What follows belongs to an exercise in optimizing a design on an open flow for small area and a short achievable clock period; a production flow would make more cautious choices.
Only simulation tests tie the RTL to the original design; equivalence was not proved.
Not every run is shown, and edits may drop behaviour that the tests do not exercise.

--- flow/run.sh ---
#!/bin/bash
# synth_recipe.tcl (not shown) runs the flow's synth.tcl, then flattens the netlist and writes it again
# the make line also repeats each setting of config.mk as NAME=value (left out here)
make -C /OpenROAD-flow-scripts/flow DESIGN_CONFIG=/design/flow/config.mk WORK_HOME=/design/flow/orfs CLKGATE_MAP_FILE= SYNTH_SCRIPT=/design/flow/synth_recipe.tcl finish
--- flow/design.v ---
module BCD (x, d);
  input [31:0] x;
  output [27:0] d;
  wire s = x[31];
  wire [30:0] y = x[30:0] ^ {31{s}};
  wire fs1 = y[1] ^ y[4] ^ y[5];
  wire fc2 = (y[1] & y[4]) | (y[1] & y[5]) | (y[4] & y[5]);
  wire fs3 = y[2] ^ y[4] ^ y[6];
  wire fc4 = (y[2] & y[4]) | (y[2] & y[6]) | (y[4] & y[6]);
  wire hs5 = y[8] ^ y[10];
  wire hc6 = y[8] & y[10];
  wire fs7 = fs1 ^ y[8] ^ y[9];
  wire fc8 = (fs1 & y[8]) | (fs1 & y[9]) | (y[8] & y[9]);
  wire fs9 = y[12] ^ y[13] ^ y[16];
  wire fc10 = (y[12] & y[13]) | (y[12] & y[16]) | (y[13] & y[16]);
  wire fs11 = fc2 ^ fs3 ^ hs5;
  wire fc12 = (fc2 & fs3) | (fc2 & hs5) | (fs3 & hs5);
  wire fs13 = y[12] ^ y[14] ^ y[16];
  wire fc14 = (y[12] & y[14]) | (y[12] & y[16]) | (y[14] & y[16]);
  wire fs15 = y[18] ^ y[20] ^ y[22];
  wire fc16 = (y[18] & y[20]) | (y[18] & y[22]) | (y[20] & y[22]);
  wire fs17 = fc4 ^ hc6 ^ y[3];
  wire fc18 = (fc4 & hc6) | (fc4 & y[3]) | (hc6 & y[3]);
  wire hs19 = y[7] ^ y[11];
  wire hc20 = y[7] & y[11];
  wire fs21 = fs7 ^ fs9 ^ y[17];
  wire fc22 = (fs7 & fs9) | (fs7 & y[17]) | (fs9 & y[17]);
  wire hs23 = y[20] ^ y[21];
  wire hc24 = y[20] & y[21];
  wire fs25 = fc8 ^ fc10 ^ fs11;
  wire fc26 = (fc8 & fc10) | (fc8 & fs11) | (fc10 & fs11);
  wire fs27 = fs13 ^ fs15 ^ y[24];
  wire fc28 = (fs13 & fs15) | (fs13 & y[24]) | (fs15 & y[24]);
  wire hs29 = y[26] ^ y[28];
  wire hc30 = y[26] & y[28];
  wire fs31 = fc12 ^ fc14 ^ fc16;
  wire fc32 = (fc12 & fc14) | (fc12 & fc16) | (fc14 & fc16);
  wire fs33 = fs17 ^ hs19 ^ y[15];
  wire fc34 = (fs17 & hs19) | (fs17 & y[15]) | (hs19 & y[15]);
  wire fs35 = y[19] ^ y[23] ^ y[27];
  wire fc36 = (y[19] & y[23]) | (y[19] & y[27]) | (y[23] & y[27]);
  wire fs37 = fs21 ^ hs23 ^ y[24];
  wire fc38 = (fs21 & hs23) | (fs21 & y[24]) | (hs23 & y[24]);
  wire fs39 = fc22 ^ hc24 ^ fs25;
  wire fc40 = (fc22 & hc24) | (fc22 & fs25) | (hc24 & fs25);
  wire hs41 = fs27 ^ hs29;
  wire hc42 = fs27 & hs29;
  wire fs43 = fc26 ^ fc28 ^ hc30;
  wire fc44 = (fc26 & fc28) | (fc26 & hc30) | (fc28 & hc30);
  wire fs45 = fs31 ^ fs33 ^ fs35;
  wire fc46 = (fs31 & fs33) | (fs31 & fs35) | (fs33 & fs35);
  wire fs47 = fc32 ^ fc34 ^ fc36;
  wire fc48 = (fc32 & fc34) | (fc32 & fc36) | (fc34 & fc36);
  wire hs49 = fc18 ^ hc20;
  wire hc50 = fc18 & hc20;
  wire hs51 = fs37 ^ y[25];
  wire hc52 = fs37 & y[25];
  wire fs53 = fc38 ^ fs39 ^ hs41;
  wire fc54 = (fc38 & fs39) | (fc38 & hs41) | (fs39 & hs41);
  wire fs55 = fc40 ^ hc42 ^ fs43;
  wire fc56 = (fc40 & hc42) | (fc40 & fs43) | (hc42 & fs43);
  wire fs57 = fc44 ^ fc46 ^ fs47;
  wire fc58 = (fc44 & fc46) | (fc44 & fs47) | (fc46 & fs47);
  wire hs59 = hs51 ^ y[28];
  wire hc60 = hs51 & y[28];
  wire fs61 = hc52 ^ fs53 ^ y[30];
  wire fc62 = (hc52 & fs53) | (hc52 & y[30]) | (fs53 & y[30]);
  wire fs63 = fc54 ^ fs55 ^ fs45;
  wire fc64 = (fc54 & fs55) | (fc54 & fs45) | (fs55 & fs45);
  wire fs65 = fc56 ^ fs57 ^ hs49;
  wire fc66 = (fc56 & fs57) | (fc56 & hs49) | (fs57 & hs49);
  wire fs67 = fc58 ^ fc48 ^ hc50;
  wire fc68 = (fc58 & fc48) | (fc58 & hc50) | (fc48 & hc50);
  wire [7:0] A0 = {1'b0,fc68,fc66,fc64,fc62,hc60,hs59,y[0]};
  wire [7:0] B0 = {1'b0,1'b0,fs67,fs65,fs63,fs61,y[29],s};
  wire [7:0] S0 = A0 + B0;
  wire hs69 = y[4] ^ y[5];
  wire hc70 = y[4] & y[5];
  wire fs71 = hs69 ^ y[8] ^ y[9];
  wire fc72 = (hs69 & y[8]) | (hs69 & y[9]) | (y[8] & y[9]);
  wire fs73 = y[12] ^ y[13] ^ y[16];
  wire fc74 = (y[12] & y[13]) | (y[12] & y[16]) | (y[13] & y[16]);
  wire fs75 = hc70 ^ y[5] ^ y[6];
  wire fc76 = (hc70 & y[5]) | (hc70 & y[6]) | (y[5] & y[6]);
  wire fs77 = y[7] ^ y[10] ^ y[15];
  wire fc78 = (y[7] & y[10]) | (y[7] & y[15]) | (y[10] & y[15]);
  wire fs79 = y[16] ^ y[17] ^ y[20];
  wire fc80 = (y[16] & y[17]) | (y[16] & y[20]) | (y[17] & y[20]);
  wire fs81 = y[6] ^ y[8] ^ y[11];
  wire fc82 = (y[6] & y[8]) | (y[6] & y[11]) | (y[8] & y[11]);
  wire fs83 = y[15] ^ y[17] ^ y[18];
  wire fc84 = (y[15] & y[17]) | (y[15] & y[18]) | (y[17] & y[18]);
  wire fs85 = fs71 ^ fs73 ^ y[17];
  wire fc86 = (fs71 & fs73) | (fs71 & y[17]) | (fs73 & y[17]);
  wire hs87 = y[20] ^ y[21];
  wire hc88 = y[20] & y[21];
  wire fs89 = fc72 ^ fc74 ^ fs75;
  wire fc90 = (fc72 & fc74) | (fc72 & fs75) | (fc74 & fs75);
  wire fs91 = fs77 ^ fs79 ^ y[25];
  wire fc92 = (fs77 & fs79) | (fs77 & y[25]) | (fs79 & y[25]);
  wire hs93 = y[26] ^ y[27];
  wire hc94 = y[26] & y[27];
  wire fs95 = fc76 ^ fc78 ^ fc80;
  wire fc96 = (fc76 & fc78) | (fc76 & fc80) | (fc78 & fc80);
  wire fs97 = fs81 ^ fs83 ^ y[20];
  wire fc98 = (fs81 & fs83) | (fs81 & y[20]) | (fs83 & y[20]);
  wire fs99 = y[21] ^ y[26] ^ y[28];
  wire fc100 = (y[21] & y[26]) | (y[21] & y[28]) | (y[26] & y[28]);
  wire fs101 = fc82 ^ fc84 ^ y[12];
  wire fc102 = (fc82 & fc84) | (fc82 & y[12]) | (fc84 & y[12]);
  wire hs103 = y[13] ^ y[14];
  wire hc104 = y[13] & y[14];
  wire fs105 = fs85 ^ hs87 ^ y[24];
  wire fc106 = (fs85 & hs87) | (fs85 & y[24]) | (hs87 & y[24]);
  wire fs107 = fc86 ^ hc88 ^ fs89;
  wire fc108 = (fc86 & hc88) | (fc86 & fs89) | (hc88 & fs89);
  wire hs109 = fs91 ^ hs93;
  wire hc110 = fs91 & hs93;
  wire fs111 = fc90 ^ fc92 ^ hc94;
  wire fc112 = (fc90 & fc92) | (fc90 & hc94) | (fc92 & hc94);
  wire fs113 = fs95 ^ fs97 ^ fs99;
  wire fc114 = (fs95 & fs97) | (fs95 & fs99) | (fs97 & fs99);
  wire fs115 = fc96 ^ fc98 ^ fc100;
  wire fc116 = (fc96 & fc98) | (fc96 & fc100) | (fc98 & fc100);
  wire fs117 = fs101 ^ hs103 ^ y[19];
  wire fc118 = (fs101 & hs103) | (fs101 & y[19]) | (hs103 & y[19]);
  wire hs119 = fs105 ^ y[25];
  wire hc120 = fs105 & y[25];
  wire fs121 = fc106 ^ fs107 ^ hs109;
  wire fc122 = (fc106 & fs107) | (fc106 & hs109) | (fs107 & hs109);
  wire fs123 = fc108 ^ hc110 ^ fs111;
  wire fc124 = (fc108 & hc110) | (fc108 & fs111) | (hc110 & fs111);
  wire fs125 = fc112 ^ fc114 ^ fs115;
  wire fc126 = (fc112 & fc114) | (fc112 & fs115) | (fc114 & fs115);
  wire fs127 = fc116 ^ fc118 ^ fc102;
  wire fc128 = (fc116 & fc118) | (fc116 & fc102) | (fc118 & fc102);
  wire hs129 = hs119 ^ y[28];
  wire hc130 = hs119 & y[28];
  wire fs131 = hc120 ^ fs121 ^ y[30];
  wire fc132 = (hc120 & fs121) | (hc120 & y[30]) | (fs121 & y[30]);
  wire fs133 = fc122 ^ fs123 ^ fs113;
  wire fc134 = (fc122 & fs123) | (fc122 & fs113) | (fs123 & fs113);
  wire fs135 = fc124 ^ fs125 ^ fs117;
  wire fc136 = (fc124 & fs125) | (fc124 & fs117) | (fs125 & fs117);
  wire fs137 = fc126 ^ fs127 ^ hc104;
  wire fc138 = (fc126 & fs127) | (fc126 & hc104) | (fs127 & hc104);
  wire [7:0] A1 = {1'b0,1'b0,fc138,fc136,fc134,fc132,hc130,hs129};
  wire [7:0] B1 = {1'b0,1'b0,fc128,fs137,fs135,fs133,fs131,y[29]};
  wire [7:0] S1 = A1 + B1;
  wire fs139 = y[7] ^ y[9] ^ y[13];
  wire fc140 = (y[7] & y[9]) | (y[7] & y[13]) | (y[9] & y[13]);
  wire hs141 = y[14] ^ y[15];
  wire hc142 = y[14] & y[15];
  wire hs143 = y[8] ^ y[14];
  wire hc144 = y[8] & y[14];
  wire fs145 = fs139 ^ hs141 ^ y[16];
  wire fc146 = (fs139 & hs141) | (fs139 & y[16]) | (hs141 & y[16]);
  wire hs147 = y[18] ^ y[20];
  wire hc148 = y[18] & y[20];
  wire fs149 = fc140 ^ hc142 ^ hs143;
  wire fc150 = (fc140 & hc142) | (fc140 & hs143) | (hc142 & hs143);
  wire fs151 = y[15] ^ y[19] ^ y[22];
  wire fc152 = (y[15] & y[19]) | (y[15] & y[22]) | (y[19] & y[22]);
  wire hs153 = y[23] ^ y[24];
  wire hc154 = y[23] & y[24];
  wire fs155 = hc144 ^ y[9] ^ y[15];
  wire fc156 = (hc144 & y[9]) | (hc144 & y[15]) | (y[9] & y[15]);
  wire fs157 = y[16] ^ y[20] ^ y[23];
  wire fc158 = (y[16] & y[20]) | (y[16] & y[23]) | (y[20] & y[23]);
  wire fs159 = y[25] ^ y[27] ^ y[28];
  wire fc160 = (y[25] & y[27]) | (y[25] & y[28]) | (y[27] & y[28]);
  wire fs161 = fs145 ^ hs147 ^ y[21];
  wire fc162 = (fs145 & hs147) | (fs145 & y[21]) | (hs147 & y[21]);
  wire fs163 = fc146 ^ hc148 ^ fs149;
  wire fc164 = (fc146 & hc148) | (fc146 & fs149) | (hc148 & fs149);
  wire hs165 = fs151 ^ hs153;
  wire hc166 = fs151 & hs153;
  wire fs167 = fc150 ^ fc152 ^ hc154;
  wire fc168 = (fc150 & fc152) | (fc150 & hc154) | (fc152 & hc154);
  wire fs169 = fs155 ^ fs157 ^ fs159;
  wire fc170 = (fs155 & fs157) | (fs155 & fs159) | (fs157 & fs159);
  wire fs171 = fc156 ^ fc158 ^ fc160;
  wire fc172 = (fc156 & fc158) | (fc156 & fc160) | (fc158 & fc160);
  wire fs173 = y[26] ^ y[29] ^ y[30];
  wire fc174 = (y[26] & y[29]) | (y[26] & y[30]) | (y[29] & y[30]);
  wire hs175 = fs161 ^ y[22];
  wire hc176 = fs161 & y[22];
  wire fs177 = fc162 ^ fs163 ^ hs165;
  wire fc178 = (fc162 & fs163) | (fc162 & hs165) | (fs163 & hs165);
  wire fs179 = fc164 ^ hc166 ^ fs167;
  wire fc180 = (fc164 & hc166) | (fc164 & fs167) | (hc166 & fs167);
  wire fs181 = fc168 ^ fc170 ^ fs171;
  wire fc182 = (fc168 & fc170) | (fc168 & fs171) | (fc170 & fs171);
  wire hs183 = hs175 ^ y[27];
  wire hc184 = hs175 & y[27];
  wire fs185 = hc176 ^ fs177 ^ y[27];
  wire fc186 = (hc176 & fs177) | (hc176 & y[27]) | (fs177 & y[27]);
  wire fs187 = fc178 ^ fs179 ^ fs169;
  wire fc188 = (fc178 & fs179) | (fc178 & fs169) | (fs179 & fs169);
  wire fs189 = fc180 ^ fs181 ^ fs173;
  wire fc190 = (fc180 & fs181) | (fc180 & fs173) | (fs181 & fs173);
  wire fs191 = fc182 ^ fc172 ^ fc174;
  wire fc192 = (fc182 & fc172) | (fc182 & fc174) | (fc172 & fc174);
  wire [7:0] A2 = {1'b0,1'b0,fc192,fc190,fc188,fc186,hc184,hs183};
  wire [7:0] B2 = {1'b0,1'b0,1'b0,fs191,fs189,fs187,fs185,y[29]};
  wire [7:0] S2 = A2 + B2;
  wire hs193 = y[12] ^ y[14];
  wire hc194 = y[12] & y[14];
  wire fs195 = y[10] ^ y[16] ^ y[17];
  wire fc196 = (y[10] & y[16]) | (y[10] & y[17]) | (y[16] & y[17]);
  wire fs197 = y[11] ^ y[14] ^ y[15];
  wire fc198 = (y[11] & y[14]) | (y[11] & y[15]) | (y[14] & y[15]);
  wire fs199 = hs193 ^ y[16] ^ y[19];
  wire fc200 = (hs193 & y[16]) | (hs193 & y[19]) | (y[16] & y[19]);
  wire fs201 = y[21] ^ y[22] ^ y[24];
  wire fc202 = (y[21] & y[22]) | (y[21] & y[24]) | (y[22] & y[24]);
  wire hs203 = hc194 ^ y[13];
  wire hc204 = hc194 & y[13];
  wire fs205 = fs195 ^ y[21] ^ y[24];
  wire fc206 = (fs195 & y[21]) | (fs195 & y[24]) | (y[21] & y[24]);
  wire fs207 = fc196 ^ fs197 ^ y[18];
  wire fc208 = (fc196 & fs197) | (fc196 & y[18]) | (fs197 & y[18]);
  wire hs209 = y[21] ^ y[24];
  wire hc210 = y[21] & y[24];
  wire fs211 = fc198 ^ fs199 ^ fs201;
  wire fc212 = (fc198 & fs199) | (fc198 & fs201) | (fs199 & fs201);
  wire fs213 = y[25] ^ y[27] ^ y[28];
  wire fc214 = (y[25] & y[27]) | (y[25] & y[28]) | (y[27] & y[28]);
  wire fs215 = fc200 ^ fc202 ^ hs203;
  wire fc216 = (fc200 & fc202) | (fc200 & hs203) | (fc202 & hs203);
  wire fs217 = y[20] ^ y[23] ^ y[26];
  wire fc218 = (y[20] & y[23]) | (y[20] & y[26]) | (y[23] & y[26]);
  wire hs219 = fs205 ^ y[27];
  wire hc220 = fs205 & y[27];
  wire fs221 = fc206 ^ fs207 ^ hs209;
  wire fc222 = (fc206 & fs207) | (fc206 & hs209) | (fs207 & hs209);
  wire fs223 = fc208 ^ hc210 ^ fs211;
  wire fc224 = (fc208 & hc210) | (fc208 & fs211) | (hc210 & fs211);
  wire fs225 = fc212 ^ fc214 ^ fs215;
  wire fc226 = (fc212 & fc214) | (fc212 & fs215) | (fc214 & fs215);
  wire hs227 = fc216 ^ fc218;
  wire hc228 = fc216 & fc218;
  wire hs229 = hs219 ^ y[28];
  wire hc230 = hs219 & y[28];
  wire fs231 = hc220 ^ fs221 ^ y[27];
  wire fc232 = (hc220 & fs221) | (hc220 & y[27]) | (fs221 & y[27]);
  wire fs233 = fc222 ^ fs223 ^ fs213;
  wire fc234 = (fc222 & fs223) | (fc222 & fs213) | (fs223 & fs213);
  wire fs235 = fc224 ^ fs225 ^ fs217;
  wire fc236 = (fc224 & fs225) | (fc224 & fs217) | (fs225 & fs217);
  wire fs237 = fc226 ^ hs227 ^ hc204;
  wire fc238 = (fc226 & hs227) | (fc226 & hc204) | (hs227 & hc204);
  wire [7:0] A3 = {1'b0,1'b0,fc238,fc236,fc234,fc232,hc230,hs229};
  wire [7:0] B3 = {1'b0,1'b0,hc228,fs237,fs235,fs233,fs231,y[30]};
  wire [7:0] S3 = A3 + B3;
  wire hs239 = y[14] ^ y[15];
  wire hc240 = y[14] & y[15];
  wire fs241 = hs239 ^ y[17] ^ y[21];
  wire fc242 = (hs239 & y[17]) | (hs239 & y[21]) | (y[17] & y[21]);
  wire hs243 = y[22] ^ y[24];
  wire hc244 = y[22] & y[24];
  wire fs245 = hc240 ^ y[15] ^ y[16];
  wire fc246 = (hc240 & y[15]) | (hc240 & y[16]) | (y[15] & y[16]);
  wire fs247 = y[17] ^ y[18] ^ y[19];
  wire fc248 = (y[17] & y[18]) | (y[17] & y[19]) | (y[18] & y[19]);
  wire hs249 = y[24] ^ y[28];
  wire hc250 = y[24] & y[28];
  wire fs251 = y[16] ^ y[18] ^ y[20];
  wire fc252 = (y[16] & y[18]) | (y[16] & y[20]) | (y[18] & y[20]);
  wire fs253 = y[24] ^ y[25] ^ y[29];
  wire fc254 = (y[24] & y[25]) | (y[24] & y[29]) | (y[25] & y[29]);
  wire fs255 = fs241 ^ hs243 ^ y[25];
  wire fc256 = (fs241 & hs243) | (fs241 & y[25]) | (hs243 & y[25]);
  wire fs257 = fc242 ^ hc244 ^ fs245;
  wire fc258 = (fc242 & hc244) | (fc242 & fs245) | (hc244 & fs245);
  wire hs259 = fs247 ^ hs249;
  wire hc260 = fs247 & hs249;
  wire fs261 = fc246 ^ fc248 ^ hc250;
  wire fc262 = (fc246 & fc248) | (fc246 & hc250) | (fc248 & hc250);
  wire fs263 = fs251 ^ fs253 ^ y[30];
  wire fc264 = (fs251 & fs253) | (fs251 & y[30]) | (fs253 & y[30]);
  wire fs265 = fc252 ^ fc254 ^ y[21];
  wire fc266 = (fc252 & fc254) | (fc252 & y[21]) | (fc254 & y[21]);
  wire hs267 = y[22] ^ y[23];
  wire hc268 = y[22] & y[23];
  wire hs269 = fs255 ^ y[27];
  wire hc270 = fs255 & y[27];
  wire fs271 = fc256 ^ fs257 ^ hs259;
  wire fc272 = (fc256 & fs257) | (fc256 & hs259) | (fs257 & hs259);
  wire fs273 = fc258 ^ hc260 ^ fs261;
  wire fc274 = (fc258 & hc260) | (fc258 & fs261) | (hc260 & fs261);
  wire fs275 = fc262 ^ fc264 ^ fs265;
  wire fc276 = (fc262 & fc264) | (fc262 & fs265) | (fc264 & fs265);
  wire hs277 = hs269 ^ y[28];
  wire hc278 = hs269 & y[28];
  wire fs279 = hc270 ^ fs271 ^ y[29];
  wire fc280 = (hc270 & fs271) | (hc270 & y[29]) | (fs271 & y[29]);
  wire fs281 = fc272 ^ fs273 ^ fs263;
  wire fc282 = (fc272 & fs273) | (fc272 & fs263) | (fs273 & fs263);
  wire fs283 = fc274 ^ fs275 ^ hs267;
  wire fc284 = (fc274 & fs275) | (fc274 & hs267) | (fs275 & hs267);
  wire fs285 = fc276 ^ fc266 ^ hc268;
  wire fc286 = (fc276 & fc266) | (fc276 & hc268) | (fc266 & hc268);
  wire [7:0] A4 = {1'b0,1'b0,fc286,fc284,fc282,fc280,hc278,hs277};
  wire [7:0] B4 = {1'b0,1'b0,1'b0,fs285,fs283,fs281,fs279,y[29]};
  wire [7:0] S4 = A4 + B4;
  wire fs287 = y[17] ^ y[19] ^ y[22];
  wire fc288 = (y[17] & y[19]) | (y[17] & y[22]) | (y[19] & y[22]);
  wire fs289 = fs287 ^ y[23] ^ y[24];
  wire fc290 = (fs287 & y[23]) | (fs287 & y[24]) | (y[23] & y[24]);
  wire fs291 = fc288 ^ y[18] ^ y[23];
  wire fc292 = (fc288 & y[18]) | (fc288 & y[23]) | (y[18] & y[23]);
  wire hs293 = y[24] ^ y[27];
  wire hc294 = y[24] & y[27];
  wire fs295 = y[19] ^ y[24] ^ y[25];
  wire fc296 = (y[19] & y[24]) | (y[19] & y[25]) | (y[24] & y[25]);
  wire hs297 = y[28] ^ y[30];
  wire hc298 = y[28] & y[30];
  wire hs299 = fs289 ^ y[25];
  wire hc300 = fs289 & y[25];
  wire fs301 = fc290 ^ fs291 ^ hs293;
  wire fc302 = (fc290 & fs291) | (fc290 & hs293) | (fs291 & hs293);
  wire fs303 = fc292 ^ hc294 ^ fs295;
  wire fc304 = (fc292 & hc294) | (fc292 & fs295) | (hc294 & fs295);
  wire hs305 = fc296 ^ hc298;
  wire hc306 = fc296 & hc298;
  wire hs307 = hs299 ^ y[26];
  wire hc308 = hs299 & y[26];
  wire fs309 = hc300 ^ fs301 ^ y[30];
  wire fc310 = (hc300 & fs301) | (hc300 & y[30]) | (fs301 & y[30]);
  wire fs311 = fc302 ^ fs303 ^ hs297;
  wire fc312 = (fc302 & fs303) | (fc302 & hs297) | (fs303 & hs297);
  wire fs313 = fc304 ^ hs305 ^ y[29];
  wire fc314 = (fc304 & hs305) | (fc304 & y[29]) | (hs305 & y[29]);
  wire [7:0] A5 = {1'b0,1'b0,1'b0,fc314,fc312,fc310,hc308,hs307};
  wire [7:0] B5 = {1'b0,1'b0,1'b0,hc306,fs313,fs311,fs309,y[30]};
  wire [7:0] S5 = A5 + B5;
  wire fs315 = y[21] ^ y[24] ^ y[25];
  wire fc316 = (y[21] & y[24]) | (y[21] & y[25]) | (y[24] & y[25]);
  wire fs317 = y[22] ^ y[24] ^ y[26];
  wire fc318 = (y[22] & y[24]) | (y[22] & y[26]) | (y[24] & y[26]);
  wire hs319 = y[20] ^ y[25];
  wire hc320 = y[20] & y[25];
  wire fs321 = fs315 ^ y[26] ^ y[29];
  wire fc322 = (fs315 & y[26]) | (fs315 & y[29]) | (y[26] & y[29]);
  wire fs323 = fc316 ^ fs317 ^ y[27];
  wire fc324 = (fc316 & fs317) | (fc316 & y[27]) | (fs317 & y[27]);
  wire hs325 = fc318 ^ y[23];
  wire hc326 = fc318 & y[23];
  wire hs327 = hs319 ^ y[26];
  wire hc328 = hs319 & y[26];
  wire fs329 = hc320 ^ fs321 ^ y[30];
  wire fc330 = (hc320 & fs321) | (hc320 & y[30]) | (fs321 & y[30]);
  wire fs331 = fc322 ^ fs323 ^ y[29];
  wire fc332 = (fc322 & fs323) | (fc322 & y[29]) | (fs323 & y[29]);
  wire fs333 = fc324 ^ hs325 ^ y[28];
  wire fc334 = (fc324 & hs325) | (fc324 & y[28]) | (hs325 & y[28]);
  wire [7:0] A6 = {1'b0,1'b0,1'b0,fc334,fc332,fc330,hc328,hs327};
  wire [7:0] B6 = {1'b0,1'b0,1'b0,hc326,fs333,fs331,fs329,y[30]};
  wire [7:0] S6 = A6 + B6;
  wire [3:0] a0 = S0 / 8'd10;
  wire [3:0] b0 = S0 % 8'd10;
  wire [3:0] a1 = S1 / 8'd10;
  wire [3:0] b1 = S1 % 8'd10;
  wire [3:0] a2 = S2 / 8'd10;
  wire [3:0] b2 = S2 % 8'd10;
  wire [3:0] a3 = S3 / 8'd10;
  wire [3:0] b3 = S3 % 8'd10;
  wire [3:0] a4 = S4 / 8'd10;
  wire [3:0] b4 = S4 % 8'd10;
  wire [3:0] a5 = S5 / 8'd10;
  wire [3:0] b5 = S5 % 8'd10;
  wire [3:0] a6 = S6 / 8'd10;
  wire [3:0] b6 = S6 % 8'd10;
  wire [4:0] T0 = b0 + 4'd0;
  wire [1:0] c0 = (T0 >= 5'd20) ? 2'd2 : (T0 >= 5'd10) ? 2'd1 : 2'd0;
  wire [3:0] e0 = T0 - c0*5'd10;
  wire [4:0] T1 = b1 + a0;
  wire [1:0] c1 = (T1 >= 5'd20) ? 2'd2 : (T1 >= 5'd10) ? 2'd1 : 2'd0;
  wire [3:0] e1 = T1 - c1*5'd10;
  wire [4:0] T2 = b2 + a1;
  wire [1:0] c2 = (T2 >= 5'd20) ? 2'd2 : (T2 >= 5'd10) ? 2'd1 : 2'd0;
  wire [3:0] e2 = T2 - c2*5'd10;
  wire [4:0] T3 = b3 + a2;
  wire [1:0] c3 = (T3 >= 5'd20) ? 2'd2 : (T3 >= 5'd10) ? 2'd1 : 2'd0;
  wire [3:0] e3 = T3 - c3*5'd10;
  wire [4:0] T4 = b4 + a3;
  wire [1:0] c4 = (T4 >= 5'd20) ? 2'd2 : (T4 >= 5'd10) ? 2'd1 : 2'd0;
  wire [3:0] e4 = T4 - c4*5'd10;
  wire [4:0] T5 = b5 + a4;
  wire [1:0] c5 = (T5 >= 5'd20) ? 2'd2 : (T5 >= 5'd10) ? 2'd1 : 2'd0;
  wire [3:0] e5 = T5 - c5*5'd10;
  wire [4:0] T6 = b6 + a5;
  wire [1:0] c6 = (T6 >= 5'd20) ? 2'd2 : (T6 >= 5'd10) ? 2'd1 : 2'd0;
  wire [3:0] e6 = T6 - c6*5'd10;
  wire [3:0] U0 = e0 + 2'd0;
  wire g0 = U0 >= 4'd10;
  wire p0 = U0 == 4'd9;
  wire [3:0] U1 = e1 + c0;
  wire g1 = U1 >= 4'd10;
  wire p1 = U1 == 4'd9;
  wire [3:0] U2 = e2 + c1;
  wire g2 = U2 >= 4'd10;
  wire p2 = U2 == 4'd9;
  wire [3:0] U3 = e3 + c2;
  wire g3 = U3 >= 4'd10;
  wire p3 = U3 == 4'd9;
  wire [3:0] U4 = e4 + c3;
  wire g4 = U4 >= 4'd10;
  wire p4 = U4 == 4'd9;
  wire [3:0] U5 = e5 + c4;
  wire g5 = U5 >= 4'd10;
  wire p5 = U5 == 4'd9;
  wire [3:0] U6 = e6 + c5;
  wire g6 = U6 >= 4'd10;
  wire p6 = U6 == 4'd9;
  wire ci0 = 1'b0;
  wire ci1 = g0 | (p0 & ci0);
  wire ci2 = g1 | (p1 & ci1);
  wire ci3 = g2 | (p2 & ci2);
  wire ci4 = g3 | (p3 & ci3);
  wire ci5 = g4 | (p4 & ci4);
  wire ci6 = g5 | (p5 & ci5);
  wire [4:0] V0 = U0 + ci0;
  assign d[3:0] = (V0 >= 5'd10) ? V0 - 5'd10 : V0;
  wire [4:0] V1 = U1 + ci1;
  assign d[7:4] = (V1 >= 5'd10) ? V1 - 5'd10 : V1;
  wire [4:0] V2 = U2 + ci2;
  assign d[11:8] = (V2 >= 5'd10) ? V2 - 5'd10 : V2;
  wire [4:0] V3 = U3 + ci3;
  assign d[15:12] = (V3 >= 5'd10) ? V3 - 5'd10 : V3;
  wire [4:0] V4 = U4 + ci4;
  assign d[19:16] = (V4 >= 5'd10) ? V4 - 5'd10 : V4;
  wire [4:0] V5 = U5 + ci5;
  assign d[23:20] = (V5 >= 5'd10) ? V5 - 5'd10 : V5;
  wire [4:0] V6 = U6 + ci6;
  assign d[27:24] = (V6 >= 5'd10) ? V6 - 5'd10 : V6;
endmodule
module Display(Out, In);
	input [3:0] In;
	output reg [6:0] Out;
	always @(*)
		case (In)
			0: Out = 7'b1000000;
			1: Out = 7'b1111001;
			2: Out = 7'b0100100;
			3: Out = 7'b0110000;
			4: Out = 7'b0011001;
			5: Out = 7'b0010010;
			6: Out = 7'b0000010;
			7: Out = 7'b1111000;
			8: Out = 7'b0000000;
			9: Out = 7'b0010000;
			default: Out = 7'b1111111;
		endcase
endmodule
module HardCore (switches, instr, reset, inread, outend,
	display0, display1, display2, display3, display4, display5,
	display6, display7, clk, pc);
	input [14:0] switches;
	input clk;
	input [31:0] instr;
	input reset;
	input inread, outend;
	output reg [31:0] pc;
	output [6:0] display0, display1, display2, display3, display4,
		display5, display6;
	output [6:0] display7;
	wire [5:0] op = instr[31:26];
	wire [4:0] rs = instr[25:21];
	wire [4:0] rt = instr[20:16];
	wire [4:0] rd = instr[15:11];
	wire [4:0] sh = instr[10:6];
	wire op_add = (op == 6'd1);
	wire op_sub = (op == 6'd2);
	wire op_lw  = (op == 6'd3);
	wire op_mov = (op == 6'd4);
	wire op_sw  = (op == 6'd5);
	wire op_li  = (op == 6'd6);
	wire op_or  = (op == 6'd7) | (op == 6'd8);
	wire op_not = (op == 6'd9);
	wire op_xor = (op == 6'd10);
	wire op_shr = (op == 6'd11);
	wire op_shl = (op == 6'd12);
	wire op_beq = (op == 6'd13);
	wire op_bne = (op == 6'd14);
	wire op_bgt = (op == 6'd15);
	wire op_blt = (op == 6'd16);
	wire op_j   = (op == 6'd17);
	wire op_jr  = (op == 6'd18);
	wire op_in  = (op == 6'd19);
	wire op_out = (op == 6'd20);
	wire op_hlt = (op == 6'd63);
	wire op_br  = op_beq | op_bne | op_bgt | op_blt;
	wire op_alu = op_add | op_sub | op_or | op_not | op_xor | op_shr | op_shl;
	reg [31:0] R [0:31];
	wire [31:0] A = R[rs];
	wire [31:0] B = R[rt];
	wire [31:0] C = R[rd];
	reg [31:0] M [0:20];
	wire inrange = (A < 32'd21);
	wire [31:0] memrd = inrange ? M[A[4:0]] : 32'd0;
	always @(posedge clk)
		if (op_sw && inrange)
			M[A[4:0]] <= B;
	wire subtract = op_sub | op_br;
	wire [31:0] Bx = B ^ {32{subtract}};
	wire [31:0] sum = A + Bx + {31'd0, subtract};
	wire ovf = (A[31] == Bx[31]) & (sum[31] != A[31]);
	reg [31:0] wd;
	always @(*) begin
		wd = sum;
		if (op_or)  wd = A | B;
		if (op_not) wd = ~A;
		if (op_xor) wd = A ^ B;
		if (op_shr) wd = A >> sh;
		if (op_shl) wd = A << sh;
		if (op_lw)  wd = memrd;
		if (op_mov) wd = A;
		if (op_li)  wd = {{11{instr[20]}}, instr[20:0]};
		if (op_in)  wd = {{17{switches[14]}}, switches};
	end
	wire we = op_alu | op_lw | op_mov | op_li | op_in;
	wire [4:0] wa = (op_li | op_in) ? rs : (op_lw | op_mov) ? rt : rd;
	always @(posedge clk)
		if (we)
			R[wa] <= wd;
	wire zero = (sum == 32'd0);
	wire taken = (op_beq & zero) | (op_bne & ~zero) |
		(op_bgt & ~sum[31] & ~zero) | (op_blt & sum[31]);
	wire halt = op_hlt | (op_in & ~inread) | (op_out & ~outend) |
		((op_add | op_sub | op_br) & ovf);
	always @(posedge clk)
		if (reset)
			pc <= 32'd0;
		else if (halt)
			pc <= pc;
		else if (op_j)
			pc <= {{6{instr[25]}}, instr[25:0]};
		else if (op_jr)
			pc <= A;
		else if (taken)
			pc <= C;
		else
			pc <= pc + 32'd1;
	wire [27:0] dig;
	BCD conv(.x(A), .d(dig));
	wire [6:0] s0, s1, s2, s3, s4, s5, s6;
	Display d0(.In(dig[3:0]),   .Out(s0));
	Display d1(.In(dig[7:4]),   .Out(s1));
	Display d2(.In(dig[11:8]),  .Out(s2));
	Display d3(.In(dig[15:12]), .Out(s3));
	Display d4(.In(dig[19:16]), .Out(s4));
	Display d5(.In(dig[23:20]), .Out(s5));
	Display d6(.In(dig[27:24]), .Out(s6));
	assign display0 = op_out ? s0 : 7'b1000000;
	assign display1 = op_out ? s1 : 7'b1000000;
	assign display2 = op_out ? s2 : 7'b1000000;
	assign display3 = op_out ? s3 : 7'b1000000;
	assign display4 = op_out ? s4 : 7'b1000000;
	assign display5 = op_out ? s5 : 7'b1000000;
	assign display6 = op_out ? s6 : 7'b1000000;
	assign display7 = (op_out & A[31]) ? 7'b0111111 : 7'b1111111;
endmodule
--- flow/constraint.sdc ---
create_clock -name core_clock -period 70.0 [get_ports {clk}]
set_input_delay 14.0000 -clock core_clock [delete_from_list [all_inputs] [get_ports {clk}]]
set_output_delay 14.0000 -clock core_clock [all_outputs]
set_load 0.01 [all_outputs]
--- flow/config.mk ---
export PLATFORM = sky130hd
export DESIGN_NAME = HardCore
export DESIGN_NICKNAME = HardCore
export VERILOG_FILES = /design/flow/design.v
export SDC_FILE = /design/flow/constraint.sdc
export NUM_CORES = 4
export LEC_CHECK = 0
export CAP_MARGIN = 20
export CORE_MARGIN = 2
export CORE_UTILIZATION = 40
export SLEW_MARGIN = 20
Run 1, clock distribution:
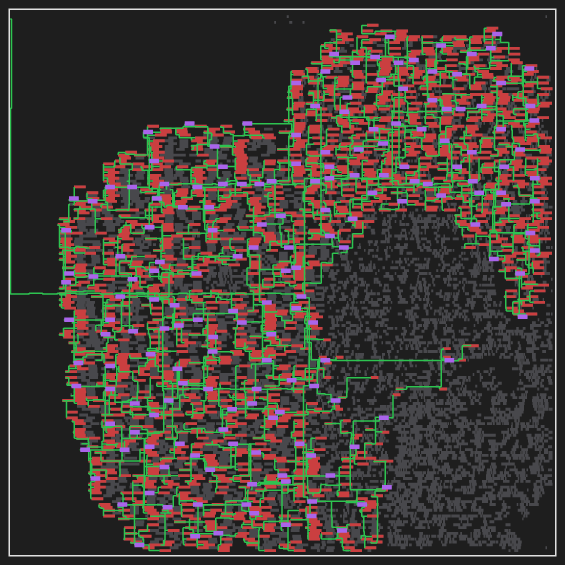
green -> clock wires  # length 21.3 mm
red -> flip-flops  # count 1728
purple -> clock drivers  # count 182
routed clock nets = 183
flops lie = widely spread

Run 1, I/O nets highlighted:
Bar = 200 um.
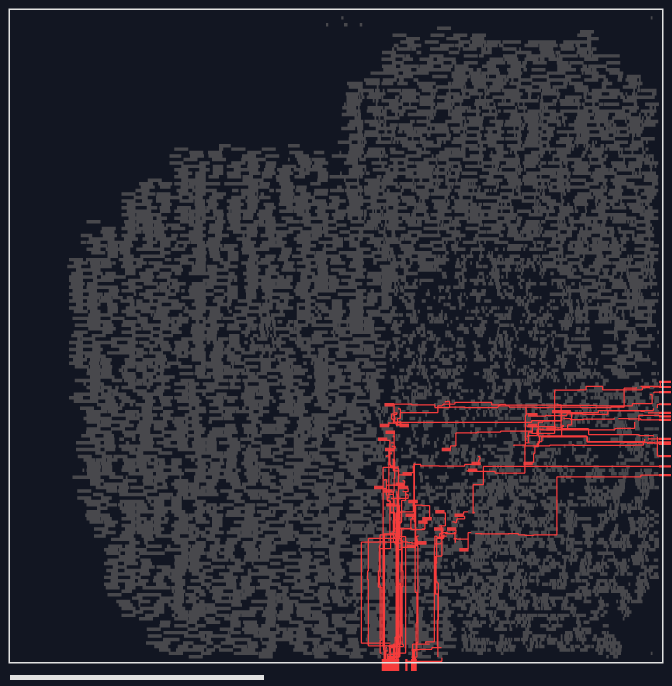
red -> pc  # bits 32, direction output, end cells 32, wire 5720 um

==> results.txt, run 1 <==
Outcome
The run finished with no timing, DRC or antenna violations.

Critical path
STA puts the critical path data required time at 56.00 ns. The largest delay contributor family on the critical path is adder cells. The category of the critical setup timing path is in -> out. The data arrival time of the critical path is 32.74 ns. The endpoint identified for the worst register-to-register timing path is pc[1].

Cells and area
The largest cell class by area is sequential cells. The non-clock buffer contribution to total cell area is 0.0292. Once layout is done, the placed cells without fillers occupy 117000 sq um. The top register by number of flip-flops is R. The share of cell area taken by flip-flops and latches is 0.443. The count of multi-input combinational gates is 4736.

The total inserted antenna cells is 8. Multi-input logic gates represent a cell area share of 0.427. The non-clock inverter instance count of the final layout is 359.

The most frequent standard cell in the layout excluding fill and tap cells is edfxtp_1.

Clock tree
The deepest clock path buffer count is 3. CTS saw 1728 sinks. The number of setup buffers added after CTS is 0.

The number of gates resized after CTS was 0.

Synth
The leading register cell type out of synthesis is edfxtp_1. The multiplexer share of the synthesized area is 0.249. Of the total synthesized cell area, the portion taken by AND, OR, NAND and NOR gates is 0.0675. The area of the mapped netlist is 104000 sq um. The number of enable-type register cells in the synthesized netlist is 1696.

The area fraction in compound gates after synthesis is 0.0760. The dominant combinational cell family by area after synthesis is multiplexers. The sequential element share of the synthesized area is 0.497.

The commonest cells after synthesis are 1696 x edfxtp_1, 971 x mux4_2, 735 x nand2_1.

Routing
The total number of vias is 71154. For this block, wires on met1 add up to 136 mm. The detailed-routed wire length on met3 is 39.5 mm.

Placement
Timing analysis after detailed placement gives a worst setup slack of 23.52 ns. In this run the tool buffered the top-level ports with 132 buffer cells.

Floorplanning
The floorplan has 187 rows. After floorplanning, the core was sized to cover 259000 sq um.

GRT
Entering global routing, the biggest net connects 181 pins. met2 is the most crowded layer.

Timing
The least setup slack across all paths after layout is 23.26 ns.

Worst hold path
The number of cells on the worst hold path is 2.
Run 1, worst path highlighted:
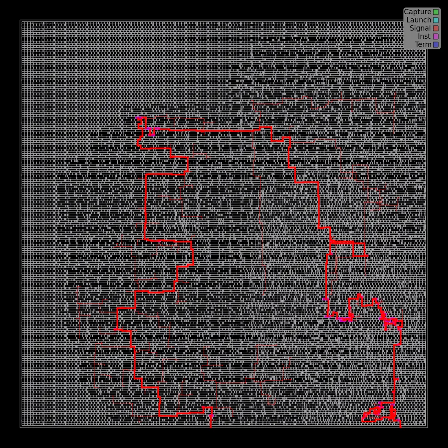
Final TNS setup: 0 ns
minimum clock period: 46.74 ns
share of the core filled with cells in the final layout: 0.450
number of non-filler instances in the completed layout: 10972

Run 1, placed cells, one color a class:
Bar = 200 um.
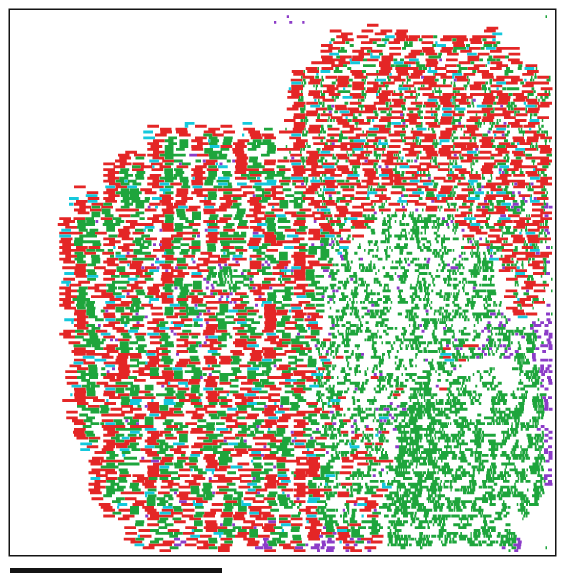

==> run 2, diff against run 1 <==
--- a/flow/design.v
+++ b/flow/design.v
@@ -358,82 +358,94 @@
   wire [7:0] A6 = {1'b0,1'b0,1'b0,fc334,fc332,fc330,hc328,hs327};
   wire [7:0] B6 = {1'b0,1'b0,1'b0,hc326,fs333,fs331,fs329,y[30]};
   wire [7:0] S6 = A6 + B6;
-  wire [3:0] a0 = S0 / 8'd10;
+  wire [4:0] a0 = S0 / 8'd10;
   wire [3:0] b0 = S0 % 8'd10;
-  wire [3:0] a1 = S1 / 8'd10;
+  wire [4:0] a1 = S1 / 8'd10;
   wire [3:0] b1 = S1 % 8'd10;
-  wire [3:0] a2 = S2 / 8'd10;
+  wire [4:0] a2 = S2 / 8'd10;
   wire [3:0] b2 = S2 % 8'd10;
-  wire [3:0] a3 = S3 / 8'd10;
+  wire [4:0] a3 = S3 / 8'd10;
   wire [3:0] b3 = S3 % 8'd10;
-  wire [3:0] a4 = S4 / 8'd10;
+  wire [4:0] a4 = S4 / 8'd10;
   wire [3:0] b4 = S4 % 8'd10;
-  wire [3:0] a5 = S5 / 8'd10;
+  wire [4:0] a5 = S5 / 8'd10;
   wire [3:0] b5 = S5 % 8'd10;
-  wire [3:0] a6 = S6 / 8'd10;
+  wire [4:0] a6 = S6 / 8'd10;
   wire [3:0] b6 = S6 % 8'd10;
-  wire [4:0] T0 = b0 + 4'd0;
-  wire [1:0] c0 = (T0 >= 5'd20) ? 2'd2 : (T0 >= 5'd10) ? 2'd1 : 2'd0;
-  wire [3:0] e0 = T0 - c0*5'd10;
+  wire [4:0] T0 = b0 + 5'd0;
+  wire [1:0] v0 = (T0 >= 5'd20) ? 2'd2 : (T0 >= 5'd10) ? 2'd1 : 2'd0;
+  wire [3:0] m0 = T0 - v0*5'd10;
+  wire n9_0 = (m0 == 4'd9);
+  wire n8_0 = (m0 >= 4'd8);
   wire [4:0] T1 = b1 + a0;
-  wire [1:0] c1 = (T1 >= 5'd20) ? 2'd2 : (T1 >= 5'd10) ? 2'd1 : 2'd0;
-  wire [3:0] e1 = T1 - c1*5'd10;
+  wire [1:0] v1 = (T1 >= 5'd20) ? 2'd2 : (T1 >= 5'd10) ? 2'd1 : 2'd0;
+  wire [3:0] m1 = T1 - v1*5'd10;
+  wire n9_1 = (m1 == 4'd9);
+  wire n8_1 = (m1 >= 4'd8);
   wire [4:0] T2 = b2 + a1;
-  wire [1:0] c2 = (T2 >= 5'd20) ? 2'd2 : (T2 >= 5'd10) ? 2'd1 : 2'd0;
-  wire [3:0] e2 = T2 - c2*5'd10;
+  wire [1:0] v2 = (T2 >= 5'd20) ? 2'd2 : (T2 >= 5'd10) ? 2'd1 : 2'd0;
+  wire [3:0] m2 = T2 - v2*5'd10;
+  wire n9_2 = (m2 == 4'd9);
+  wire n8_2 = (m2 >= 4'd8);
   wire [4:0] T3 = b3 + a2;
-  wire [1:0] c3 = (T3 >= 5'd20) ? 2'd2 : (T3 >= 5'd10) ? 2'd1 : 2'd0;
-  wire [3:0] e3 = T3 - c3*5'd10;
+  wire [1:0] v3 = (T3 >= 5'd20) ? 2'd2 : (T3 >= 5'd10) ? 2'd1 : 2'd0;
+  wire [3:0] m3 = T3 - v3*5'd10;
+  wire n9_3 = (m3 == 4'd9);
+  wire n8_3 = (m3 >= 4'd8);
   wire [4:0] T4 = b4 + a3;
-  wire [1:0] c4 = (T4 >= 5'd20) ? 2'd2 : (T4 >= 5'd10) ? 2'd1 : 2'd0;
-  wire [3:0] e4 = T4 - c4*5'd10;
+  wire [1:0] v4 = (T4 >= 5'd20) ? 2'd2 : (T4 >= 5'd10) ? 2'd1 : 2'd0;
+  wire [3:0] m4 = T4 - v4*5'd10;
+  wire n9_4 = (m4 == 4'd9);
+  wire n8_4 = (m4 >= 4'd8);
   wire [4:0] T5 = b5 + a4;
-  wire [1:0] c5 = (T5 >= 5'd20) ? 2'd2 : (T5 >= 5'd10) ? 2'd1 : 2'd0;
-  wire [3:0] e5 = T5 - c5*5'd10;
+  wire [1:0] v5 = (T5 >= 5'd20) ? 2'd2 : (T5 >= 5'd10) ? 2'd1 : 2'd0;
+  wire [3:0] m5 = T5 - v5*5'd10;
+  wire n9_5 = (m5 == 4'd9);
+  wire n8_5 = (m5 >= 4'd8);
   wire [4:0] T6 = b6 + a5;
-  wire [1:0] c6 = (T6 >= 5'd20) ? 2'd2 : (T6 >= 5'd10) ? 2'd1 : 2'd0;
-  wire [3:0] e6 = T6 - c6*5'd10;
-  wire [3:0] U0 = e0 + 2'd0;
-  wire g0 = U0 >= 4'd10;
-  wire p0 = U0 == 4'd9;
-  wire [3:0] U1 = e1 + c0;
-  wire g1 = U1 >= 4'd10;
-  wire p1 = U1 == 4'd9;
-  wire [3:0] U2 = e2 + c1;
-  wire g2 = U2 >= 4'd10;
-  wire p2 = U2 == 4'd9;
-  wire [3:0] U3 = e3 + c2;
-  wire g3 = U3 >= 4'd10;
-  wire p3 = U3 == 4'd9;
-  wire [3:0] U4 = e4 + c3;
-  wire g4 = U4 >= 4'd10;
-  wire p4 = U4 == 4'd9;
-  wire [3:0] U5 = e5 + c4;
-  wire g5 = U5 >= 4'd10;
-  wire p5 = U5 == 4'd9;
-  wire [3:0] U6 = e6 + c5;
-  wire g6 = U6 >= 4'd10;
-  wire p6 = U6 == 4'd9;
-  wire ci0 = 1'b0;
-  wire ci1 = g0 | (p0 & ci0);
-  wire ci2 = g1 | (p1 & ci1);
-  wire ci3 = g2 | (p2 & ci2);
-  wire ci4 = g3 | (p3 & ci3);
-  wire ci5 = g4 | (p4 & ci4);
-  wire ci6 = g5 | (p5 & ci5);
-  wire [4:0] V0 = U0 + ci0;
+  wire [1:0] v6 = (T6 >= 5'd20) ? 2'd2 : (T6 >= 5'd10) ? 2'd1 : 2'd0;
+  wire [3:0] m6 = T6 - v6*5'd10;
+  wire n9_6 = (m6 == 4'd9);
+  wire n8_6 = (m6 >= 4'd8);
+  wire e1_0 = 1'b0, e2_0 = 1'b0;
+  wire k0 = (n9_0 & e1_0) | (n8_0 & e2_0);
+  wire e1_1 = (v0 != 2'd0) | k0;
+  wire e2_1 = v0[1] | (v0[0] & k0);
+  wire k1 = (n9_1 & e1_1) | (n8_1 & e2_1);
+  wire e1_2 = (v1 != 2'd0) | k1;
+  wire e2_2 = v1[1] | (v1[0] & k1);
+  wire k2 = (n9_2 & e1_2) | (n8_2 & e2_2);
+  wire e1_3 = (v2 != 2'd0) | k2;
+  wire e2_3 = v2[1] | (v2[0] & k2);
+  wire k3 = (n9_3 & e1_3) | (n8_3 & e2_3);
+  wire e1_4 = (v3 != 2'd0) | k3;
+  wire e2_4 = v3[1] | (v3[0] & k3);
+  wire k4 = (n9_4 & e1_4) | (n8_4 & e2_4);
+  wire e1_5 = (v4 != 2'd0) | k4;
+  wire e2_5 = v4[1] | (v4[0] & k4);
+  wire k5 = (n9_5 & e1_5) | (n8_5 & e2_5);
+  wire e1_6 = (v5 != 2'd0) | k5;
+  wire e2_6 = v5[1] | (v5[0] & k5);
+  wire [1:0] dl0 = {e2_0, e1_0 & ~e2_0};
+  wire [4:0] V0 = m0 + dl0;
   assign d[3:0] = (V0 >= 5'd10) ? V0 - 5'd10 : V0;
-  wire [4:0] V1 = U1 + ci1;
+  wire [1:0] dl1 = {e2_1, e1_1 & ~e2_1};
+  wire [4:0] V1 = m1 + dl1;
   assign d[7:4] = (V1 >= 5'd10) ? V1 - 5'd10 : V1;
-  wire [4:0] V2 = U2 + ci2;
+  wire [1:0] dl2 = {e2_2, e1_2 & ~e2_2};
+  wire [4:0] V2 = m2 + dl2;
   assign d[11:8] = (V2 >= 5'd10) ? V2 - 5'd10 : V2;
-  wire [4:0] V3 = U3 + ci3;
+  wire [1:0] dl3 = {e2_3, e1_3 & ~e2_3};
+  wire [4:0] V3 = m3 + dl3;
   assign d[15:12] = (V3 >= 5'd10) ? V3 - 5'd10 : V3;
-  wire [4:0] V4 = U4 + ci4;
+  wire [1:0] dl4 = {e2_4, e1_4 & ~e2_4};
+  wire [4:0] V4 = m4 + dl4;
   assign d[19:16] = (V4 >= 5'd10) ? V4 - 5'd10 : V4;
-  wire [4:0] V5 = U5 + ci5;
+  wire [1:0] dl5 = {e2_5, e1_5 & ~e2_5};
+  wire [4:0] V5 = m5 + dl5;
   assign d[23:20] = (V5 >= 5'd10) ? V5 - 5'd10 : V5;
-  wire [4:0] V6 = U6 + ci6;
+  wire [1:0] dl6 = {e2_6, e1_6 & ~e2_6};
+  wire [4:0] V6 = m6 + dl6;
   assign d[27:24] = (V6 >= 5'd10) ? V6 - 5'd10 : V6;
 endmodule
 module Display(Out, In);
==> flow/flow/run.sh (new file) <==
#!/bin/bash
# The standard layout (standard.sh, the standard flow's own ORFS run) with these changes:
#  - synthesis: flow/synth_pre.tcl is put in front of the standard flow's synthesis
#    script; it only changes ABC's mapping script (see there), so the
#    registers are the standard synthesis's;
#  - Yosys's adder step is off (ADDER_MAP_FILE empty): adders and compressor
#    trees stay plain gates for ABC instead of the slow fa/ha cells;
#  - ports are buffered with buf_4 instead of the default delay buffer;
#  - repair_timing aims for extra setup slack (SETUP_SLACK_MARGIN) so the
#    resizer works on the longest paths although the 70 ns clock is met.
# Clock, constraints and everything else are the standard flow's.
set -o pipefail
W=$(pwd)
{ sed "s#@W@#$W#g" flow/synth_pre.tcl; cat synth_recipe.tcl; } > "$W/synth_abc.tcl"
bash standard.sh SYNTH_SCRIPT="$W/synth_abc.tcl" ADDER_MAP_FILE= \
  "BUFFER_PORTS_ARGS=-buffer_cell sky130_fd_sc_hd__buf_4" \
  SETUP_SLACK_MARGIN=31.5 finish > standard_flow.log 2>&1
==> flow/flow/abc_fast.script (new file) <==
strash
&get -n
&st
&synch2
&if -g -K 6
&synch2
&if -g -K 6
&synch2
&put
dch -f
map -B 0.9
topo
stime -c
buffer -c
upsize -c
dnsize -c
==> flow/flow/abc_small.script (new file) <==
&get -n
&st
&dch
&nf -p -R 0
&put
topo
==> flow/flow/synth_pre.tcl (new file) <==
# Prepended to the standard flow's synthesis script. ORFS's synth.tcl calls abc once for
# the whole design; here the converter module BCD (kept as its own module by
# SYNTH_HIERARCHICAL 1 until the final flatten) is mapped with ORFS's
# delay-oriented area script and every other module with ABC's area-oriented
# &nf mapper.
proc abc {args} {
  set i [lsearch -exact $args -script]
  set fast $args
  set small $args
  lset fast [expr {$i + 1}] @W@/flow/abc_fast.script
  lset small [expr {$i + 1}] @W@/flow/abc_small.script
  yosys abc {*}$fast BCD
  yosys abc {*}$small HardCore Display
}
==> flow/standard.sh (new file) <==
#!/bin/bash
# synth_recipe.tcl (not shown) runs the flow's synth.tcl, then flattens the netlist and writes it again
# the make line also repeats each setting of config.mk as NAME=value (left out here)
make -C /OpenROAD-flow-scripts/flow DESIGN_CONFIG=/design/flow/config.mk WORK_HOME=/design/flow/orfs CLKGATE_MAP_FILE= SYNTH_SCRIPT=/design/flow/synth_recipe.tcl "${@:-finish}"
--- a/flow/config.mk
+++ b/flow/config.mk
@@ -5,7 +5,10 @@
 export SDC_FILE = /design/flow/constraint.sdc
 export NUM_CORES = 4
 export LEC_CHECK = 0
+export ABC_AREA = 1
 export CAP_MARGIN = 20
 export CORE_MARGIN = 2
-export CORE_UTILIZATION = 40
+export CORE_UTILIZATION = 50
+export CTS_BUF_LIST = sky130_fd_sc_hd__clkbuf_8
 export SLEW_MARGIN = 20
+export SYNTH_HIERARCHICAL = 1
removed: flow/run.sh
Run 2, placed cells, one color a class:
Bar = 100 um.
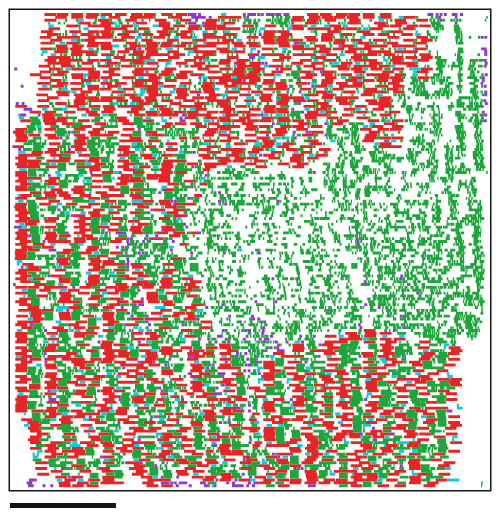
green -> combinational and other logic  # cells 6747, share of their area 46%
cyan -> clock drivers and dummy loads  # cells 507, share of their area 4.8%
red -> flops  # cells 1728, share of their area 47%
purple -> other buffers and delay cells  # cells 382, share of their area 2.8%

==> results.txt, run 2 <==
Clock tree
The post-CTS setup-driven buffer insertion count is 0. The clock sink count is 1728. No sink is reached through more buffers than the 4 on the longest clock path. After clock tree synthesis, the repair step resized 7 gates.

Critical path
The category of the critical setup timing path is in -> out. The data required time of the worst path is 56.00 ns. For the worst setup path, the data arrival time is 23.85 ns. The largest delay contributor family on the critical path is simple AND/OR/NAND/NOR gates.

The end of the worst register-to-register path is pc[20].

Synth
In the synthesized netlist the dominant register cell turns out to be edfxtp_1. The number of enable-type register cells in the synthesized netlist is 1696. The multiplexer share of the synthesized area is 0.197. After synthesis, the largest family of logic cells by area is multiplexers. The area fraction in compound gates after synthesis was 0.114. The area of the mapped netlist is 101000 sq um. For this run, the number of Yosys warnings is 8. After synthesis, the most frequently instantiated cells are 1696 x edfxtp_1, 1424 x nand2_1, 916 x nor2_1.

Cells and area
The number of antenna diodes in the final layout is 14. Leaving out filler cells and counting taps, the final layout contains 12050. The final cell utilization of the core is 0.562. The clock distribution area overhead in the final layout is 0.0462.

Of the total standard cell area in the layout, the sequential portion is 0.454. The clock buffer instance count of the final layout is 317. The non-clock inverters instantiated in the layout total 390. The non-clock buffer contribution to total cell area is 0.0269. For this run, combinational gates with multiple inputs come to 6357. The most frequent standard cell in the layout excluding fill and tap cells is edfxtp_1.

GRT
The routing layer with the top usage in global route is met2. The maximum number of pins on one net before global-route repair is 138. The via count of the first global-routing pass was 78851.

Floorplanning
The core region area is 202000 sq um. The count of standard-cell rows is 165.

Timing
After layout, the worst setup slack is 32.15 ns. Counting I/O delays and the setup requirement, the final critical path takes 37.85 ns.

Outcome
The run finished with no timing, DRC or antenna violations.

Routing
After detailed routing, the met3 layer carries 45.3 mm of wire. The routed metal-1 wire length is 140 mm.

Worst hold path
The number of cells on the worst hold path is 2.
Run 2, I/O nets highlighted:
Bar = 100 um.
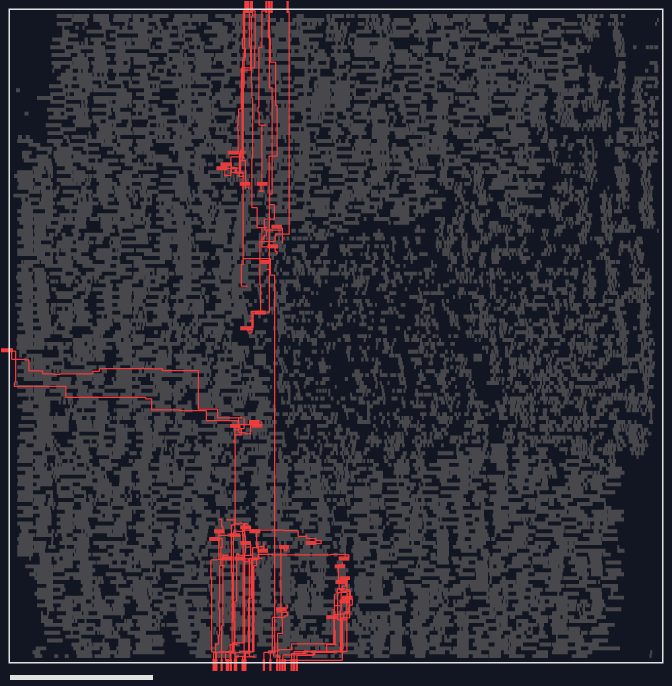
red -> pc  # bits 32, direction output, end cells 32, wire 4850 um

Run 2, cell density map:
23 x 23 tiles, from black (low) to pale yellow (high), 0 to 100% covered.
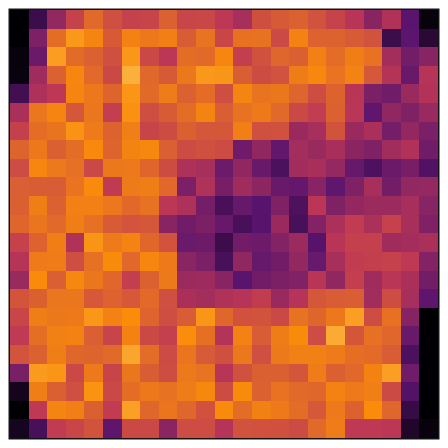

==> run 3, diff against run 2 <==
--- a/flow/flow/run.sh
+++ b/flow/flow/run.sh
@@ -14,4 +14,4 @@
 { sed "s#@W@#$W#g" flow/synth_pre.tcl; cat synth_recipe.tcl; } > "$W/synth_abc.tcl"
 bash standard.sh SYNTH_SCRIPT="$W/synth_abc.tcl" ADDER_MAP_FILE= \
   "BUFFER_PORTS_ARGS=-buffer_cell sky130_fd_sc_hd__buf_4" \
-  SETUP_SLACK_MARGIN=31.5 finish > standard_flow.log 2>&1
+  SETUP_SLACK_MARGIN=33 finish > standard_flow.log 2>&1
--- a/flow/config.mk
+++ b/flow/config.mk
@@ -9,6 +9,8 @@
 export CAP_MARGIN = 20
 export CORE_MARGIN = 2
 export CORE_UTILIZATION = 50
-export CTS_BUF_LIST = sky130_fd_sc_hd__clkbuf_8
+export CTS_BUF_LIST = sky130_fd_sc_hd__clkbuf_16
+export CTS_CLUSTER_DIAMETER = 100
+export CTS_CLUSTER_SIZE = 30
 export SLEW_MARGIN = 20
 export SYNTH_HIERARCHICAL = 1
Run 3, cell density map:
23 x 23 tiles, from black (low) to pale yellow (high), 0 to 100% covered.
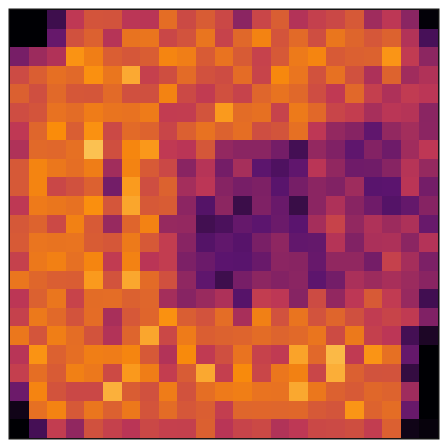
fullest tile = 87%
mean over tiles = 52%
tiles over 75% full = 4.9%
initial core utilization: 0.502
core area: 202000 sq um
share of the core filled with cells in the final layout: 0.553

==> results.txt, run 3 <==
Outcome
The flow ran to the end and the layout has no timing, DRC or antenna violations.

Synth
Summing every instance area after synthesis gives 101000 sq um. The number of enable-type register cells in the synthesized netlist is 1696. Measured against the total synthesized area, the mux share comes to 0.197. The leading register cell type out of synthesis is edfxtp_1. The area fraction in compound gates after synthesis was 0.114. The Yosys step of the flow raised 8 warnings. Of the post-synthesis cell area, the dominant cell type holds 0.502. The synthesized design spends more area on one cell type than any other, namely edfxtp_1. In the synthesized netlist, the cells that appear most often are 1696 x edfxtp_1, 1424 x nand2_1, 916 x nor2_1. The dominant combinational cell family by area after synthesis is multiplexers.

The sequential element share of the synthesized area is 0.509.

Cells and area
The non-clock buffer contribution to total cell area is 0.0349. The clock distribution area overhead in the final layout is 0.0197. R holds more flip-flops than any other register. After layout, the inverter instance count without clock inverters stands at 390. 9 antenna diodes ended up in the layout.

The multi-input gate share of the layout cell area is 0.439. The largest cell class by area is sequential cells. The storage element area is 51600 sq um. The count of multi-input combinational gates is 6357. Leaving out fill and tap cells, the most frequent cell in the layout is edfxtp_1.

Counting the clock-network buffers in the layout gives 73.

Placement
OpenSTA, run right after detailed placement, puts the worst setup slack at 31.03 ns. The count of buffers added on input and output ports is 132.

Critical path
Tracing the worst setup path back leads to its startpoint at instr[22]. In this run the critical register-to-register path is captured at pc[22]. At the worst endpoint, the required time is 56.00 ns. Among cell families on the critical path, the largest total delay comes from simple AND/OR/NAND/NOR gates.

GRT
The via count of the first global-routing pass was 76931. The global routing stage identified its most utilized layer as met2. The maximum number of pins on one net before global-route repair is 127.

Clock tree
Once the clock tree was built, the setup fixing pass inserted 0 buffers. The clock sink count is 1728. The number of buffers added by the clock tree synthesis step is 71.

The deepest clock path buffer count is 3.

Routing
The routed design uses 42.8 mm of met3 wire. Summing over every cut layer, the via total after detailed routing is 80690. The number of violations reported at the end of detailed-routing iteration 0 is 11173. For this block, wires on met1 add up to 144 mm.

Timing
Setup slack on the critical path of the routed design comes to 33.46 ns. Setup total negative slack on the finished layout was measured at 0 ns. The final critical delay including setup and external delays is 36.54 ns.

Worst hold path
Counting instances, the worst hold path has a depth of 2.
Run 3, placed cells, one color a class:
Bar = 100 um.
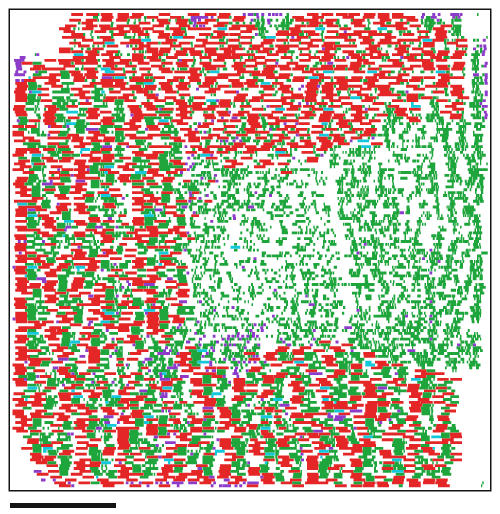
cyan -> clock drivers and dummy loads  # cells 112, share of their area 2.0%
purple -> other buffers and delay cells  # cells 423, share of their area 3.6%
green -> combinational and other logic  # cells 6747, share of their area 47%
red -> flops  # cells 1728, share of their area 48%
final non-filler cell area: 112000 sq um
register fraction of the total cell area: 0.462
number of rows created at floorplan: 165

Run 3, I/O nets highlighted:
Bar = 100 um.
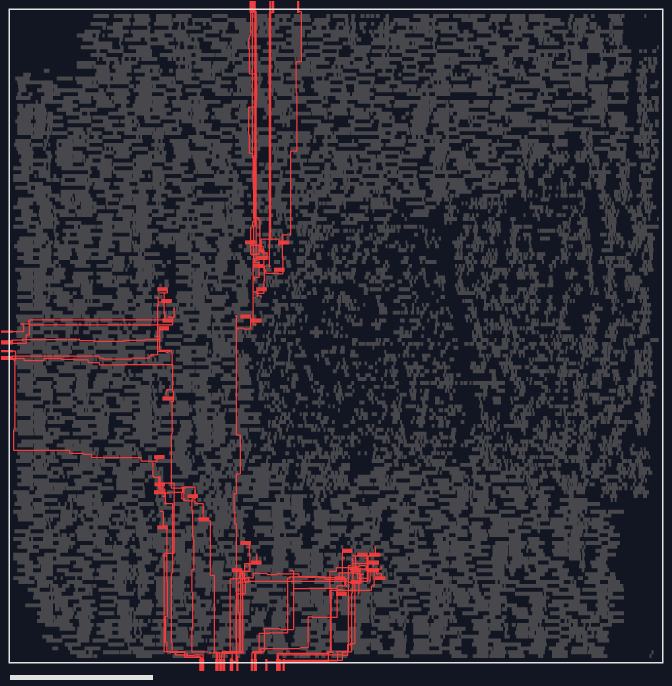

==> run 4, diff against run 3 <==
==> flow/flow/synth_pre.tcl (replaced) <==
# Prepended to the standard flow's synthesis script. ORFS's synth.tcl calls abc once for
# the whole design; here the converter module BCD (kept as its own module by
# SYNTH_HIERARCHICAL 1 until the final flatten) is mapped for speed
# (abc_fast.script: ORFS's area script after SOP balancing) and every other
# module with ABC's area-oriented &nf mapper (abc_small.script).
proc abc {args} {
  set i [lsearch -exact $args -script]
  set fast $args
  set small $args
  lset fast [expr {$i + 1}] @W@/flow/abc_fast.script
  lset small [expr {$i + 1}] @W@/flow/abc_small.script
  yosys abc {*}$fast BCD
  yosys abc {*}$small HardCore Display
}
--- a/flow/config.mk
+++ b/flow/config.mk
@@ -10,7 +10,7 @@
 export CORE_MARGIN = 2
 export CORE_UTILIZATION = 50
 export CTS_BUF_LIST = sky130_fd_sc_hd__clkbuf_16
-export CTS_CLUSTER_DIAMETER = 100
-export CTS_CLUSTER_SIZE = 30
+export CTS_CLUSTER_DIAMETER = 80
+export CTS_CLUSTER_SIZE = 20
 export SLEW_MARGIN = 20
 export SYNTH_HIERARCHICAL = 1
Run 4, I/O nets highlighted:
Bar = 100 um.
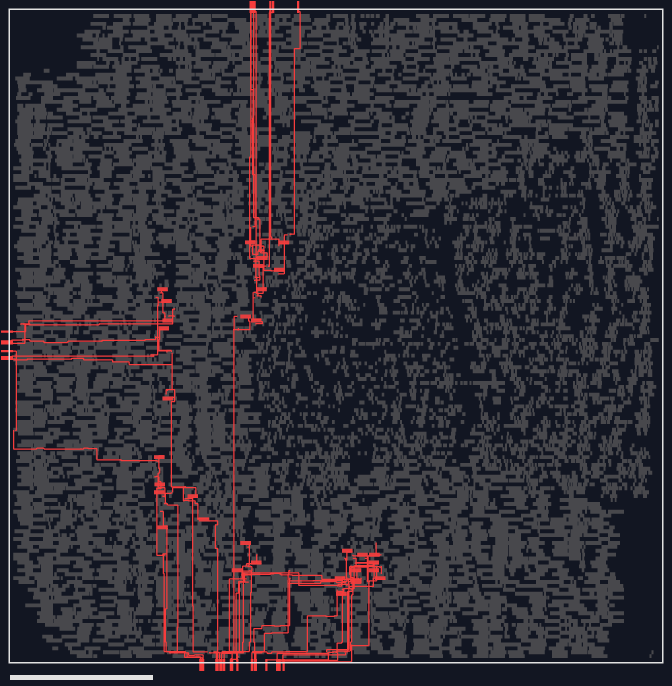
red -> pc  # bits 32, direction output, end cells 32, wire 5480 um
Port Buffer Count: 132
I/O pin total: 139

==> results.txt, run 4 <==
Outcome
The run finished with no timing, DRC or antenna violations.

Routing
The number of violations reported at the end of detailed-routing iteration 0 is 11491. In the final routed layout, each cell accounts on average for 33.4 um. For this block, wires on met1 add up to 143 mm.

The detail route stage leaves a number of antenna-violating nets equal to 0. The detailed-routed wire length on met3 is 44.4 mm. The total number of vias is 81366.

Synth
After synthesis, the most frequently instantiated cells are 1696 x edfxtp_1, 1424 x nand2_1, 916 x nor2_1. After synthesis the cells add up to 101000 sq um. The sequential element share of the synthesized area is 0.509. The number of enable-type register cells in the synthesized netlist is 1696. By area, the combinational part of the netlist is dominated by multiplexers. The share of the synthesized area in the top cell type is 0.502.

The area fraction in compound gates after synthesis came to 0.114. The total of warnings raised by yosys is 8. Among all flip-flop cells after synthesis, the most frequent one is edfxtp_1. The multiplexer share of the synthesized area is 0.197.

The post-synthesis cell type with the largest combined area is edfxtp_1. The most frequently used cell type in the post-synthesis netlist is edfxtp_1. Of the total synthesized cell area, the portion taken by AND, OR, NAND and NOR gates is 0.131.

Clock tree
The post-CTS setup-driven buffer insertion count is 0. The clock sink count is 1728. The number of buffers added by the clock tree synthesis step is 106. Counting along the longest clock path gives a buffer depth of 3. For the worst-skew pair, the clock arrives at the later sink with an insertion delay of 0.82 ns. The post-cts resize count is 69.

Critical path
Data arrives at the worst endpoint at 22.49 ns. The category of the critical setup timing path is in -> out. In this run the critical register-to-register path is captured at pc[25]. The most critical setup path has its startpoint at instr[24]. The cell family contributing the most delay on the critical path is simple AND/OR/NAND/NOR gates. For the worst setup path, the data required time is 56.00 ns. The cell with the largest stage delay on the worst path is xnor2_1.

Timing
The final total negative setup slack is 0 ns. The final critical delay including setup and external delays is 36.49 ns. The worst slew margin relative to its limit is 0.187. Setup slack closes at 33.51 ns.

GRT
The layer flagged by global routing as most heavily used is met2. The via count of the first global-routing pass came to 77116. Across every metal layer, demand over resource in global routing totals 0.373. The maximum number of pins on one net before global-route repair is 127.

Cells and area
The non-clock inverter instance count of the final layout is 390. The cell area after layout is 113000 sq um. For this run, the share of the core covered by cells in the final layout is 0.558.

Counting the clock-network buffers in the layout gives 107. Of all the cell area in the finished design, the clock network holds 0.0288. Leaving out fill and tap cells, the most frequent cell in the layout is edfxtp_1. The count of multi-input combinational gates is 6357. Counting flops per register, the top entry is R.

The non-filler instance count after layout is 11745. By area, the class that comes first in the final layout consists of sequential cells. The number of antenna diodes in the final layout is 9. The non-clock buffer contribution to total cell area is 0.0343. The share of cell area taken by flip-flops and latches is 0.458. Multi-input logic gates represent a cell area share of 0.435.

Summing all flip-flop and latch instances after layout gives 51600 sq um.

Placement
The worst slack at placement is 31.03 ns. At the end of routability-driven placement, the weighted congestion stood at 0.993.

Worst hold path
The worst hold path was traced through 2 stages.

Floorplanning
The width of the die is 454 um. The count of standard-cell rows is 165. The core region area is 202000 sq um.
Run 4, clock distribution:
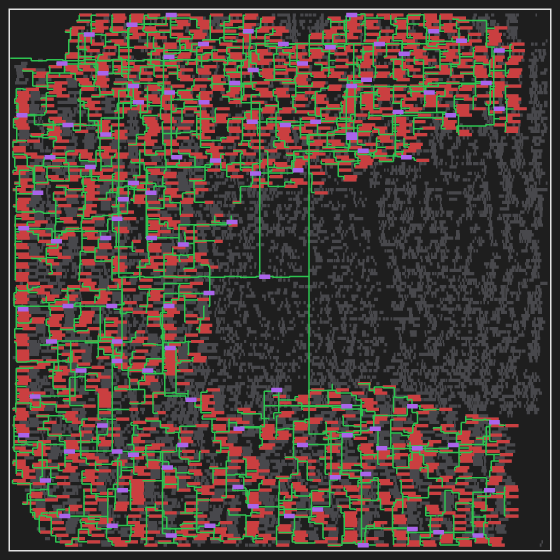
purple -> clock drivers  # count 106
green -> clock wires  # length 19300 um
red -> flip-flops  # count 1728
routed clock nets = 107
flops lie = widely spread
final setup skew: 0.0560 ns

Run 4, cell density map:
23 x 23 tiles, from black (low) to pale yellow (high), 0 to 100% covered.
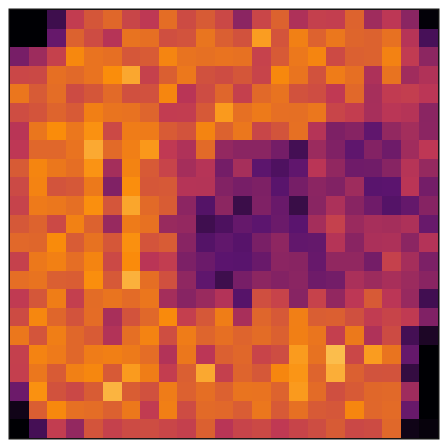

==> run 5, diff against run 4 <==
--- a/flow/design.v
+++ b/flow/design.v
@@ -508,7 +508,14 @@
 	reg [31:0] R [0:31];
 	wire [31:0] A = R[rs];
 	wire [31:0] B = R[rt];
-	wire [31:0] C = R[rd];
+	wire [31:0] rd_oh = 32'd1 << rd;
+	reg [31:0] C;
+	integer k;
+	always @(*) begin
+		C = 32'd0;
+		for (k = 0; k < 32; k = k + 1)
+			C = C | (R[k] & {32{rd_oh[k]}});
+	end
 	reg [31:0] M [0:20];
 	wire inrange = (A < 32'd21);
 	wire [31:0] memrd = inrange ? M[A[4:0]] : 32'd0;
Run 5, cell density map:
22 x 22 tiles, from black (low) to pale yellow (high), 0 to 100% covered.
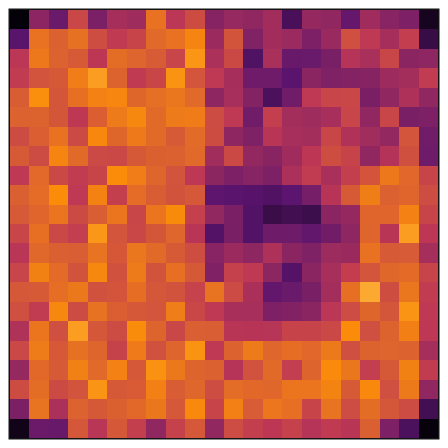
tiles over 75% full = 2.7%
nearly empty tiles = 0.40%
fullest tile = 81%
mean over tiles = 53%

==> results.txt, run 5 <==
Outcome
The flow ran to the end and the layout has no timing, DRC or antenna violations.

Critical path
The cell with the largest stage delay on the worst path is o221ai_2. In this run the critical register-to-register path is captured at pc[25]. The first element of the critical path is instr[23]. The worst setup path endpoint is display4[6].

The data arrival time of the critical path is 22.46 ns. The worst setup path is of the in -> out kind. Data on the critical path is required at its endpoint by 56.00 ns. The number of buffers and inverters on the critical path is 9. The largest delay contributor family on the critical path is simple AND/OR/NAND/NOR gates.

Routing
For this block, the initial DRC count from the detailed router was 15007. The routed layout has 85810 vias. After detailed routing, the average wire length per cell comes to 35.5 um. The post-detailed-route count of antenna-violating nets is 0. The routed metal-1 wire length is 146 mm.

Cells and area
The total inserted antenna cells is 12. The clock buffer instance count of the final layout is 104. Registers represent a cell area share of 0.468. The layout has 411 inverters outside the clock class. The clock distribution area overhead in the final layout is 0.0280. The multi-input gate share of the layout cell area is 0.422. The most frequent standard cell in the layout excluding fill and tap cells is edfxtp_1.

The final cell utilization of the core is 0.560. The fraction of final cell area spent on non-clock buffers in this run is 0.0378. The non-filler instance count after layout is 11928. The top register by number of flip-flops is R. The storage element area is 51600 sq um.

The count of multi-input combinational gates is 6520. After routing the design area is 110000 sq um. The largest cell class by area is sequential cells.

Synth
The dominant combinational cell family by area after synthesis is compound AO/OA/AOI/OAI gates. The post-synthesis cell type with the largest combined area is edfxtp_1. The commonest cells after synthesis are 1696 x edfxtp_1, 1473 x nand2_1, 778 x nor2_1.

The Yosys step of the flow raised 8 warnings. In this run, synthesis inferred 1696 flip-flops with an integrated enable. For this run, the register share of the synthesized area comes to 0.522.

The area fraction in compound gates after synthesis was 0.153. The share of the synthesized area in the top cell type is 0.516. Yosys instantiated no cell more often than edfxtp_1. The simple logic cell fraction of the synthesized area is 0.147.

The area of the mapped netlist is 98800 sq um. The multiplexer share of the synthesized area is 0.127.

Clock tree
The TritonCTS clock tree is yes. For the worst-skew pair, the clock arrives at the later sink with an insertion delay of 0.85 ns. The H-tree depth reported by CTS is 3. The clock sink count is 1728.

Once the clock tree was built, the resizer swapped 59 gates to a different size. TritonCTS created 103 clock buffers. The post-CTS setup-driven buffer insertion count is 3. The deepest clock path buffer count is 3. The clock edge transition at the registers on the reported setup and hold paths is 0.09 ns.

Timing
Setup repair after global routing left no endpoint under its margin. The worst clock skew is 0.0955 ns. The worst slew margin relative to its limit is 0.159. The final total negative setup slack is 0 ns. The least setup slack across all paths after layout is 33.54 ns. The final critical delay including setup and external delays is 36.46 ns.

GRT
The routing layer with the top usage in global route is met2. For this run, the total global-route usage over all layers was measured as 0.411. The maximum number of pins on one net before global-route repair is 127. The via count of the first global-routing pass is 80501.

Floorplanning
For this configuration, the core starts out at a cell density of 0.502. The core region area is 197000 sq um. From left edge to right edge, the die measures 448 um. After floorplanning, the core was divided into 163 placement rows.

Placement
The estimated wirelength of the detail-placed design is 265 mm. The worst slack at placement is 30.67 ns. The number of I/O port buffers is 132.

The routability congestion estimate from global placement is 0.986.

Worst hold path
The number of cells on the worst hold path is 2.
Run 5, I/O nets highlighted:
Bar = 100 um.
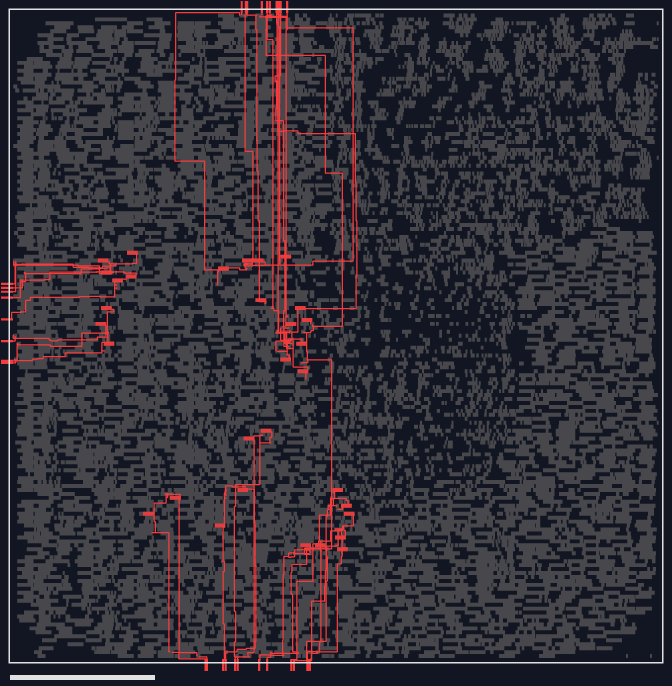
red -> pc  # bits 32, direction output, end cells 32, wire 5940 um

Run 5, placed cells, one color a class:
Bar = 100 um.
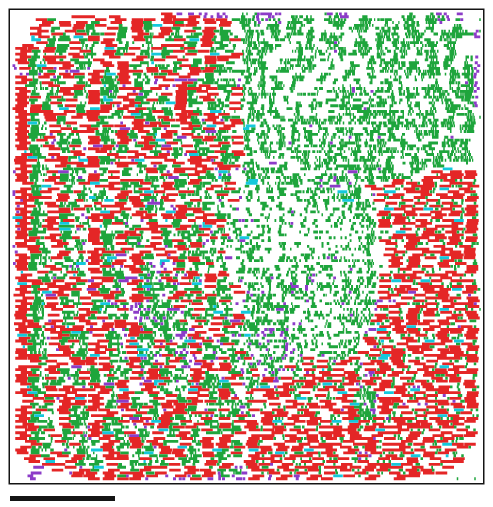

==> run 6, diff against run 5 <==
--- a/flow/design.v
+++ b/flow/design.v
@@ -506,22 +506,34 @@
 	wire op_br  = op_beq | op_bne | op_bgt | op_blt;
 	wire op_alu = op_add | op_sub | op_or | op_not | op_xor | op_shr | op_shl;
 	reg [31:0] R [0:31];
-	wire [31:0] A = R[rs];
-	wire [31:0] B = R[rt];
+	wire [31:0] rs_oh = 32'd1 << rs;
+	wire [31:0] rt_oh = 32'd1 << rt;
 	wire [31:0] rd_oh = 32'd1 << rd;
-	reg [31:0] C;
+	reg [31:0] A, B, C;
 	integer k;
 	always @(*) begin
+		A = 32'd0;
+		B = 32'd0;
 		C = 32'd0;
-		for (k = 0; k < 32; k = k + 1)
+		for (k = 0; k < 32; k = k + 1) begin
+			A = A | (R[k] & {32{rs_oh[k]}});
+			B = B | (R[k] & {32{rt_oh[k]}});
 			C = C | (R[k] & {32{rd_oh[k]}});
+		end
 	end
 	reg [31:0] M [0:20];
-	wire inrange = (A < 32'd21);
-	wire [31:0] memrd = inrange ? M[A[4:0]] : 32'd0;
+	wire inrange = (A[31:5] == 27'd0) & (A[4:0] < 5'd21);
+	wire [31:0] ma_oh = inrange ? (32'd1 << A[4:0]) : 32'd0;
+	reg [31:0] memrd;
+	always @(*) begin
+		memrd = 32'd0;
+		for (k = 0; k < 21; k = k + 1)
+			memrd = memrd | (M[k] & {32{ma_oh[k]}});
+	end
 	always @(posedge clk)
-		if (op_sw && inrange)
-			M[A[4:0]] <= B;
+		for (k = 0; k < 21; k = k + 1)
+			if (op_sw && ma_oh[k])
+				M[k] <= B;
 	wire subtract = op_sub | op_br;
 	wire [31:0] Bx = B ^ {32{subtract}};
 	wire [31:0] sum = A + Bx + {31'd0, subtract};
@@ -541,9 +553,11 @@
 	end
 	wire we = op_alu | op_lw | op_mov | op_li | op_in;
 	wire [4:0] wa = (op_li | op_in) ? rs : (op_lw | op_mov) ? rt : rd;
+	wire [31:0] wa_oh = we ? (32'd1 << wa) : 32'd0;
 	always @(posedge clk)
-		if (we)
-			R[wa] <= wd;
+		for (k = 0; k < 32; k = k + 1)
+			if (wa_oh[k])
+				R[k] <= wd;
 	wire zero = (sum == 32'd0);
 	wire taken = (op_beq & zero) | (op_bne & ~zero) |
 		(op_bgt & ~sum[31] & ~zero) | (op_blt & sum[31]);
--- a/flow/flow/run.sh
+++ b/flow/flow/run.sh
@@ -14,4 +14,4 @@
 { sed "s#@W@#$W#g" flow/synth_pre.tcl; cat synth_recipe.tcl; } > "$W/synth_abc.tcl"
 bash standard.sh SYNTH_SCRIPT="$W/synth_abc.tcl" ADDER_MAP_FILE= \
   "BUFFER_PORTS_ARGS=-buffer_cell sky130_fd_sc_hd__buf_4" \
-  SETUP_SLACK_MARGIN=33 finish > standard_flow.log 2>&1
+  SETUP_SLACK_MARGIN=32 finish > standard_flow.log 2>&1
==> flow/flow/synth_pre.tcl (replaced) <==
# Prepended to the standard flow's synthesis script. ORFS's synth.tcl calls abc once for
# the whole design; here the converter module BCD (kept as its own module by
# SYNTH_HIERARCHICAL 1 until the final flatten) is mapped with ORFS's
# delay-oriented area script and every other module with ABC's area-oriented
# &nf mapper.
proc abc {args} {
  set i [lsearch -exact $args -script]
  set fast $args
  set small $args
  lset fast [expr {$i + 1}] @W@/flow/abc_fast.script
  lset small [expr {$i + 1}] @W@/flow/abc_small.script
  yosys abc {*}$fast BCD
  yosys abc {*}$small HardCore Display
}
--- a/flow/config.mk
+++ b/flow/config.mk
@@ -8,9 +8,9 @@
 export ABC_AREA = 1
 export CAP_MARGIN = 20
 export CORE_MARGIN = 2
-export CORE_UTILIZATION = 50
+export CORE_UTILIZATION = 45
 export CTS_BUF_LIST = sky130_fd_sc_hd__clkbuf_16
-export CTS_CLUSTER_DIAMETER = 80
-export CTS_CLUSTER_SIZE = 20
+export CTS_CLUSTER_DIAMETER = 100
+export CTS_CLUSTER_SIZE = 30
 export SLEW_MARGIN = 20
 export SYNTH_HIERARCHICAL = 1
Run 6, placed cells, one color a class:
Bar = 100 um.
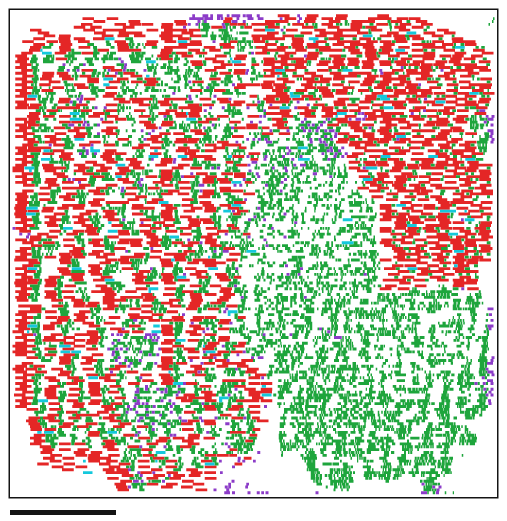
cyan -> clock drivers and dummy loads  # cells 117, share of their area 2.4%
green -> combinational and other logic  # cells 7179, share of their area 43%
purple -> other buffers and delay cells  # cells 470, share of their area 3.5%
red -> flops  # cells 1728, share of their area 51%

Run 6, I/O nets highlighted:
Bar = 100 um.
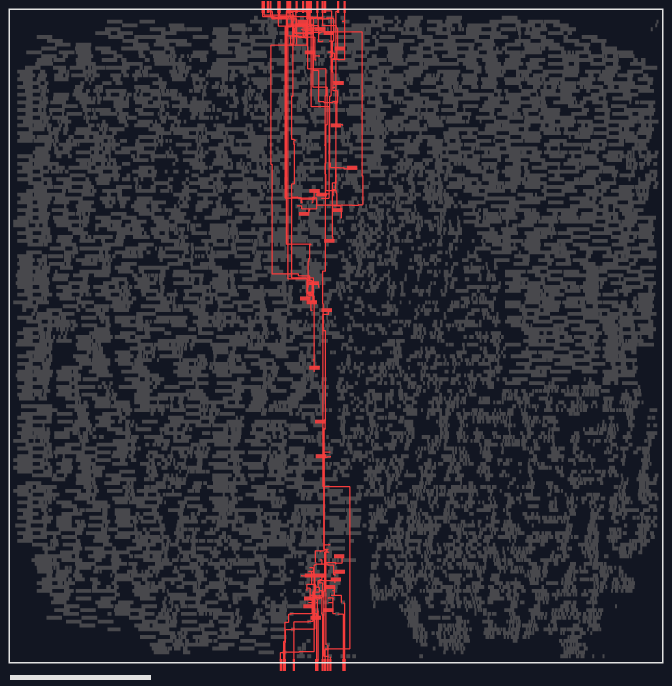

==> results.txt, run 6 <==
Cells and area
After the flow finishes, the layout carries non-filler instances totaling 12294. Of all the cell area in the finished design, the clock network holds 0.0229. Measured on the finished design, the core utilization comes to 0.505. Of the total standard cell area in the layout, the sequential portion is 0.493. The count of multi-input combinational gates is 6789. The non-clock inverter instance count of the final layout is 390. After routing the design area is 105000 sq um.

The clock buffer instance count of the final layout is 77. The top register by number of flip-flops is R. The non-clock buffer contribution to total cell area is 0.0340. The library cell used most frequently in the layout, excluding fill and tap cells, is nand2_1. 12 antenna diodes ended up in the layout. The largest cell class by area is sequential cells.

Synth
The most frequently used cell type in the post-synthesis netlist is nand2_1. Summing every instance area after synthesis gives 94000 sq um. The number of enable-type register cells in the synthesized netlist is 1696. The post-synthesis cell type with the largest combined area is edfxtp_1. In the synthesized netlist, the cells that appear most often are 1750 x nand2_1, 1696 x edfxtp_1, 736 x a222oi_1. For this run, the register share of the synthesized area comes to 0.549. Yosys printed 10 warnings. The area fraction in compound gates after synthesis was 0.195.

The share of the synthesized area in the top cell type is 0.542. The multiplexer share of the synthesized area is 0.00644. Of the total synthesized cell area, the portion taken by AND, OR, NAND and NOR gates is 0.198. The dominant combinational cell family by area after synthesis is simple AND/OR/NAND/NOR gates.

Outcome
The run finished with no timing, DRC or antenna violations.

Floorplanning
Pin placement for this block handled 139 I/O pins. The count of standard-cell rows is 167. The initial utilization of the core area, before any placement, comes to 0.454. The floorplan step set the die width to 461 um.

Timing
Clock skew on the completed layout was measured at 0.0658 ns. In this run the tightest slew margin relative to its limit is 0.181. Setup total negative slack on the finished layout was measured at 0 ns. At the pin with the least slew margin, the transition time is 1.23 ns.

GRT
The routing layer with the top usage in global route is met2. The total global-route track usage is 0.401. Entering global routing, the biggest net connects 72 pins.

Clock tree
The tree built by TritonCTS fans out to 1728 sinks. The H-tree depth reported by CTS is 3. Buffers added to address setup during post-CTS repair amount to 0.

TritonCTS created 76 clock buffers. After clock tree synthesis, the clock-pin slew on the worst setup and hold paths is 0.12 ns. TritonCTS built the clock tree. The clock latency on the worst-skew pair is 0.80 ns.

In this run the deepest clock path goes through 3 buffers.

Routing
After detailed routing, the wire length on met1 is 152 mm. The routed length per instance is 35.8 um. The detailed-routed wire length on met3 is 64.5 mm. After the first detailed-routing iteration, the DRC count stood at 19102.

Placement
Input and output buffers added on the ports amount to 132. At the end of routability-driven placement, the weighted congestion stood at 1.03. At the placement stage, the worst setup path has a slack of 31.89 ns.

Critical path
The capturing element type of the critical path is a primary output. The critical path in this run is classified as in -> out. On the critical path the largest part of the delay comes from simple AND/OR/NAND/NOR gates. Data arrives at the worst endpoint at 23.46 ns.

Following the worst setup path forward leads to its endpoint at display6[6]. The buffer and inverter count on the worst path is 9. The cell with the largest stage delay on the worst path is a222oi_1.

## re-timing with driven ports
The results above use ideal ports. As a check the final layouts listed here were re-extracted and re-timed, cells and wires unchanged.
Step 1 sets driving cells, clkbuf_16 on the clock port and buf_2 on the other inputs (assumed; they add their load-dependent delay and slew).
Step 2 times the ports against the registers' clock, not the clock port: input delays grow and output delays shrink by t, the midpoint of the rising clock arrivals with the driver on.
Three values: ideal ports, drivers, drivers and shift; two values: the first two.
run	shift t [ns]	slack for setup (ns)	hold slack, ns	clock arrival spread, ns
run 1	0.931	23.264 / 23.207 / 23.207	0.604 / 0.604 / 0.604	0.071 / 0.071
run 2	1.147	32.148 / 32.100 / 32.100	0.508 / 0.508 / 0.508	0.087 / 0.087
run 3	0.865	33.462 / 33.239 / 33.239	0.516 / 0.516 / 0.516	0.047 / 0.047
run 4	0.885	33.513 / 33.307 / 33.307	0.515 / 0.515 / 0.515	0.056 / 0.056
run 5	0.891	33.538 / 33.372 / 33.372	0.531 / 0.531 / 0.531	0.095 / 0.096
run 6	0.879	32.538 / 32.508 / 32.508	0.518 / 0.518 / 0.518	0.071 / 0.071
After both steps setup and hold are still met in every run listed. The setup slack of run 3, which loses most, moves by -0.223 ns with the drivers and by -0.223 ns with both steps.
